From an optimization exercise on the open Yosys and OpenROAD flow, aimed at small area and a short achievable clock period; shortcuts taken in it are not production practice.
Only simulation tests tie the RTL to the original design; equivalence was not proved.
Some runs may be left out. An edit can pass the tests and still lose a function that they never use.
Power is estimated from default activity; no workload was simulated.

==> flow/design.v, too long to show whole: its modules and the start of the top module <==
// module divider: 3170 lines
module divider
        (
                input wire signed [31:0] data1,
                input wire signed [31:0] data2,
                input wire clock,
                input wire reset_n,
                output reg signed [31:0] q,
                output reg signed [31:0] r
        );
  // ...
==> flow/run.sh <==
#!/bin/bash
# synth_recipe.tcl (not shown) runs the flow's synth.tcl, then flattens the netlist and writes it again
# the make line also repeats each setting of config.mk as NAME=value (left out here)
make -C /OpenROAD-flow-scripts/flow DESIGN_CONFIG=/design/flow/config.mk WORK_HOME=/design/flow/orfs CLKGATE_MAP_FILE= SYNTH_SCRIPT=/design/flow/synth_recipe.tcl finish
==> flow/config.mk <==
export PLATFORM = sky130hd
export DESIGN_NAME = divider
export DESIGN_NICKNAME = divider
export VERILOG_FILES = /design/flow/design.v
export SDC_FILE = /design/flow/constraint.sdc
export NUM_CORES = 4
export LEC_CHECK = 0
export ABC_AREA = 1
export CAP_MARGIN = 20
export CORE_MARGIN = 2
export CORE_UTILIZATION = 40
export SLEW_MARGIN = 20
==> flow/constraint.sdc <==
create_clock -name core_clock -period 150.0 [get_ports {clock}]
set_input_delay 30.0000 -clock core_clock [delete_from_list [all_inputs] [get_ports {clock}]]
set_output_delay 30.0000 -clock core_clock [all_outputs]
set_load 0.01 [all_outputs]
### Nets reached from selected ports, run 1

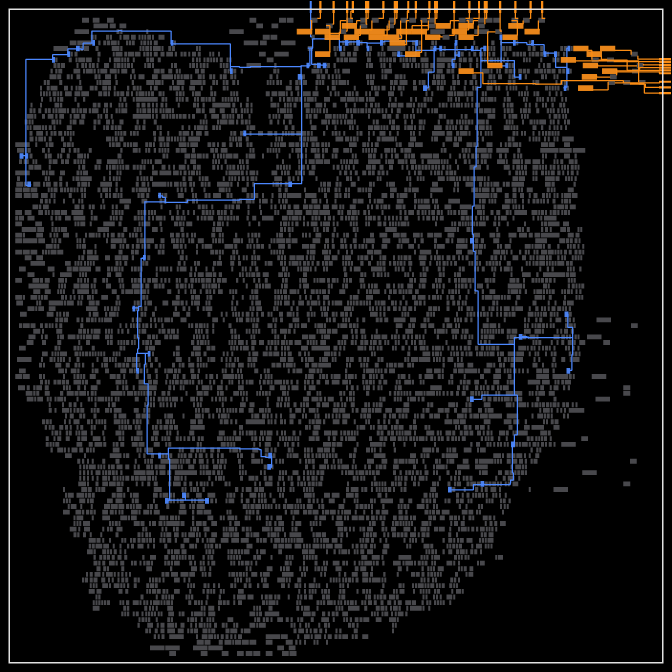
legend:
  reset_n:
    color: blue
    bits: 1
    direction: input
    end_cells: 59
    wire: 1340 µm
  r:
    color: orange
    bits: 32
    direction: output
    end_cells: 32
    wire: 686 µm
# IOs: 130
port buffer count: 129

### Cell density map, run 1

The die is cut into 31 by 31 equal tiles; dark blue is low, red is high, 0 to 100% covered.
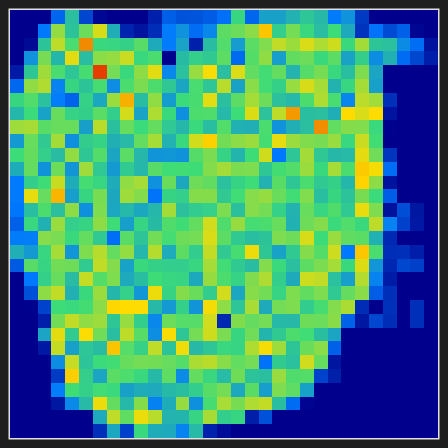
nearly empty tiles: 19%
tiles over 75% full: 1.7%
fullest tile: 93%
Initial Util: 40.4%
Core Area: 95000 µm²
final cell utilization of the core: 41.4%

### Gate families picked out, run 1

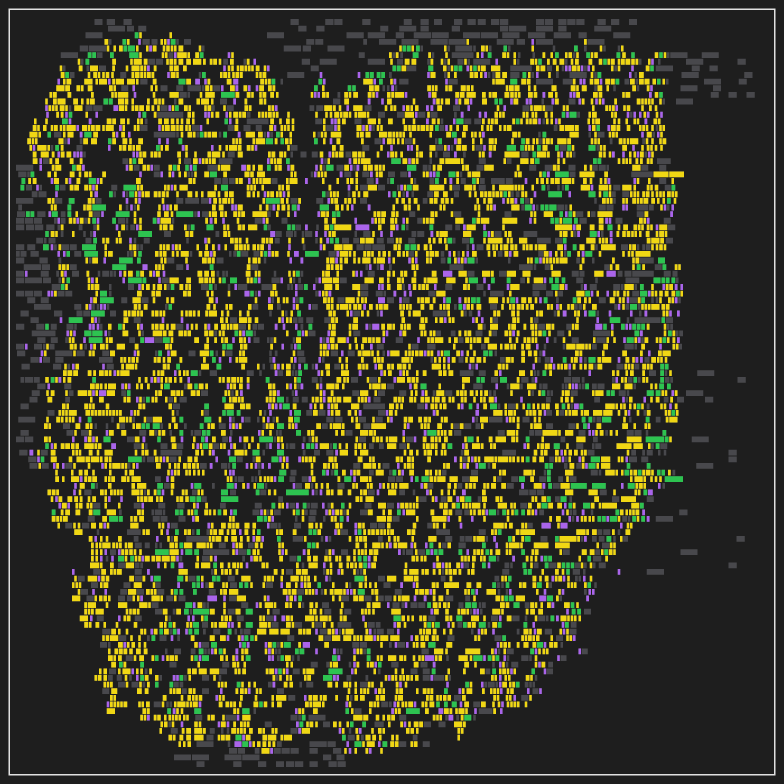
legend:
  NAND gates:
    color: yellow
    cells: 3929
    most_used: nand2_1
    where: widely spread
  inverters:
    color: purple
    cells: 892
    most_used: inv_1
    where: widely spread
  inverting AOI/OAI gates:
    color: green
    cells: 612
    most_used: a21oi_1
    where: widely spread
fraction of area in multi-input gates: 78.3%
commonest non-fill, non-tap cell in the layout: nand2_1

==> metrics.md, run 1 <==
| Metric | Value |
|---|---|
| Clock Path Buffers | `2` |
| CP Max Fanout | `52` |
| CP max-delay cell | `a21boi_2` |
| DRC violations left | `0` |
| Area share of the largest cell type after synthesis | `23.1%` |
| Max Cap Viol | `0` |
| Post-DRT Antenna Nets | `0` |
| Mapped cell area | `around 38000 µm²` |
| Fin crit period | `80.17 ns` |
| Slew Limit Fails | `0` |
| Worst Path Required | `~150 ns` |
| FP Rows | `between 100 and 150` |
| Setup violations, final | `0` |
| TNS Setup | `0 ns` |
| Crit path depth | `between 300 and 400` |
| Status | `no timing/DRC/antenna violations` |
| Top post-synthesis cells by area | `nand2_1, nand3_1, xor2_1` |
| Final Hold Viols | `0` |
| Met2 wire len | `63.1 mm` |
| Routed vias/inst | `5.30` |
| Routed wire per std cell | `16.2 µm` |
| Initial DRC Count | `a little over 3000` |
| Postcts setup bufs | `0` |
| Worst-margin pin slew | `1.10 ns` |
| CTS clk-pin slew, worst paths | `0.06 ns` |
| Most used flip-flop cell after synthesis | `dfxtp_1` |
| Grt ovf | `0` |
| Top sig layer | `met4` |
| CP top delay family | `simple AND/OR/NAND/NOR gates` |
| Worst path bufs/invs | `48` |
| Startpoint class of the critical path | `input pin` |
| Register area share after synthesis | `approximately 3.3%` |
| Syn_nets | `roughly 7000` |
| Layout net count | `6953` |
| Vias in the first global route | `between 30000 and 40000` |
| Mapped Avg Cell Area | `approximately 5.5 µm²` |
| Worst min-delay path class | `in -> reg` |
| P&R area growth vs syn | `2.45%` |
| GRT Total Usage | `between 20% and 30%` |
| Gpl congestion | `between 0.9 and 1` |
run 1: logic make-up after synthesis:
kind of cell | Yosys count | synth area share [%]
fa+ha+maj | 2 | 0.0587
compound gates | 634 | 10.4
buf+inv | 1152 | 16.9
simple gates | 4629 | 58.5
xor+xnor | 454 | 10.8
flops | 64 | 3.34
run 1: report_power, final:
group,leakage (nW),switching (mW),internal (mW)
Combinational,19.9,0.240,0.113
Sequential,0.532,0.00178,0.0231
Clock,0.169,0.0109,0.0166
run 1: per-stage QoR:
step / cells / cell area, µm² / utilization (%)
6_report: 8156 / 39300 / 41.4
2_1_floorplan: 6935 / 38400 / -
3_5_place_dp: 8139 / 38900 / 41.0
3_3_place_gp: 8139 / 38900 / 41.0
5_1_grt: 8155 / 39300 / 41.4
4_1_cts: 8154 / 39300 / 41.3
run 1: synthesized netlist by cell type, types with 11 or more instances:
| cell | count |
|---|---|
| inv_2 | 114 |
| nor2_1 | 514 |
| or2_1 | 52 |
| nand2_2 | 234 |
| inv_1 | 713 |
| xnor2_1 | 43 |
| nand4_1 | 183 |
| a21oi_2 | 46 |
| a21oi_1 | 178 |
| xor2_1 | 389 |
| or2_2 | 34 |
| o211ai_1 | 11 |
| clkbuf_8 | 97 |
| nand3b_1 | 29 |
| nand3_4 | 25 |
| nand3_1 | 808 |
| nand3_2 | 167 |
| buf_8 | 18 |
| o21ai_2 | 23 |
| nor2_2 | 27 |
| o21ai_0 | 99 |
| o21ai_1 | 152 |
| clkinv_1 | 29 |
| a31oi_1 | 35 |
| inv_4 | 14 |
| buf_4 | 40 |
| nand2_4 | 100 |
| buf_2 | 17 |
| buf_6 | 61 |
| dfxtp_1 | 64 |
| nor3_1 | 21 |
| nand2_1 | 2362 |
| xor2_2 | 12 |
run 1: cells in the final DEF (no fill, tap or decap), types with 11 or more instances in the layout:
master           instances
inv_4                   14
a21oi_1                168
clkdlybuf4s50_1        125
o211ai_1                11
nand2_4                100
nand3_1                808
nand3_4                 25
or2_2                   34
nor2_2                  27
nor2_1                 514
o21ai_0                 97
nand3b_1                29
nor3_1                  21
a31oi_1                 35
o21ai_1                146
o21ai_2                 27
nand2_2                236
xor2_1                 388
dfxtp_1                 64
xor2_2                  12
nand2_1               2360
clkinv_1                31
a21oi_4                 18
nand4_1                183
buf_4                   70
inv_2                  116
inv_1                  709
xnor2_1                 43
nand3_2                167
a21oi_2                 46
or2_1                   52
run 1: layer usage:
layer	vias up	global-route usage, %
met5	-	0
met4	0	8.49
met3	219	2.45
met2	1275	46.7
met1	19700	33.0
li1	22000	-
run 1: final cells by class:
type	instances	area [µm²]	share of cell area (%)
Clock buffer	10	239	0.608
Tap cell	1265	1580	4.03
Clock inverter	5	104	0.264
Multi-Input combinational cell	5719	30800	78.3
Sequential cell	64	1280	3.26
Timing Repair Buffer	200	1810	4.61
Inverter	892	3490	8.88
Antenna cell	1	2.50	0.00637
### Pin map, run 1

Pins as bars across the die edge, other pins in gray.
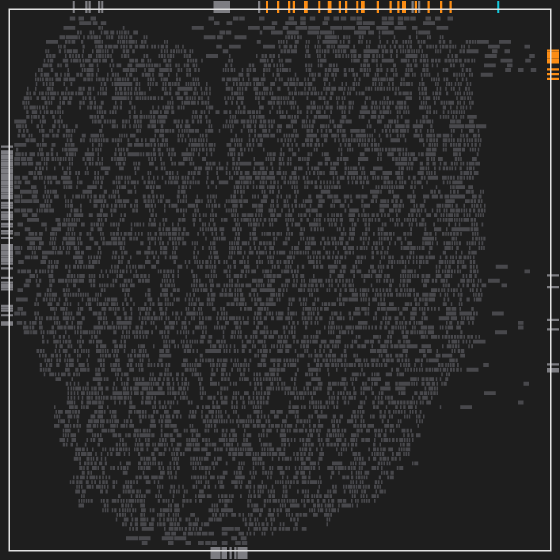

## Run 2: what changed since run 1
==> flow/flow/run.sh (new file) <==
#!/bin/bash
# The standard layout (standard.sh, standard synthesis included), except
# that repair_timing after CTS and after global routing aims for a setup
# slack of flow/setup_margin ns instead of 0, using gate up-sizing only (no
# buffering, pin swaps or cloning), so the netlist keeps the synthesized
# structure. The design's SDC and clock period are used unchanged.
set -euo pipefail
MARGIN=$(cat flow/setup_margin)
bash standard.sh SETUP_SLACK_MARGIN=$MARGIN SETUP_MOVE_SEQUENCE=sizeup \
  SKIP_GATE_CLONING=1 SKIP_PIN_SWAP=1 finish > flow_make.log 2>&1
==> flow/flow/setup_margin (new file) <==
74
==> flow/standard.sh (new file) <==
#!/bin/bash
# synth_recipe.tcl (not shown) runs the flow's synth.tcl, then flattens the netlist and writes it again
# the make line also repeats each setting of config.mk as NAME=value (left out here)
make -C /OpenROAD-flow-scripts/flow DESIGN_CONFIG=/design/flow/config.mk WORK_HOME=/design/flow/orfs CLKGATE_MAP_FILE= SYNTH_SCRIPT=/design/flow/synth_recipe.tcl "${@:-finish}"
removed: flow/run.sh
### Pin map, run 2

Pins as bars across the die edge, other pins in gray.
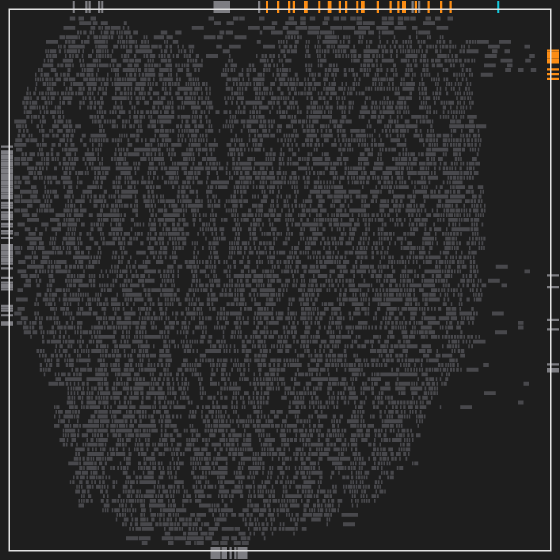
legend:
  r:
    color: orange
    pins: 32
    direction: output
    edge: 23 top, 9 right
  clock:
    color: cyan
    pins: 1
    direction: input
    edge: top
Die X: 314 µm
Die H: 314 µm

==> run 2 against run 1 <==
Against the previous run:
- largest cell class unchanged
- highest routed layer unchanged
- synthesized area stayed put
- clock power hardly changed
- count of clock-buffer cells in the layout stayed put
- utilization is 5.7 points higher
==> metrics.md, run 2 <==
| Metric | Value |
|---|---|
| Placed instance area | `38900 µm² (unchanged)` |
| Initial DRC Count | `3102 (-0.35%)` |
| CTS clk-pin slew, worst paths | `0.06 ns (about the same)` |
| Routed wire per std cell | `16.8 µm (+3.9%)` |
| Most used flip-flop cell after synthesis | `dfxtp_1` |
| CTS tree | `built` |
| Commonest cells in the netlist | `nand2_1, nand3_1, inv_1` |
| Die area | `a little under 100000 µm²` |
| Postcts setup bufs | `0 (unchanged)` |
| Startpoint class of the critical path | `input pin` |
| Grt ovf | `0 (unchanged)` |
| Status | `no timing/DRC/antenna violations` |
| Mapped Avg Cell Area | `5.53 µm² (unchanged)` |
| Syn_nets | `7002 (unchanged)` |
| First-pass DRT Iterations | `9` |
| Sequential power share | `5.6% (-0.5 points)` |
| Gpl congestion | `0.969 (unchanged)` |
| Global routing's busiest layer | `met2` |
| P_sw | `0.279 mW (+10%)` |
| Commonest non-fill, non-tap cell in the layout | `nand2_1` |
| TNS Setup | `0 ns (unchanged)` |
| Most frequent cell after synthesis | `nand2_1` |
| Grt met2 use | `46.9% (+0.30 points)` |
| Clock power share | `6.2% (-0.6 points)` |
| Worst path bufs/invs | `47 (-2.1%)` |
| Worst Path Required | `150.36 ns (+0.05 ns)` |
| Slew Limit Fails | `0 (unchanged)` |
| Post-DRT Antenna Nets | `0 (unchanged)` |
| P&R area growth vs syn | `16.5%` |
| CP Max Fanout | `52 (unchanged)` |
| Area share of the largest cell type after synthesis | `23.1% (unchanged)` |
| Logic gate share of total power | `88.3% (+1.2 points)` |
| Layout net count | `6953 (unchanged)` |
| Initial Util | `40.4% (unchanged)` |
| GRT Total Usage | `26.3% (+0.12 points)` |
| CP top delay family | `simple AND/OR/NAND/NOR gates` |
| Max Cap Viol | `0 (unchanged)` |
| Cell area after layout | `44700 µm² (+14%)` |
| FMAX | `~13 MHz` |
| Worst min-delay path class | `in -> reg` |
| Mapped cell area | `38400 µm² (unchanged)` |
| CP max-delay cell | `a21boi_4` |
| Met1 GRT Util | `33.0% (about the same)` |
| # IOs | `130 (unchanged)` |
| FP Rows | `113 (unchanged)` |
| Register area share after synthesis | `3.34% (unchanged)` |
| Core Area | `95000 µm² (unchanged)` |
| Worst-margin pin slew | `1.08 ns (-0.0140 ns)` |
| Setup violations, final | `0 (unchanged)` |
| Final Hold Viols | `0 (unchanged)` |
| Sw Ratio | `62.3% (about the same)` |
| GR met3 Demand/Resource | `2.61% (+0.16 points)` |
| Top post-synthesis cells by area | `nand2_1, nand3_1, xor2_1` |
| Internal power | `0.169 mW (+11%)` |
| Period Utilization, post-route | `roughly half` |
| Most frequent cells in the layout | `nand2_1, inv_1, nand3_1, nor2_1, nand2_2` |
| DRC violations left | `0 (unchanged)` |
| Routed vias/inst | `5.40 (+1.8%)` |
| Crit path depth | `365 (-1.9%)` |
| Final cell utilization of the core | `47.0% (+5.7 points)` |
### Gate families picked out, run 2

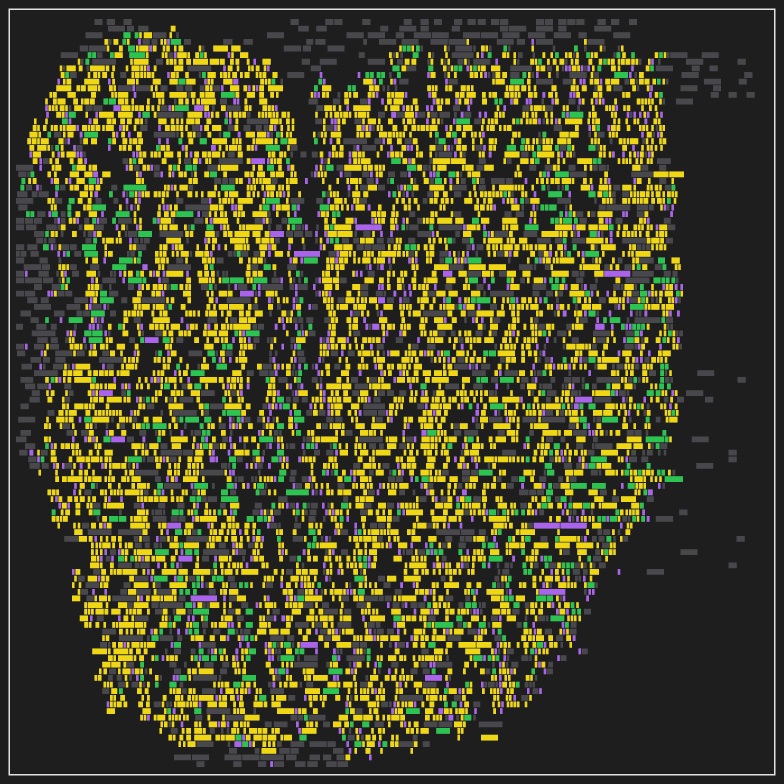
fraction of area in multi-input gates: 79.9%
Post-Layout Cell Count: 8156

-- run 2: cell counts after synthesis --
Identical to the previous run, type by type.
-- run 2: logic make-up after synthesis --
group	after synthesis	synth area share (%)
AND/OR/NAND/NOR	4629	58.5
buffers and inverters	1152	16.9
AO/OA/AOI/OAI	634	10.4
XOR/XNOR	454	10.8
flip-flops	64	3.34
adder cells (fa/ha/maj)	2	0.0587
-- run 2: final cells by class --
class / count / area [µm²] / share of cell area (%)
antenna: 1 / 2.50 / 0.00560
tap: 1265 / 1580 / 3.54
timing repair buffer: 200 / 2020 / 4.51
multi-input combinational: 5719 / 35700 / 79.9
clock inverter: 5 / 104 / 0.233
inverter: 892 / 3760 / 8.42
clock buffer: 10 / 239 / 0.535
sequential: 64 / 1280 / 2.87
-- run 2: power groups by stage --
stage	sequential, mW	clock, mW	combinational [mW]
3_5_place_dp	0.0254	0	0.350
6_report	0.0249	0.0275	0.395
5_1_grt	0.0254	0.0289	0.438
2_1_floorplan	0.0280	0	0.278
3_3_place_gp	0.0252	0	0.347
4_1_cts	0.0250	0.0287	0.356
-- run 2: metal layers --
metal,part of all wire [%],vias to the layer above
met4,3.7,0
met5,0,-
li1,-,22000
met1,42,20400
met3,5.7,308
met2,48,1343
### Cell density map, run 2

The die is cut into 31 by 31 equal tiles; dark blue is low, red is high, 0 to 100% covered.
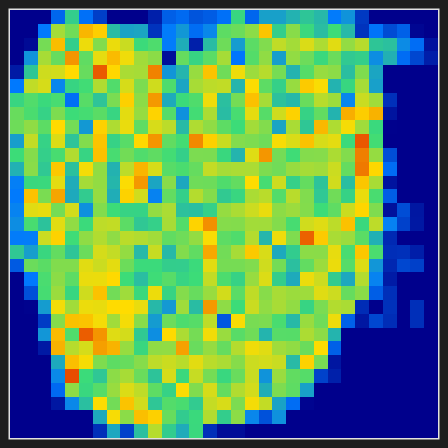

## Run 3: what changed since run 2
--- a/flow/design.v
+++ b/flow/design.v
@@ -633,25 +633,23 @@
         wire g12_2 = g12_b3 | (p12_b3 & g12_1);
         wire g12_3 = g12_b4 | (p12_b4 & g12_2);
-        wire g12_4 = g12_b6 | (p12_b6 & g12_b5);
-        wire p12_4 = p12_b6 & p12_b5;
-        wire g12_5 = g12_b7 | (p12_b7 & g12_4);
-        wire p12_5 = p12_b7 & p12_4;
-        wire g12_6 = g12_b8 | (p12_b8 & g12_5);
-        wire p12_6 = p12_b8 & p12_5;
+        wire g12_4 = g12_b5 | (p12_b5 & g12_3);
+        wire g12_5 = g12_b6 | (p12_b6 & g12_4);
+        wire g12_6 = g12_b8 | (p12_b8 & g12_b7);
+        wire p12_6 = p12_b8 & p12_b7;
         wire g12_7 = g12_b9 | (p12_b9 & g12_6);
         wire p12_7 = p12_b9 & p12_6;
-        wire g12_8 = g12_b5 | (p12_b5 & g12_3);
-        wire g12_9 = g12_4 | (p12_4 & g12_3);
-        wire g12_10 = g12_5 | (p12_5 & g12_3);
-        wire g12_11 = g12_6 | (p12_6 & g12_3);
-        wire g12_12 = g12_7 | (p12_7 & g12_3);
-        wire g12_13 = g12_b11 | (p12_b11 & g12_b10);
-        wire p12_13 = p12_b11 & p12_b10;
-        wire g12_14 = g12_b12 | (p12_b12 & g12_13);
-        wire p12_14 = p12_b12 & p12_13;
-        wire g12_15 = g12_b10 | (p12_b10 & g12_12);
-        wire g12_16 = g12_13 | (p12_13 & g12_12);
-        wire g12_17 = g12_14 | (p12_14 & g12_12);
-        assign uq[19] = g12_17 & hz[12] & ~bz;
+        wire g12_8 = g12_b10 | (p12_b10 & g12_7);
+        wire p12_8 = p12_b10 & p12_7;
+        wire g12_9 = g12_b11 | (p12_b11 & g12_8);
+        wire p12_9 = p12_b11 & p12_8;
+        wire g12_10 = g12_b12 | (p12_b12 & g12_9);
+        wire p12_10 = p12_b12 & p12_9;
+        wire g12_11 = g12_b7 | (p12_b7 & g12_5);
+        wire g12_12 = g12_6 | (p12_6 & g12_5);
+        wire g12_13 = g12_7 | (p12_7 & g12_5);
+        wire g12_14 = g12_8 | (p12_8 & g12_5);
+        wire g12_15 = g12_9 | (p12_9 & g12_5);
+        wire g12_16 = g12_10 | (p12_10 & g12_5);
+        assign uq[19] = g12_16 & hz[12] & ~bz;
         assign r12[0] = t12[0] ^ (uq[19] & (nb[0] ^ 1'b1));
         assign r12[1] = t12[1] ^ (uq[19] & (nb[1] ^ g12_b0));
@@ -660,11 +658,11 @@
         assign r12[4] = t12[4] ^ (uq[19] & (nb[4] ^ g12_2));
         assign r12[5] = t12[5] ^ (uq[19] & (nb[5] ^ g12_3));
-        assign r12[6] = t12[6] ^ (uq[19] & (nb[6] ^ g12_8));
-        assign r12[7] = t12[7] ^ (uq[19] & (nb[7] ^ g12_9));
-        assign r12[8] = t12[8] ^ (uq[19] & (nb[8] ^ g12_10));
-        assign r12[9] = t12[9] ^ (uq[19] & (nb[9] ^ g12_11));
-        assign r12[10] = t12[10] ^ (uq[19] & (nb[10] ^ g12_12));
-        assign r12[11] = t12[11] ^ (uq[19] & (nb[11] ^ g12_15));
-        assign r12[12] = t12[12] ^ (uq[19] & (nb[12] ^ g12_16));
+        assign r12[6] = t12[6] ^ (uq[19] & (nb[6] ^ g12_4));
+        assign r12[7] = t12[7] ^ (uq[19] & (nb[7] ^ g12_5));
+        assign r12[8] = t12[8] ^ (uq[19] & (nb[8] ^ g12_11));
+        assign r12[9] = t12[9] ^ (uq[19] & (nb[9] ^ g12_12));
+        assign r12[10] = t12[10] ^ (uq[19] & (nb[10] ^ g12_13));
+        assign r12[11] = t12[11] ^ (uq[19] & (nb[11] ^ g12_14));
+        assign r12[12] = t12[12] ^ (uq[19] & (nb[12] ^ g12_15));
         wire [13:0] t13, r13;
         assign t13 = {r12, ua[18]};
@@ -700,28 +698,26 @@
         wire g13_2 = g13_b3 | (p13_b3 & g13_1);
         wire g13_3 = g13_b4 | (p13_b4 & g13_2);
-        wire g13_4 = g13_b6 | (p13_b6 & g13_b5);
-        wire p13_4 = p13_b6 & p13_b5;
-        wire g13_5 = g13_b7 | (p13_b7 & g13_4);
-        wire p13_5 = p13_b7 & p13_4;
-        wire g13_6 = g13_b8 | (p13_b8 & g13_5);
-        wire p13_6 = p13_b8 & p13_5;
+        wire g13_4 = g13_b5 | (p13_b5 & g13_3);
+        wire g13_5 = g13_b6 | (p13_b6 & g13_4);
+        wire g13_6 = g13_b8 | (p13_b8 & g13_b7);
+        wire p13_6 = p13_b8 & p13_b7;
         wire g13_7 = g13_b9 | (p13_b9 & g13_6);
         wire p13_7 = p13_b9 & p13_6;
-        wire g13_8 = g13_b5 | (p13_b5 & g13_3);
-        wire g13_9 = g13_4 | (p13_4 & g13_3);
-        wire g13_10 = g13_5 | (p13_5 & g13_3);
-        wire g13_11 = g13_6 | (p13_6 & g13_3);
-        wire g13_12 = g13_7 | (p13_7 & g13_3);
-        wire g13_13 = g13_b11 | (p13_b11 & g13_b10);
-        wire p13_13 = p13_b11 & p13_b10;
-        wire g13_14 = g13_b12 | (p13_b12 & g13_13);
-        wire p13_14 = p13_b12 & p13_13;
-        wire g13_15 = g13_b13 | (p13_b13 & g13_14);
-        wire p13_15 = p13_b13 & p13_14;
-        wire g13_16 = g13_b10 | (p13_b10 & g13_12);
-        wire g13_17 = g13_13 | (p13_13 & g13_12);
-        wire g13_18 = g13_14 | (p13_14 & g13_12);
-        wire g13_19 = g13_15 | (p13_15 & g13_12);
-        assign uq[18] = g13_19 & hz[13] & ~bz;
+        wire g13_8 = g13_b10 | (p13_b10 & g13_7);
+        wire p13_8 = p13_b10 & p13_7;
+        wire g13_9 = g13_b11 | (p13_b11 & g13_8);
+        wire p13_9 = p13_b11 & p13_8;
+        wire g13_10 = g13_b12 | (p13_b12 & g13_9);
+        wire p13_10 = p13_b12 & p13_9;
+        wire g13_11 = g13_b13 | (p13_b13 & g13_10);
+        wire p13_11 = p13_b13 & p13_10;
+        wire g13_12 = g13_b7 | (p13_b7 & g13_5);
+        wire g13_13 = g13_6 | (p13_6 & g13_5);
+        wire g13_14 = g13_7 | (p13_7 & g13_5);
+        wire g13_15 = g13_8 | (p13_8 & g13_5);
+        wire g13_16 = g13_9 | (p13_9 & g13_5);
+        wire g13_17 = g13_10 | (p13_10 & g13_5);
+        wire g13_18 = g13_11 | (p13_11 & g13_5);
+        assign uq[18] = g13_18 & hz[13] & ~bz;
         assign r13[0] = t13[0] ^ (uq[18] & (nb[0] ^ 1'b1));
         assign r13[1] = t13[1] ^ (uq[18] & (nb[1] ^ g13_b0));
@@ -730,12 +726,12 @@
         assign r13[4] = t13[4] ^ (uq[18] & (nb[4] ^ g13_2));
         assign r13[5] = t13[5] ^ (uq[18] & (nb[5] ^ g13_3));
-        assign r13[6] = t13[6] ^ (uq[18] & (nb[6] ^ g13_8));
-        assign r13[7] = t13[7] ^ (uq[18] & (nb[7] ^ g13_9));
-        assign r13[8] = t13[8] ^ (uq[18] & (nb[8] ^ g13_10));
-        assign r13[9] = t13[9] ^ (uq[18] & (nb[9] ^ g13_11));
-        assign r13[10] = t13[10] ^ (uq[18] & (nb[10] ^ g13_12));
-        assign r13[11] = t13[11] ^ (uq[18] & (nb[11] ^ g13_16));
-        assign r13[12] = t13[12] ^ (uq[18] & (nb[12] ^ g13_17));
-        assign r13[13] = t13[13] ^ (uq[18] & (nb[13] ^ g13_18));
+        assign r13[6] = t13[6] ^ (uq[18] & (nb[6] ^ g13_4));
+        assign r13[7] = t13[7] ^ (uq[18] & (nb[7] ^ g13_5));
+        assign r13[8] = t13[8] ^ (uq[18] & (nb[8] ^ g13_12));
+        assign r13[9] = t13[9] ^ (uq[18] & (nb[9] ^ g13_13));
+        assign r13[10] = t13[10] ^ (uq[18] & (nb[10] ^ g13_14));
+        assign r13[11] = t13[11] ^ (uq[18] & (nb[11] ^ g13_15));
+        assign r13[12] = t13[12] ^ (uq[18] & (nb[12] ^ g13_16));
+        assign r13[13] = t13[13] ^ (uq[18] & (nb[13] ^ g13_17));
         wire [14:0] t14, r14;
         assign t14 = {r13, ua[17]};
@@ -773,31 +769,27 @@
         wire g14_2 = g14_b3 | (p14_b3 & g14_1);
         wire g14_3 = g14_b4 | (p14_b4 & g14_2);
-        wire g14_4 = g14_b6 | (p14_b6 & g14_b5);
-        wire p14_4 = p14_b6 & p14_b5;
-        wire g14_5 = g14_b7 | (p14_b7 & g14_4);
-        wire p14_5 = p14_b7 & p14_4;
-        wire g14_6 = g14_b8 | (p14_b8 & g14_5);
-        wire p14_6 = p14_b8 & p14_5;
+        wire g14_4 = g14_b5 | (p14_b5 & g14_3);
+        wire g14_5 = g14_b6 | (p14_b6 & g14_4);
+        wire g14_6 = g14_b8 | (p14_b8 & g14_b7);
+        wire p14_6 = p14_b8 & p14_b7;
         wire g14_7 = g14_b9 | (p14_b9 & g14_6);
         wire p14_7 = p14_b9 & p14_6;
-        wire g14_8 = g14_b5 | (p14_b5 & g14_3);
-        wire g14_9 = g14_4 | (p14_4 & g14_3);
-        wire g14_10 = g14_5 | (p14_5 & g14_3);
-        wire g14_11 = g14_6 | (p14_6 & g14_3);
-        wire g14_12 = g14_7 | (p14_7 & g14_3);
-        wire g14_13 = g14_b11 | (p14_b11 & g14_b10);
-        wire p14_13 = p14_b11 & p14_b10;
-        wire g14_14 = g14_b12 | (p14_b12 & g14_13);
-        wire p14_14 = p14_b12 & p14_13;
-        wire g14_15 = g14_b13 | (p14_b13 & g14_14);
-        wire p14_15 = p14_b13 & p14_14;
-        wire g14_16 = g14_b14 | (p14_b14 & g14_15);
-        wire p14_16 = p14_b14 & p14_15;
-        wire g14_17 = g14_b10 | (p14_b10 & g14_12);
-        wire g14_18 = g14_13 | (p14_13 & g14_12);
-        wire g14_19 = g14_14 | (p14_14 & g14_12);
-        wire g14_20 = g14_15 | (p14_15 & g14_12);
-        wire g14_21 = g14_16 | (p14_16 & g14_12);
-        assign uq[17] = g14_21 & hz[14] & ~bz;
+        wire g14_8 = g14_b10 | (p14_b10 & g14_7);
+        wire p14_8 = p14_b10 & p14_7;
+        wire g14_9 = g14_b11 | (p14_b11 & g14_8);
+        wire p14_9 = p14_b11 & p14_8;
+        wire g14_10 = g14_b12 | (p14_b12 & g14_9);
+        wire p14_10 = p14_b12 & p14_9;
+        wire g14_11 = g14_b13 | (p14_b13 & g14_10);
+        wire p14_11 = p14_b13 & p14_10;
+        wire g14_12 = g14_b7 | (p14_b7 & g14_5);
+        wire g14_13 = g14_6 | (p14_6 & g14_5);
+        wire g14_14 = g14_7 | (p14_7 & g14_5);
+        wire g14_15 = g14_8 | (p14_8 & g14_5);
+        wire g14_16 = g14_9 | (p14_9 & g14_5);
+        wire g14_17 = g14_10 | (p14_10 & g14_5);
+        wire g14_18 = g14_11 | (p14_11 & g14_5);
+        wire g14_19 = g14_b14 | (p14_b14 & g14_18);
+        assign uq[17] = g14_19 & hz[14] & ~bz;
         assign r14[0] = t14[0] ^ (uq[17] & (nb[0] ^ 1'b1));
         assign r14[1] = t14[1] ^ (uq[17] & (nb[1] ^ g14_b0));
@@ -806,13 +798,13 @@
         assign r14[4] = t14[4] ^ (uq[17] & (nb[4] ^ g14_2));
         assign r14[5] = t14[5] ^ (uq[17] & (nb[5] ^ g14_3));
-        assign r14[6] = t14[6] ^ (uq[17] & (nb[6] ^ g14_8));
-        assign r14[7] = t14[7] ^ (uq[17] & (nb[7] ^ g14_9));
-        assign r14[8] = t14[8] ^ (uq[17] & (nb[8] ^ g14_10));
-        assign r14[9] = t14[9] ^ (uq[17] & (nb[9] ^ g14_11));
-        assign r14[10] = t14[10] ^ (uq[17] & (nb[10] ^ g14_12));
-        assign r14[11] = t14[11] ^ (uq[17] & (nb[11] ^ g14_17));
-        assign r14[12] = t14[12] ^ (uq[17] & (nb[12] ^ g14_18));
-        assign r14[13] = t14[13] ^ (uq[17] & (nb[13] ^ g14_19));
-        assign r14[14] = t14[14] ^ (uq[17] & (nb[14] ^ g14_20));
+        assign r14[6] = t14[6] ^ (uq[17] & (nb[6] ^ g14_4));
+        assign r14[7] = t14[7] ^ (uq[17] & (nb[7] ^ g14_5));
+        assign r14[8] = t14[8] ^ (uq[17] & (nb[8] ^ g14_12));
+        assign r14[9] = t14[9] ^ (uq[17] & (nb[9] ^ g14_13));
+        assign r14[10] = t14[10] ^ (uq[17] & (nb[10] ^ g14_14));
+        assign r14[11] = t14[11] ^ (uq[17] & (nb[11] ^ g14_15));
+        assign r14[12] = t14[12] ^ (uq[17] & (nb[12] ^ g14_16));
+        assign r14[13] = t14[13] ^ (uq[17] & (nb[13] ^ g14_17));
+        assign r14[14] = t14[14] ^ (uq[17] & (nb[14] ^ g14_18));
         wire [15:0] t15, r15;
         assign t15 = {r14, ua[16]};
@@ -852,32 +844,30 @@
         wire g15_2 = g15_b3 | (p15_b3 & g15_1);
         wire g15_3 = g15_b4 | (p15_b4 & g15_2);
-        wire g15_4 = g15_b6 | (p15_b6 & g15_b5);
-        wire p15_4 = p15_b6 & p15_b5;
-        wire g15_5 = g15_b7 | (p15_b7 & g15_4);
-        wire p15_5 = p15_b7 & p15_4;
-        wire g15_6 = g15_b8 | (p15_b8 & g15_5);
-        wire p15_6 = p15_b8 & p15_5;
+        wire g15_4 = g15_b5 | (p15_b5 & g15_3);
+        wire g15_5 = g15_b6 | (p15_b6 & g15_4);
+        wire g15_6 = g15_b8 | (p15_b8 & g15_b7);
+        wire p15_6 = p15_b8 & p15_b7;
         wire g15_7 = g15_b9 | (p15_b9 & g15_6);
         wire p15_7 = p15_b9 & p15_6;
-        wire g15_8 = g15_b5 | (p15_b5 & g15_3);
-        wire g15_9 = g15_4 | (p15_4 & g15_3);
-        wire g15_10 = g15_5 | (p15_5 & g15_3);
-        wire g15_11 = g15_6 | (p15_6 & g15_3);
-        wire g15_12 = g15_7 | (p15_7 & g15_3);
-        wire g15_13 = g15_b11 | (p15_b11 & g15_b10);
-        wire p15_13 = p15_b11 & p15_b10;
-        wire g15_14 = g15_b12 | (p15_b12 & g15_13);
-        wire p15_14 = p15_b12 & p15_13;
-        wire g15_15 = g15_b13 | (p15_b13 & g15_14);
-        wire p15_15 = p15_b13 & p15_14;
-        wire g15_16 = g15_b14 | (p15_b14 & g15_15);
-        wire p15_16 = p15_b14 & p15_15;
-        wire g15_17 = g15_b10 | (p15_b10 & g15_12);
-        wire g15_18 = g15_13 | (p15_13 & g15_12);
-        wire g15_19 = g15_14 | (p15_14 & g15_12);
-        wire g15_20 = g15_15 | (p15_15 & g15_12);
-        wire g15_21 = g15_16 | (p15_16 & g15_12);
-        wire g15_22 = g15_b15 | (p15_b15 & g15_21);
-        assign uq[16] = g15_22 & hz[15] & ~bz;
+        wire g15_8 = g15_b10 | (p15_b10 & g15_7);
+        wire p15_8 = p15_b10 & p15_7;
+        wire g15_9 = g15_b11 | (p15_b11 & g15_8);
+        wire p15_9 = p15_b11 & p15_8;
+        wire g15_10 = g15_b12 | (p15_b12 & g15_9);
+        wire p15_10 = p15_b12 & p15_9;
+        wire g15_11 = g15_b13 | (p15_b13 & g15_10);
+        wire p15_11 = p15_b13 & p15_10;
+        wire g15_12 = g15_b7 | (p15_b7 & g15_5);
+        wire g15_13 = g15_6 | (p15_6 & g15_5);
+        wire g15_14 = g15_7 | (p15_7 & g15_5);
+        wire g15_15 = g15_8 | (p15_8 & g15_5);
+        wire g15_16 = g15_9 | (p15_9 & g15_5);
+        wire g15_17 = g15_10 | (p15_10 & g15_5);
+        wire g15_18 = g15_11 | (p15_11 & g15_5);
+        wire g15_19 = g15_b15 | (p15_b15 & g15_b14);
+        wire p15_19 = p15_b15 & p15_b14;
+        wire g15_20 = g15_b14 | (p15_b14 & g15_18);
+        wire g15_21 = g15_19 | (p15_19 & g15_18);
+        assign uq[16] = g15_21 & hz[15] & ~bz;
         assign r15[0] = t15[0] ^ (uq[16] & (nb[0] ^ 1'b1));
         assign r15[1] = t15[1] ^ (uq[16] & (nb[1] ^ g15_b0));
@@ -886,14 +876,14 @@
         assign r15[4] = t15[4] ^ (uq[16] & (nb[4] ^ g15_2));
         assign r15[5] = t15[5] ^ (uq[16] & (nb[5] ^ g15_3));
-        assign r15[6] = t15[6] ^ (uq[16] & (nb[6] ^ g15_8));
-        assign r15[7] = t15[7] ^ (uq[16] & (nb[7] ^ g15_9));
-        assign r15[8] = t15[8] ^ (uq[16] & (nb[8] ^ g15_10));
-        assign r15[9] = t15[9] ^ (uq[16] & (nb[9] ^ g15_11));
-        assign r15[10] = t15[10] ^ (uq[16] & (nb[10] ^ g15_12));
-        assign r15[11] = t15[11] ^ (uq[16] & (nb[11] ^ g15_17));
-        assign r15[12] = t15[12] ^ (uq[16] & (nb[12] ^ g15_18));
-        assign r15[13] = t15[13] ^ (uq[16] & (nb[13] ^ g15_19));
-        assign r15[14] = t15[14] ^ (uq[16] & (nb[14] ^ g15_20));
-        assign r15[15] = t15[15] ^ (uq[16] & (nb[15] ^ g15_21));
+        assign r15[6] = t15[6] ^ (uq[16] & (nb[6] ^ g15_4));
+        assign r15[7] = t15[7] ^ (uq[16] & (nb[7] ^ g15_5));
+        assign r15[8] = t15[8] ^ (uq[16] & (nb[8] ^ g15_12));
+        assign r15[9] = t15[9] ^ (uq[16] & (nb[9] ^ g15_13));
+        assign r15[10] = t15[10] ^ (uq[16] & (nb[10] ^ g15_14));
+        assign r15[11] = t15[11] ^ (uq[16] & (nb[11] ^ g15_15));
+        assign r15[12] = t15[12] ^ (uq[16] & (nb[12] ^ g15_16));
+        assign r15[13] = t15[13] ^ (uq[16] & (nb[13] ^ g15_17));
+        assign r15[14] = t15[14] ^ (uq[16] & (nb[14] ^ g15_18));
+        assign r15[15] = t15[15] ^ (uq[16] & (nb[15] ^ g15_20));
         wire [16:0] t16, r16;
         assign t16 = {r15, ua[15]};
==> flow/run.sh (new file) <==
#!/bin/bash
# synth_recipe.tcl (not shown) runs the flow's synth.tcl, then flattens the netlist and writes it again
# the make line also repeats each setting of config.mk as NAME=value (left out here)
make -C /OpenROAD-flow-scripts/flow DESIGN_CONFIG=/design/flow/config.mk WORK_HOME=/design/flow/orfs CLKGATE_MAP_FILE= SYNTH_SCRIPT=/design/flow/synth_recipe.tcl finish
removed: flow/flow/run.sh
removed: flow/flow/setup_margin
removed: flow/standard.sh
### Cell density map, run 3

The die is cut into 31 by 31 equal tiles; dark blue is low, red is high, 0 to 100% covered.
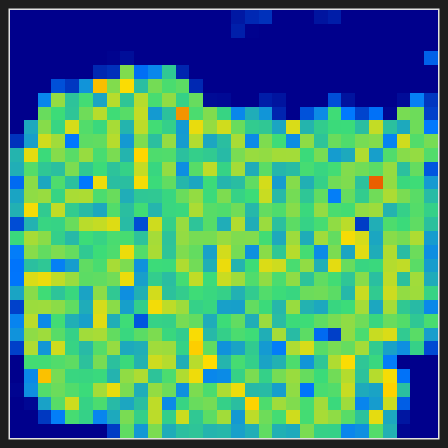
tiles over 75% full: 0.80%
mean over tiles: 39%
fullest tile: 89%
nearly empty tiles: 21%
Core Area: 91700 µm²
Initial Util: 40.4%
final cell utilization of the core: 41.6%

==> run 3 against run 2 <==
Against the previous run:
- cell count shrank 2.8%
- worst hold slack lost 0.14 ns
- sequential share of layout area up 0.49 points
- critical path type unchanged
- synthesized cell count fell by 2.2%
- via count is 3.7% lower
- sequential power increased by 2%
- combinational power decreased by 12%
==> metrics.md, run 3 <==
| Metric | Value |
|---|---|
| Grt ovf | `0 (unchanged)` |
| Die X | `308 µm (-1.7%)` |
| CP max-delay cell | `a21boi_2` |
| CTS tree | `built` |
| TNS Setup | `0 ns (unchanged)` |
| Initial antenna violation count | `5` |
| Setup violations, final | `0 (unchanged)` |
| Mapped cell area | `37000 µm² (-3.4%)` |
| Period Utilization, post-route | `53.5% (+4.1 points)` |
| Most frequent cells in the layout | `nand2_1, nand3_1, inv_1, nor2_1, xor2_1` |
| Top post-synthesis cells by area | `nand2_1, nand3_1, xor2_1` |
| CP Capture Type | `flip-flop` |
| Worst-margin pin slew | `1.09 ns (+0.00699 ns)` |
| Post-DRT Antenna Nets | `0 (unchanged)` |
| Worst Path Required | `150.24 ns (-0.12 ns)` |
| CP top delay family | `simple AND/OR/NAND/NOR gates` |
| CP Max Fanout | `49 (-5.8%)` |
| Layout net count | `6802 (-2.2%)` |
| Slew Limit Fails | `0 (unchanged)` |
| Die H | `308 µm (-1.7%)` |
| Clk root buf | `clkbuf_16` |
| FMAX | `12.5 MHz (-7.6%)` |
| Most used flip-flop cell after synthesis | `dfxtp_1` |
| Syn_nets | `6851 (-2.2%)` |
| Status | `no timing/DRC/antenna violations` |
| CTS clk-pin slew, worst paths | `0.09 ns (+0.03 ns)` |
| Gpl congestion | `0.963 (-0.54%)` |
| Die area | `95000 µm² (-3.4%)` |
| Most frequent cell after synthesis | `nand2_1` |
| P&R area growth vs syn | `2.91%` |
| Mapped Avg Cell Area | `5.46 µm² (-1.3%)` |
| Register area share after synthesis | `3.46% (+0.12 points)` |
| Crit path depth | `357 (-2.2%)` |
| Worst min-delay path class | `in -> reg` |
| Post-Layout Cell Count | `7927 (-2.8%)` |
| Routed wire per std cell | `17.0 µm (+1.5%)` |
| First-pass DRT Iterations | `6 (-3)` |
| Cell area after layout | `38100 µm² (-15%)` |
| Routed vias/inst | `5.35 (-0.87%)` |
| Max Cap Viol | `0 (unchanged)` |
| Startpoint class of the critical path | `input pin` |
| Final Hold Viols | `0 (unchanged)` |
| Commonest non-fill, non-tap cell in the layout | `nand2_1` |
| Initial DRC Count | `3391 (+9.3%)` |
| FP Rows | `111 (-1.8%)` |
| Commonest cells in the netlist | `nand2_1, nand3_1, inv_1` |
| GRT Total Usage | `27.7% (+1.4 points)` |
### Nets reached from selected ports, run 3

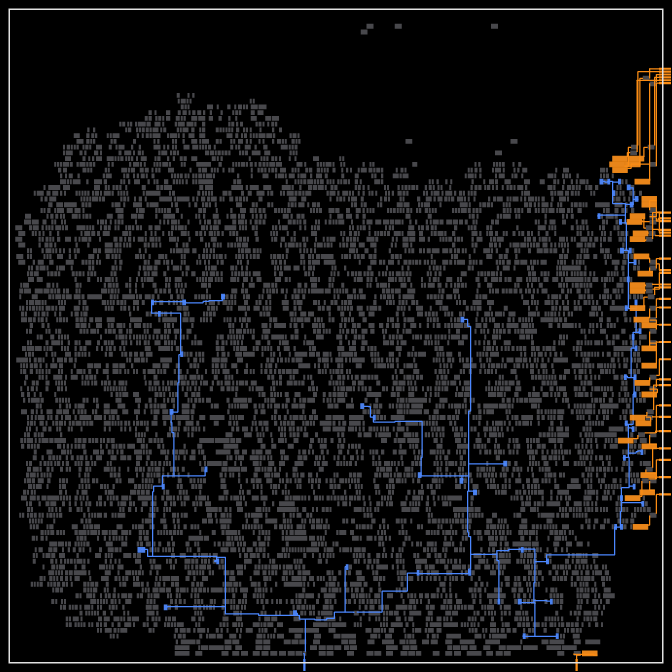
legend:
  reset_n:
    color: blue
    bits: 1
    direction: input
    end_cells: 60
    wire: 1190 µm
  r:
    color: orange
    bits: 32
    direction: output
    end_cells: 32
    wire: 646 µm

==> run 3: cell count changes in the layout (fill, tap and decap cells not counted), sizes merged, moves of 15 or more <==
cell,previous run,this run
nand2,2698,2577
clkdlybuf4s50,83,125
dlymetal6s2s,40,0
nor2,552,517
clkinv,50,28
a21oi,232,213
a31oi,37,22
inv,844,859
xor2,401,416
==> run 3: through the flow <==
stage          total power, mW  utilization, %
6_report                 0.400            41.6
5_1_grt                  0.443            41.6
4_1_cts                  0.397            41.6
3_5_place_dp             0.369            41.2
3_3_place_gp             0.367            41.2
2_1_floorplan            0.298               -
==> run 3: cell families after synthesis <==
logic type / count (synthesis) / synth area share (%)
AOI/OAI and AO/OA: 609 / 9.97
xor gates and xnor gates: 474 / 11.9
adders and majority gates: 2 / 0.0608
buffers and inverters: 1146 / 16.7
DFF: 64 / 3.46
and+or+nand+nor: 4489 / 57.9
==> run 3: power by group <==
group	internal [mW]	switching [mW]
registers	0.0233	0.00218
clock network	0.0150	0.0110
logic	0.110	0.238
total	0.149	0.251
==> run 3: cell type report <==
cell class	instances	area [µm²]
antenna	1	2.50
clock buffer	11	243
clock inverter	5	80.1
fill	10200	53600
inverter	888	3460
multi-input combinational	5574	29800
sequential	64	1280
tap	1186	1480
timing repair buffer	198	1800
==> run 3: routing by layer <==
| metal | up-vias | GRT usage [%] | routed length [µm] | part of all wire, % |
|---|---|---|---|---|
| li1 | 21500 | - | - | - |
| met1 | 19000 | 36.9 | 59400 | 44 |
| met2 | 1617 | 44.8 | 58500 | 43 |
| met3 | 290 | 2.94 | 10200 | 7.5 |
| met4 | 2 | 12.9 | 6930 | 5.1 |
| met5 | - | 0 | 13 | 0.0096 |
### Pin map, run 3

Pins as bars across the die edge, other pins in gray.
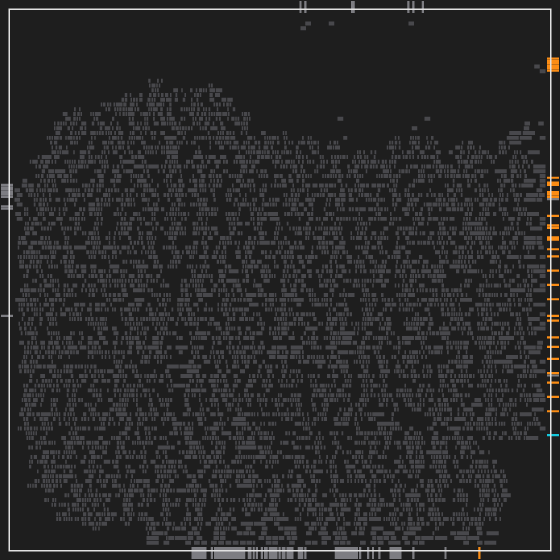

## Run 4: what changed since run 3
==> flow/flow/run.sh (new file) <==
#!/bin/bash
# The standard layout (standard.sh, standard synthesis included), except
# that the buffers ORFS puts on every input and output port are
# sky130_fd_sc_hd__buf_1 cells, instead of the delay cells
# (clkdlybuf4s50_1) that buffer_ports picks by itself. Every port still
# gets its own buffer; the design's SDC and clock period are unchanged.
set -euo pipefail
bash standard.sh "BUFFER_PORTS_ARGS=-buffer_cell sky130_fd_sc_hd__buf_1" finish > flow_make.log 2>&1
==> flow/standard.sh (new file) <==
#!/bin/bash
# synth_recipe.tcl (not shown) runs the flow's synth.tcl, then flattens the netlist and writes it again
# the make line also repeats each setting of config.mk as NAME=value (left out here)
make -C /OpenROAD-flow-scripts/flow DESIGN_CONFIG=/design/flow/config.mk WORK_HOME=/design/flow/orfs CLKGATE_MAP_FILE= SYNTH_SCRIPT=/design/flow/synth_recipe.tcl "${@:-finish}"
removed: flow/run.sh
### Pin map, run 4

Pins as bars across the die edge, other pins in gray.
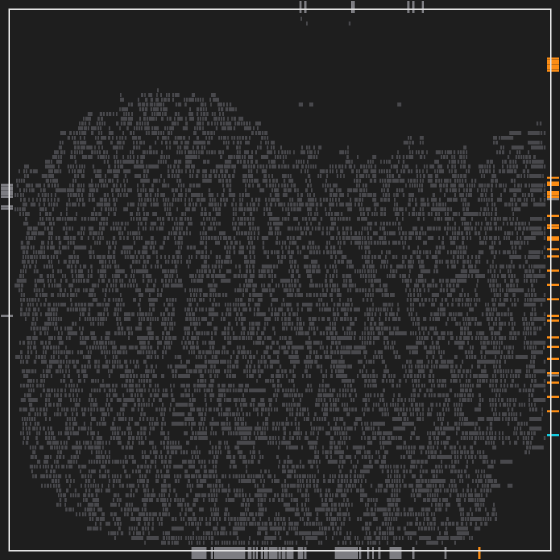
legend:
  r:
    color: orange
    pins: 32
    direction: output
    edge: 31 right, 1 bottom
  clock:
    color: cyan
    pins: 1
    direction: input
    edge: right
Die H: 308 µm
Die X: 308 µm

### Cell density map, run 4

The die is cut into 31 by 31 equal tiles; dark blue is low, red is high, 0 to 100% covered.
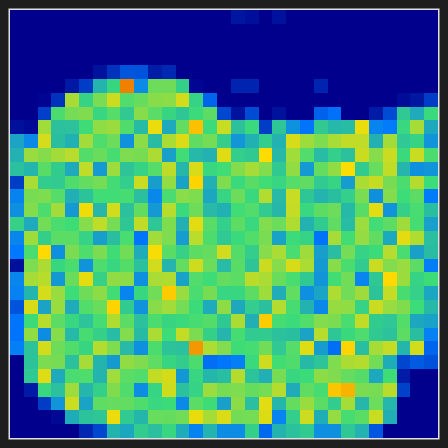
final cell utilization of the core: 40.7%

==> run 4 against run 3 <==
Against the previous run:
- sequential share of layout area is 0.068 points higher
- count of clock-buffer cells in the layout shrank 1
- fmax is 1.0% higher
- combinational power shrank 3%
- total power is 2.3% lower
- synthesized area unchanged
- global-route usage shrank 0.28 points
- via count is 0.33% lower
- final area is 2.0% lower
- critical path type unchanged
==> metrics.md, run 4 <==
| Metric | Value |
|---|---|
| Sw Ratio | `64.0% (+1.2 points)` |
| Initial Util | `40.4% (unchanged)` |
| Top post-synthesis cells by area | `nand2_1, nand3_1, xor2_1` |
| Most frequent cell after synthesis | `nand2_1` |
| Setup violations, final | `0 (unchanged)` |
| Initial antenna violation count | `3 (-2)` |
| Status | `no timing/DRC/antenna violations` |
| Most used flip-flop cell after synthesis | `dfxtp_1` |
| Period Utilization, post-route | `53.0% (-0.54 points)` |
| Clk root buf | `clkbuf_16` |
| FMAX | `12.6 MHz (+1.0%)` |
| Grt ovf | `0 (unchanged)` |
| Commonest non-fill, non-tap cell in the layout | `nand2_1` |
| CTS tree | `built` |
| Max Cap Viol | `0 (unchanged)` |
| Core Area | `91700 µm² (unchanged)` |
| CP Max Fanout | `49 (unchanged)` |
| CP max-delay cell | `a21boi_2` |
| GR met3 Demand/Resource | `3.02% (+0.076 points)` |
| TNS Setup | `0 ns (unchanged)` |
| Slew Limit Fails | `0 (unchanged)` |
| P_sw | `0.250 mW (-0.34%)` |
| Most frequent cells in the layout | `nand2_1, nand3_1, inv_1, nor2_1, xor2_1` |
| Mapped cell area | `37000 µm² (unchanged)` |
| Sequential power share | `6.5% (about the same)` |
| Worst min-delay path class | `in -> reg` |
| Routed vias/inst | `5.33 (-0.36%)` |
| First-pass DRT Iterations | `6 (unchanged)` |
| Mapped Avg Cell Area | `5.46 µm² (unchanged)` |
| Gpl congestion | `0.970 (+0.63%)` |
| Startpoint class of the critical path | `input pin` |
| Initial DRC Count | `3645 (+7.5%)` |
| GRT Total Usage | `27.5% (-0.28 points)` |
| Syn_nets | `6851 (unchanged)` |
| Worst Path Required | `150.27 ns (+0.03 ns)` |
==> run 4: layer usage <==
metal  wire length, µm  share of wire, %
met1             59500                45
met2             58900                44
met3              9390               7.0
met5                 0                 0
met4              5880               4.4
==> run 4: cell type report <==
class,count,area (µm²)
fillers,10300,54300
multi-input cells,5574,29800
inverters,888,3460
well taps,1186,1480
flip-flops and latches,64,1280
repair buffers,201,1040
clock buffers,10,239
clock inverters,6,82.6
diodes,1,2.50
==> run 4: worst max-delay path: cells and delay by family <==
family          cells  cell delay (ns)
simple gates      292            34.06
buf+inv            38             6.92
compound gates     17             5.01
xor+xnor           13             3.50
==> run 4: logic make-up after synthesis <==
logic type	synth area share (%)
adders and majority gates	0.0608
AOI/OAI and AO/OA	9.97
buffers and inverters	16.7
xor gates and xnor gates	11.9
and+or+nand+nor	57.9
DFF	3.46
==> run 4: metrics by stage <==
step                      cells  hold slack, ns  power (mW)  setup WS [ns]
after floorplan            6784           30.23       0.298          83.32
after global placement     7913           30.39       0.358          71.76
after detailed placement   7913           30.39       0.360          70.89
after CTS                  7929           30.06       0.388          71.13
after global routing       7930           30.09       0.434          65.33
final                      7930           30.09       0.391          70.52
==> run 4: power groups by stage <==
stage	sequential, mW	combinational [mW]	clock (mW)
after floorplan	0.0285	0.269	0
after global placement	0.0260	0.332	0
after detailed placement	0.0260	0.334	0
after CTS	0.0257	0.336	0.0262
after global routing	0.0262	0.381	0.0270
final	0.0256	0.339	0.0260
### Gate families picked out, run 4

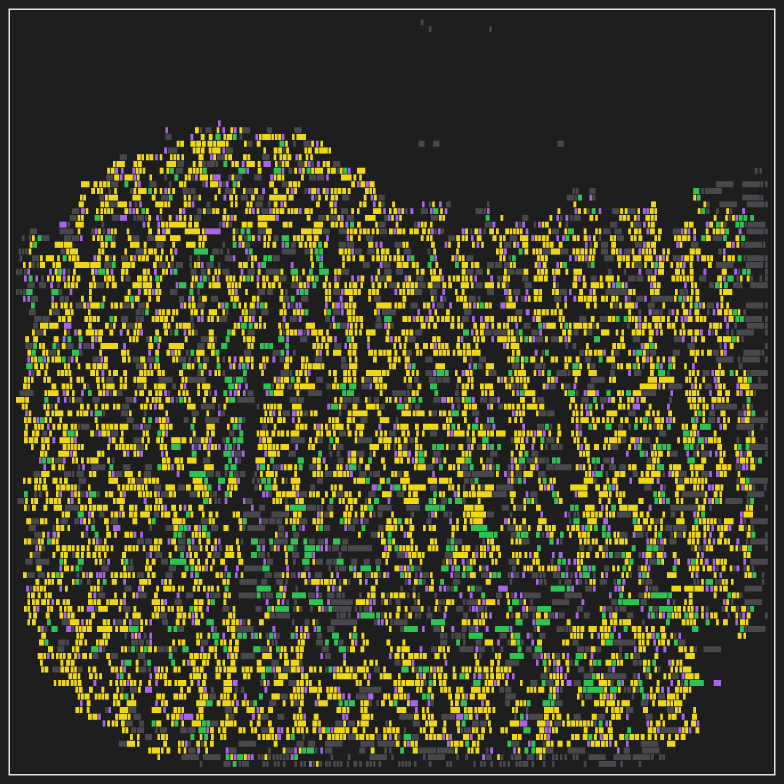

## Run 5: what changed since run 4
==> flow/flow/run.sh (replaced) <==
#!/bin/bash
# The standard layout (standard.sh, standard synthesis included), run in
# two parts: up to CTS, the post-CTS repair_timing aims for a setup slack of
# flow/setup_margin ns instead of 0, using gate up-sizing only (no
# buffering, pin swaps or cloning), so the netlist keeps the synthesized
# structure; the rest (global route with its usual repairs, detailed route,
# finish) is standard. The design's SDC and clock period are used unchanged.
set -euo pipefail
MARGIN=$(cat flow/setup_margin)
bash standard.sh SETUP_SLACK_MARGIN=$MARGIN SETUP_MOVE_SEQUENCE=sizeup \
  SKIP_GATE_CLONING=1 SKIP_PIN_SWAP=1 cts > flow_make_cts.log 2>&1
bash standard.sh finish > flow_make.log 2>&1
==> flow/flow/setup_margin (new file) <==
74
### Gate families picked out, run 5

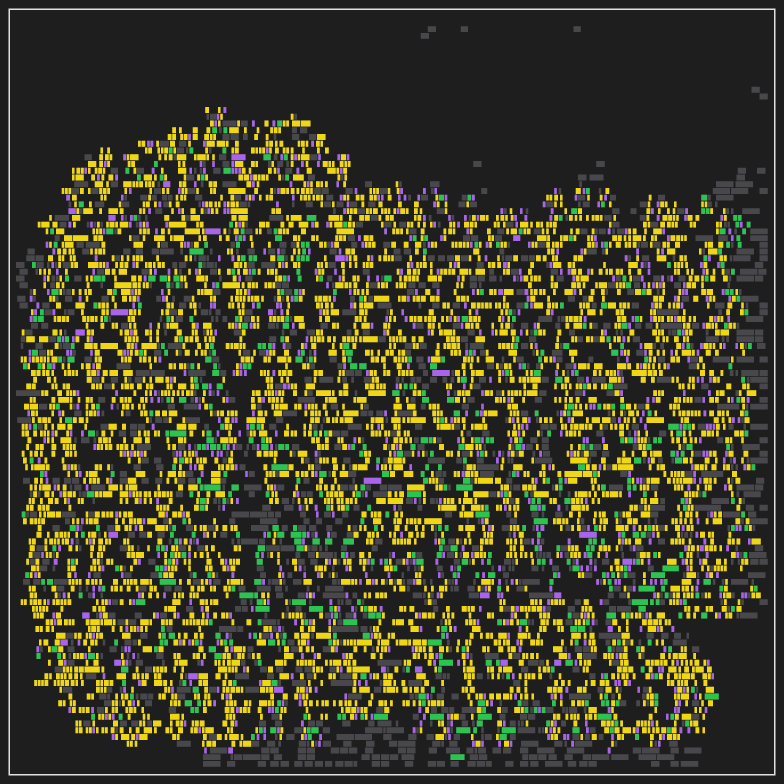
legend:
  NAND gates:
    color: yellow
    cells: 3816
    most_used: nand2_1
  inverting AOI/OAI gates:
    color: green
    cells: 591
    most_used: a21oi_1
  inverters:
    color: purple
    cells: 888
    most_used: inv_1
    where: widely spread
fraction of area in multi-input gates: 78.1%
Post-Layout Cell Count: 7926

### Nets reached from selected ports, run 5

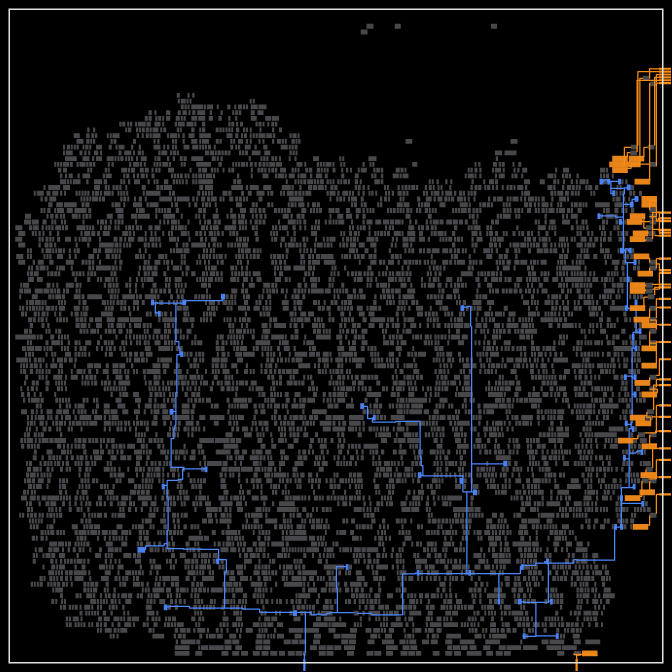

==> run 5 against run 4 <==
Against the previous run:
- sequential power about the same
- global-route usage grew 0.41 points
- first-iteration DRC count down 3.5%
- setup slack improved by 2.9 ns
- total power grew 3.2%
- final area rose by 3.5%
- count of clock-buffer cells in the layout grew 1
- worst hold slack lost 0.0085 ns
- still clean
- critical path depth increased by 3
- synthesized area stayed put
- cell count hardly changed
- sequential cell count unchanged
==> metrics.md, run 5 <==
| Metric | Value |
|---|---|
| Status | `no timing/DRC/antenna violations` |
| Initial antenna violation count | `4 (+1)` |
| Most frequent cells in the layout | `nand2_1, nand3_1, inv_1, nor2_1, xor2_1` |
| Crit-path most repeated cell | `nand2_1` |
| FP Rows | `111` |
| Worst min-delay path class | `in -> reg` |
| Vias in the first global route | `38000` |
| Cells after synthesis | `approximately 6800` |
| Fin crit period | `between 70 and 80 ns` |
| Syn_nets | `6851 (unchanged)` |
| Synth async-reset ratio | `0%` |
| Die area | `95000 µm²` |
| P&R area growth vs syn | `4.39%` |
| Layout cell share with drive strength beyond 1 | `13.7%` |
| Setup violations, final | `0 (unchanged)` |
| GRT Total Usage | `27.9% (+0.41 points)` |
| Mapped Avg Cell Area | `5.46 µm² (unchanged)` |
| Die X | `308 µm (unchanged)` |
| Startpoint class of the critical path | `input pin` |
| Commonest non-fill, non-tap cell in the layout | `nand2_1` |
| # diodes | `0 (-1)` |
| CTS tree | `built` |
| CP Max Fanout | `29 (-41%)` |
| Gpl congestion | `0.963 (-0.63%)` |
| Worst Path Required | `150.22 ns (-0.05 ns)` |
| Initial Util | `40.4% (unchanged)` |
| Grt ovf | `0 (unchanged)` |
| FMAX | `13.1 MHz (+3.8%)` |
| Most used flip-flop cell after synthesis | `dfxtp_1` |
| Top post-synthesis cells by area | `nand2_1, nand3_1, xor2_1` |
| Register area share after synthesis | `around 3.5%` |
| Largest net degree at the start of global routing | `55` |
| Delay of the slowest cell on the worst path | `~0.80 ns` |
| Mapped cell area | `37000 µm² (unchanged)` |
| CP max-delay cell | `a21boi_4` |
| Core Area | `91700 µm² (unchanged)` |
| Period Utilization, post-route | `51.0% (-2.0 points)` |
| TNS Setup | `0 ns (unchanged)` |
| Final cell utilization of the core | `42.2% (+1.4 points)` |
| First-pass DRT Iterations | `8 (+2)` |
| Initial DRC Count | `3516 (-3.5%)` |
| Most frequent cell after synthesis | `nand2_1` |
| Routed vias/inst | `5.35 (+0.37%)` |
| Die H | `308 µm (unchanged)` |
| Slew Limit Fails | `0 (unchanged)` |
| Post-CTS Hold Fix Bufs | `0` |
| Clk root buf | `clkbuf_16` |
| Max Cap Viol | `0 (unchanged)` |
| CP Capture Type | `flip-flop` |
[run 5: worst max-delay path: cells and delay by family]
| kind | cells | cell delay (ns) |
|---|---|---|
| AOI/OAI and AO/OA | 17 | 5.53 |
| xor gates and xnor gates | 11 | 2.50 |
| buffers and inverters | 28 | 3.81 |
| and+or+nand+nor | 307 | 34.57 |
[run 5: metal layers]
metal / wire, µm / share of wire, % / GRT usage [%] / up-vias
li1: - / - / - / 21500
met1: 59300 / 44 / 36.9 / 19000
met2: 58300 / 43 / 44.9 / 1612
met3: 10500 / 7.7 / 3.14 / 312
met4: 7350 / 5.4 / 13.3 / 2
met5: 13 / 0.0096 / 0 / -
[run 5: cell families (layout without fill, tap and decap cells)]
group           after synthesis  count (layout)  synth area share (%)
xor+xnor                    474             474                  11.9
flops                        64              64                  3.46
buf+inv                    1146            1102                  16.7
fa+ha+maj                     2               2                0.0608
compound gates              609             609                  9.97
simple gates               4489            4489                  57.9
[run 5: layout make-up]
cell class / instances / area, µm²
repair buffers: 198 / 1830
clock inverters: 5 / 80.1
inverters: 888 / 3550
fillers: 10100 / 53000
clock buffers: 11 / 243
flip-flops and latches: 64 / 1280
multi-input cells: 5574 / 30200
well taps: 1186 / 1480
[run 5: power breakdown]
part	internal (mW)	switching [mW]
combinational	0.112	0.240
sequential	0.0233	0.00219
clock	0.0150	0.0110
[run 5: metrics by stage]
| step | std cells | worst slack, ns | cell area [µm²] | power [mW] | hold slack [ns] |
|---|---|---|---|---|---|
| 5_1_grt | 7926 | 68.47 | 38700 | 0.447 | 30.06 |
| 3_5_place_dp | 7910 | 70.09 | 37800 | 0.369 | 30.48 |
| 2_1_floorplan | 6784 | 83.32 | 37000 | 0.298 | 30.23 |
| 3_3_place_gp | 7910 | 70.89 | 37800 | 0.367 | 30.48 |
| 6_report | 7926 | 73.46 | 38700 | 0.403 | 30.08 |
| 4_1_cts | 7926 | 74.02 | 38700 | 0.400 | 30.04 |
### Cell density map, run 5

The die is cut into 31 by 31 equal tiles; dark blue is low, red is high, 0 to 100% covered.
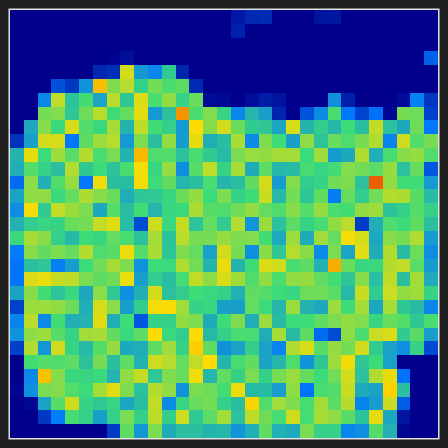

## Run 6: what changed since run 5
==> flow/flow/run.sh (replaced) <==
#!/bin/bash
# The standard layout (standard.sh, standard synthesis included), with
# two changes:
#  - the buffers ORFS puts on every input and output port are
#    sky130_fd_sc_hd__buf_1 cells instead of the delay cells
#    (clkdlybuf4s50_1) that buffer_ports picks by itself; every port still
#    gets its own buffer;
#  - the post-CTS repair_timing aims for a setup slack of flow/setup_margin
#    ns instead of 0, using gate up-sizing only (no buffering, pin swaps or
#    cloning), so the netlist keeps the synthesized structure.
# The rest (global route with its usual repairs, detailed route, finish) is
# standard. The design's SDC and clock period are used unchanged.
set -euo pipefail
MARGIN=$(cat flow/setup_margin)
IOBUF="BUFFER_PORTS_ARGS=-buffer_cell sky130_fd_sc_hd__buf_1"
bash standard.sh "$IOBUF" SETUP_SLACK_MARGIN=$MARGIN SETUP_MOVE_SEQUENCE=sizeup \
  SKIP_GATE_CLONING=1 SKIP_PIN_SWAP=1 cts > flow_make_cts.log 2>&1
bash standard.sh "$IOBUF" finish > flow_make.log 2>&1
### Cell density map, run 6

The die is cut into 31 by 31 equal tiles; dark blue is low, red is high, 0 to 100% covered.
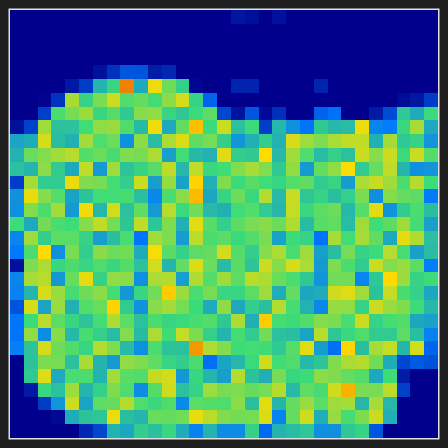
mean over tiles: 38%
fullest tile: 85%
tiles over 75% full: 1.4%
nearly empty tiles: 22%
emptiest ninth of the die: upper right
final cell utilization of the core: 41.1%

==> run 6 against run 5 <==
Against the previous run:
- combinational power is 3% lower
- fmax hardly changed
- highest routed layer unchanged
- worst hold slack better by 0.0046 ns
- sequential power hardly changed
- via count hardly changed
- setup slack worse by 0.041 ns
- global-route usage is 0.39 points lower
- still clean on timing, DRC and antenna
- critical path depth is 5 higher
- sequential cell count stayed put
- critical endpoint is now q[6]
- largest power group unchanged
- clock power hardly changed
- non-clock buffer count is 4 higher
- sequential share of layout area is 0.085 points higher
==> metrics.md, run 6 <==
| Metric | Value |
|---|---|
| Status | `no timing/DRC/antenna violations` |
| Worst path bufs/invs | `37 (+32%)` |
| FMAX | `13.1 MHz (about the same)` |
| YS warnings | `1` |
| Delay of the slowest cell on the worst path | `0.77 ns (-0.03 ns)` |
| Worst min-delay path class | `in -> reg` |
| Period Utilization, post-route | `51.1% (about the same)` |
| CTS tree | `built` |
| Die H | `308 µm (unchanged)` |
| Largest net degree at the start of global routing | `55 (unchanged)` |
| Core Area | `91700 µm² (unchanged)` |
| Die X | `308 µm (unchanged)` |
| First-pass DRT Iterations | `6 (-2)` |
| Most used flip-flop cell after synthesis | `dfxtp_1` |
| Initial antenna violation count | `3 (-1)` |
| Mapped cell area | `37000 µm² (unchanged)` |
| Grt ovf | `0 (unchanged)` |
| P_sw | `0.251 mW (-0.67%)` |
| FP Rows | `111 (unchanged)` |
| Max Cap Viol | `0 (unchanged)` |
| Sequential power share | `6.5% (+0.2 points)` |
| CP top delay family | `simple AND/OR/NAND/NOR gates` |
| Initial Util | `40.4% (unchanged)` |
| Placed Cells incl. Taps | `7913 (+0.038%)` |
| Post-Layout Cell Count | `7931 (+0.063%)` |
| Mapped Avg Cell Area | `5.46 µm² (unchanged)` |
| Logic gate share of total power | `86.9% (-0.3 points)` |
| Vias in the first global route | `37000 (-2.6%)` |
| Clock power share | `6.6% (+0.2 points)` |
| Syn_nets | `6851 (unchanged)` |
| Initial DRC Count | `3648 (+3.8%)` |
| Top post-synthesis cells by area | `nand2_1, nand3_1, xor2_1` |
| Commonest non-fill, non-tap cell in the layout | `nand2_1` |
| Setup violations, final | `0 (unchanged)` |
| Cells after synthesis | `6784 (unchanged)` |
| Layout cell share with drive strength beyond 1 | `13.3% (-0.36 points)` |
| Cell area after layout | `37700 µm² (-2.5%)` |
| Sw Ratio | `64.0% (+1.2 points)` |
| GRT Total Usage | `27.5% (-0.39 points)` |
| Routed vias/inst | `5.34 (-0.16%)` |
| TNS Setup | `0 ns (unchanged)` |
| Startpoint class of the critical path | `input pin` |
| Most frequent cell after synthesis | `nand2_1` |
| Most frequent cells in the layout | `nand2_1, nand3_1, inv_1, nor2_1, xor2_1` |
| Die area | `95000 µm² (unchanged)` |
| P&R area growth vs syn | `1.77%` |
| CP Capture Type | `flip-flop` |
| Placed instance area | `37000 µm² (-2.0%)` |
| Register area share after synthesis | `3.46% (unchanged)` |
| Crit-path most repeated cell | `nand2_1` |
| Tot Pwr | `0.393 mW (-2.6%)` |
| Clk root buf | `clkbuf_16` |
| CP Max Fanout | `49 (+69%)` |
| Worst Path Required | `150.26 ns (+0.04 ns)` |
| Fin crit period | `76.58 ns (+0.0414 ns)` |
| Gpl congestion | `0.970 (+0.63%)` |
### Nets reached from selected ports, run 6

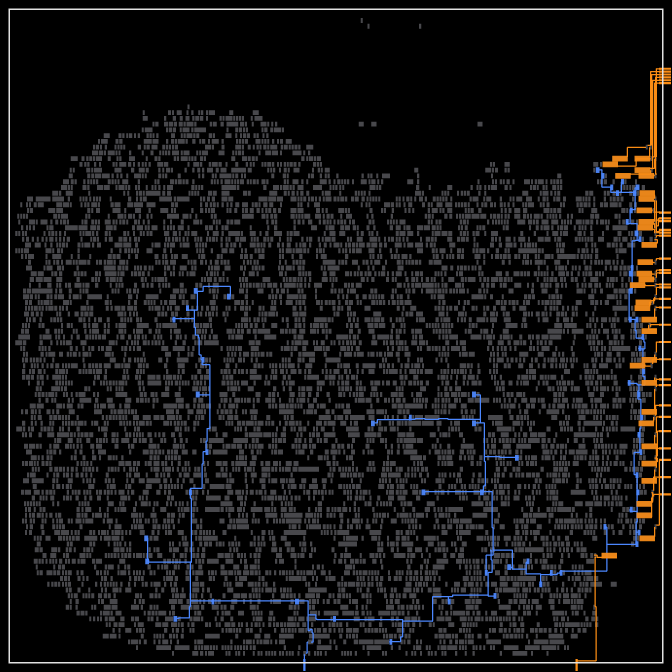
legend:
  r:
    color: orange
    bits: 32
    direction: output
    end_cells: 32
    wire: 660 µm
  reset_n:
    color: blue
    bits: 1
    direction: input
    end_cells: 60
    wire: 1060 µm

-- run 6: cell types whose count changed in the layout (fill, tap and decap cells not counted), moves of 7 or more --
cell and delta:
buf_1 +124, clkdlybuf4s50_1 -121, nand3_1 +8, nand3_2 -7, xnor2_1 +9, xnor2_2 -9
-- run 6: power by group through the flow --
| stage | Clock (mW) | Combinational [mW] | Sequential [mW] |
|---|---|---|---|
| detailed placement | 0 | 0.334 | 0.0260 |
| global route | 0.0270 | 0.383 | 0.0262 |
| CTS | 0.0262 | 0.338 | 0.0257 |
| finish | 0.0259 | 0.341 | 0.0256 |
| global placement | 0 | 0.332 | 0.0260 |
| floorplan | 0 | 0.269 | 0.0285 |
-- run 6: logic make-up after synthesis --
group           after synthesis  synth area share [%]
xor+xnor                    474                  11.9
buf+inv                    1146                  16.7
compound gates              609                  9.97
simple gates               4489                  57.9
fa+ha+maj                     2                0.0608
flops                        64                  3.46
-- run 6: what timing repair did --
action / 4_1_cts / 5_1_grt
hold buffers: 0 / 0
endpoints found under the setup margin: 64 / 0
resized for setup: 67 / 0
-- run 6: area by class of cell --
type	instances	area (µm²)
diodes	1	2.50
clock buffers	10	239
clock inverters	6	82.6
fillers	10200	54000
inverters	888	3540
multi-input cells	5574	30000
flip-flops and latches	64	1280
well taps	1186	1480
repair buffers	202	1110
-- run 6: worst min-delay path, delay by kind of cell --
family        cells  cell delay, ns
buf+inv           2            0.23
simple gates      3            0.18
-- run 6: metal layers --
metal	global-route usage, %	vias to the layer above	share of wire (%)
met1	36.9	19100	45
li1	-	21500	-
met3	2.88	233	6.8
met5	0	-	0.010
met4	11.3	2	4.6
met2	44.7	1517	44
-- run 6: stage by stage --
stage          hold WS, ns  setup WS (ns)
2_1_floorplan        30.23          83.32
3_3_place_gp         30.39          71.76
3_5_place_dp         30.39          70.89
4_1_cts              30.06          74.03
5_1_grt              30.10          68.37
6_report             30.08          73.42
### Gate families picked out, run 6

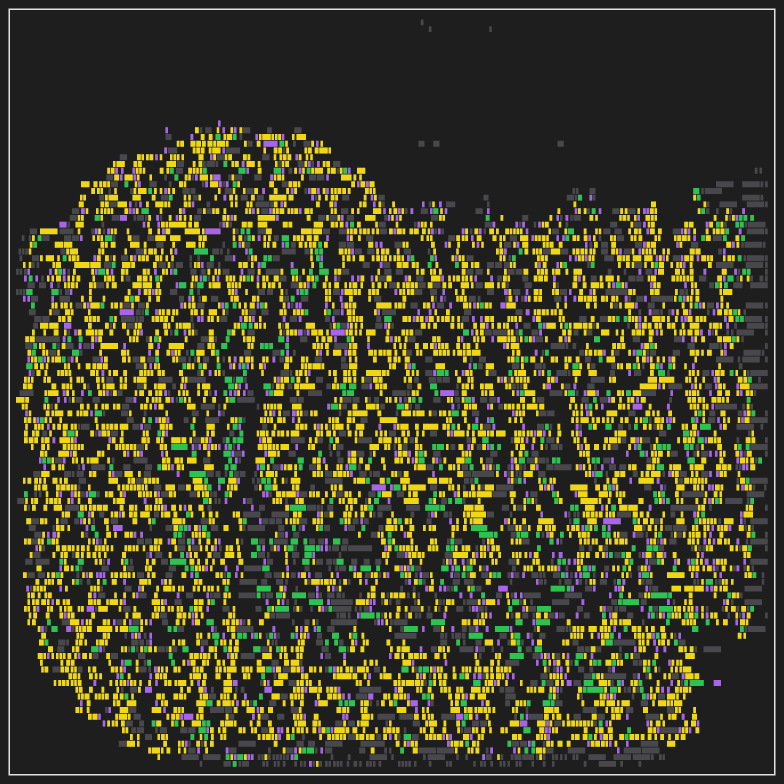

## Run 7: what changed since run 6
==> flow/flow/setup_margin (replaced) <==
75
### Gate families picked out, run 7

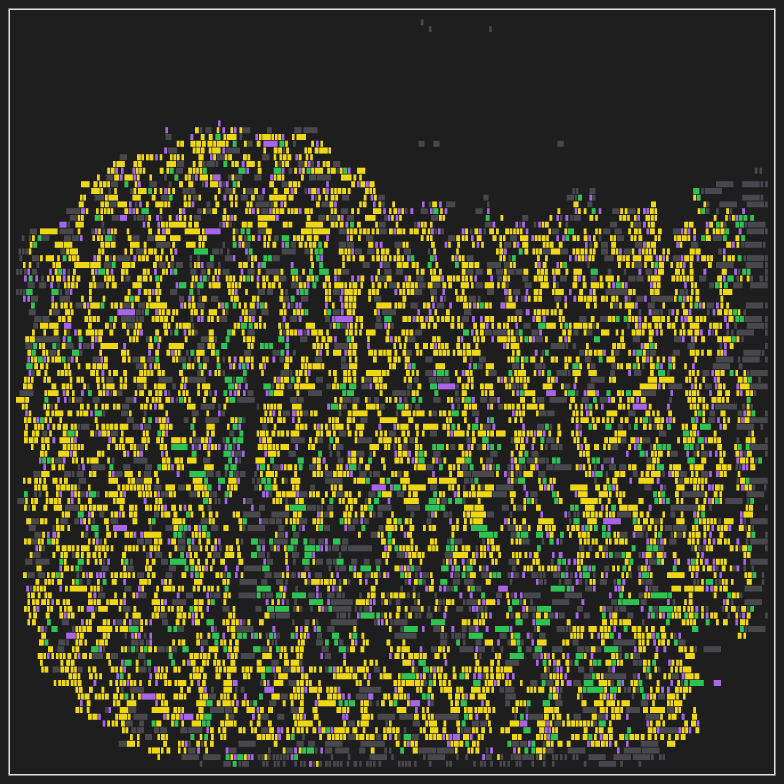
legend:
  NAND gates:
    color: yellow
    cells: 3816
    most_used: nand2_1
  inverting AOI/OAI gates:
    color: green
    cells: 591
  inverters:
    color: purple
    cells: 888
    most_used: inv_1
fraction of area in multi-input gates: 79.6%
Post-Layout Cell Count: 7931

==> run 7 against run 6 <==
Against the previous run:
- still clean on timing, DRC and antenna
- combinational power up 1%
- worst hold slack worse by 0.0047 ns
- clock power hardly changed
- non-clock buffer count did not move
- first-iteration DRC count grew 1.6%
- sequential power is essentially flat
- critical path type unchanged
==> metrics.md, run 7 <==
| Metric | Value |
|---|---|
| Routed WL | `134 mm` |
| Worst Path Required | `150.27 ns (about the same)` |
| Post-CTS Hold Fix Bufs | `0 (unchanged)` |
| Placed instance area | `37000 µm² (unchanged)` |
| Period Utilization, post-route | `50.4% (-0.65 points)` |
| Most used flip-flop cell after synthesis | `dfxtp_1` |
| GRT Total Usage | `27.6% (+0.075 points)` |
| FP Rows | `111 (unchanged)` |
| Setup violations, final | `0 (unchanged)` |
| Register area share after synthesis | `3.46% (unchanged)` |
| Syn_nets | `6851 (unchanged)` |
| Status | `no timing/DRC/antenna violations` |
| Worst min-delay path class | `in -> reg` |
| Max Cap Viol | `0 (unchanged)` |
| Fillers | `10200 (-0.50%)` |
| Largest net degree at the start of global routing | `55 (unchanged)` |
| FMAX | `13.2 MHz (+1.3%)` |
| Grt ovf | `0 (unchanged)` |
| CP Max Fanout | `54 (+10%)` |
| CP Capture Type | `flip-flop` |
| Cell area after layout | `38100 µm² (+1.2%)` |
| Routed vias/inst | `5.36 (+0.42%)` |
| Initial antenna violation count | `3 (unchanged)` |
| TNS Setup | `0 ns (unchanged)` |
| P&R area growth vs syn | `3.01%` |
| Mapped cell area | `37000 µm² (unchanged)` |
| Die X | `308 µm (unchanged)` |
| Gpl congestion | `0.970 (unchanged)` |
| Vias in the first global route | `37100 (+0.32%)` |
| Clk root buf | `clkbuf_16` |
| Commonest non-fill, non-tap cell in the layout | `nand2_1` |
| Startpoint class of the critical path | `input pin` |
| YS warnings | `1 (unchanged)` |
| Placed Cells incl. Taps | `7913 (unchanged)` |
| Mapped Avg Cell Area | `5.46 µm² (unchanged)` |
| Die H | `308 µm (unchanged)` |
| Tot Pwr | `0.397 mW (+0.94%)` |
| Delay of the slowest cell on the worst path | `0.78 ns (about the same)` |
| Initial Util | `40.4% (unchanged)` |
| Initial DRC Count | `3708 (+1.6%)` |
| CTS tree | `built` |
| Worst slack, placed | `70.89 ns (unchanged)` |
| Hold slack | `30.08 ns (-0.00470 ns)` |
| First-pass DRT Iterations | `6 (unchanged)` |
| Routed wire per std cell | `roughly 17 µm` |
### Cell density map, run 7

The die is cut into 31 by 31 equal tiles; dark blue is low, red is high, 0 to 100% covered.
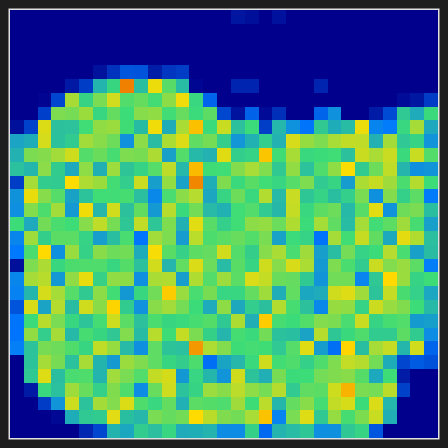
fullest tile: 85%
nearly empty tiles: 22%
mean over tiles: 39%
tiles over 75% full: 1.6%
emptiest ninth of the die: upper right
final cell utilization of the core: 41.6%

## run 7: cell counts after synthesis
Identical to the previous run, type by type.
## run 7: layer usage
metal  up-vias  share of wire [%]  wire, µm  global-route usage [%]
li1      21500                  -         -                       -
met1     19200                 45     59800                    37.0
met5         -              0.010        14                       0
met4         2                4.9      6580                    11.6
met3       251                6.9      9290                    2.95
met2      1521                 44     58600                    44.7
## run 7: layout make-up
| class | count | area [µm²] | share of cell area, % |
|---|---|---|---|
| repair buffers | 202 | 1120 | 2.94 |
| well taps | 1186 | 1480 | 3.89 |
| flip-flops and latches | 64 | 1280 | 3.36 |
| multi-input cells | 5574 | 30400 | 79.6 |
| inverters | 888 | 3580 | 9.39 |
| diodes | 1 | 2.50 | 0.00656 |
| clock buffers | 10 | 239 | 0.626 |
| clock inverters | 6 | 82.6 | 0.216 |
## run 7: cells by family after synthesis
family,synth area share (%)
AOI/OAI and AO/OA,9.97
adders and majority gates,0.0608
DFF,3.46
buffers and inverters,16.7
xor gates and xnor gates,11.9
and+or+nand+nor,57.9
## run 7: worst max-delay path, delay by kind of cell
family | cells | cell delay, ns
simple gates | 303 | 33.49
xor+xnor | 10 | 2.73
compound gates | 23 | 5.76
buf+inv | 30 | 3.56
## run 7: where the power goes
group          internal [mW]  switching, mW  total [mW]
clock network         0.0149         0.0111      0.0260
logic                  0.105          0.240       0.345
registers             0.0233        0.00237      0.0256

## static timing again, ports no longer ideal
In the flow no input, the clock included, has a driving cell. The finished layouts below were timed again as built, in two steps. Step 1 sets driving cells, clkbuf_16 on the clock port and buf_2 on the other inputs (assumed; they add their load-dependent delay and slew). Step 2 moves the port delays by t, midway between the first and last clock arrival at a register: inputs arrive t later, outputs are due t later. That takes back most of the time a late clock gives input paths. Three values: ideal, step 1, step 2; two values: the first two.
| run | shift t [ns] | setup WS [ns] | hold WS [ns] |
|---|---|---|---|
| run 1 | 0.496 | 69.826 / 69.878 / 69.381 | 30.215 / 30.165 / 30.661 |
| run 2 | 0.493 | 75.843 / 75.882 / 75.389 | 30.213 / 30.163 / 30.657 |
| run 3 | 0.445 | 69.708 / 69.720 / 69.276 | 30.070 / 30.035 / 30.480 |
| run 4 | 0.452 | 70.516 / 70.551 / 70.099 | 30.085 / 30.050 / 30.383 |
| run 5 | 0.447 | 73.461 / 73.490 / 73.043 | 30.076 / 30.038 / 30.485 |
| run 6 | 0.449 | 73.420 / 73.451 / 73.002 | 30.081 / 30.046 / 30.384 |
| run 7 | 0.454 | 74.402 / 74.389 / 73.936 | 30.076 / 30.041 / 30.383 |
After both steps every run listed still meets setup and hold. For run 7, which loses most, drivers alone change the setup slack by -0.013 ns; drivers and shift together by -0.466 ns.
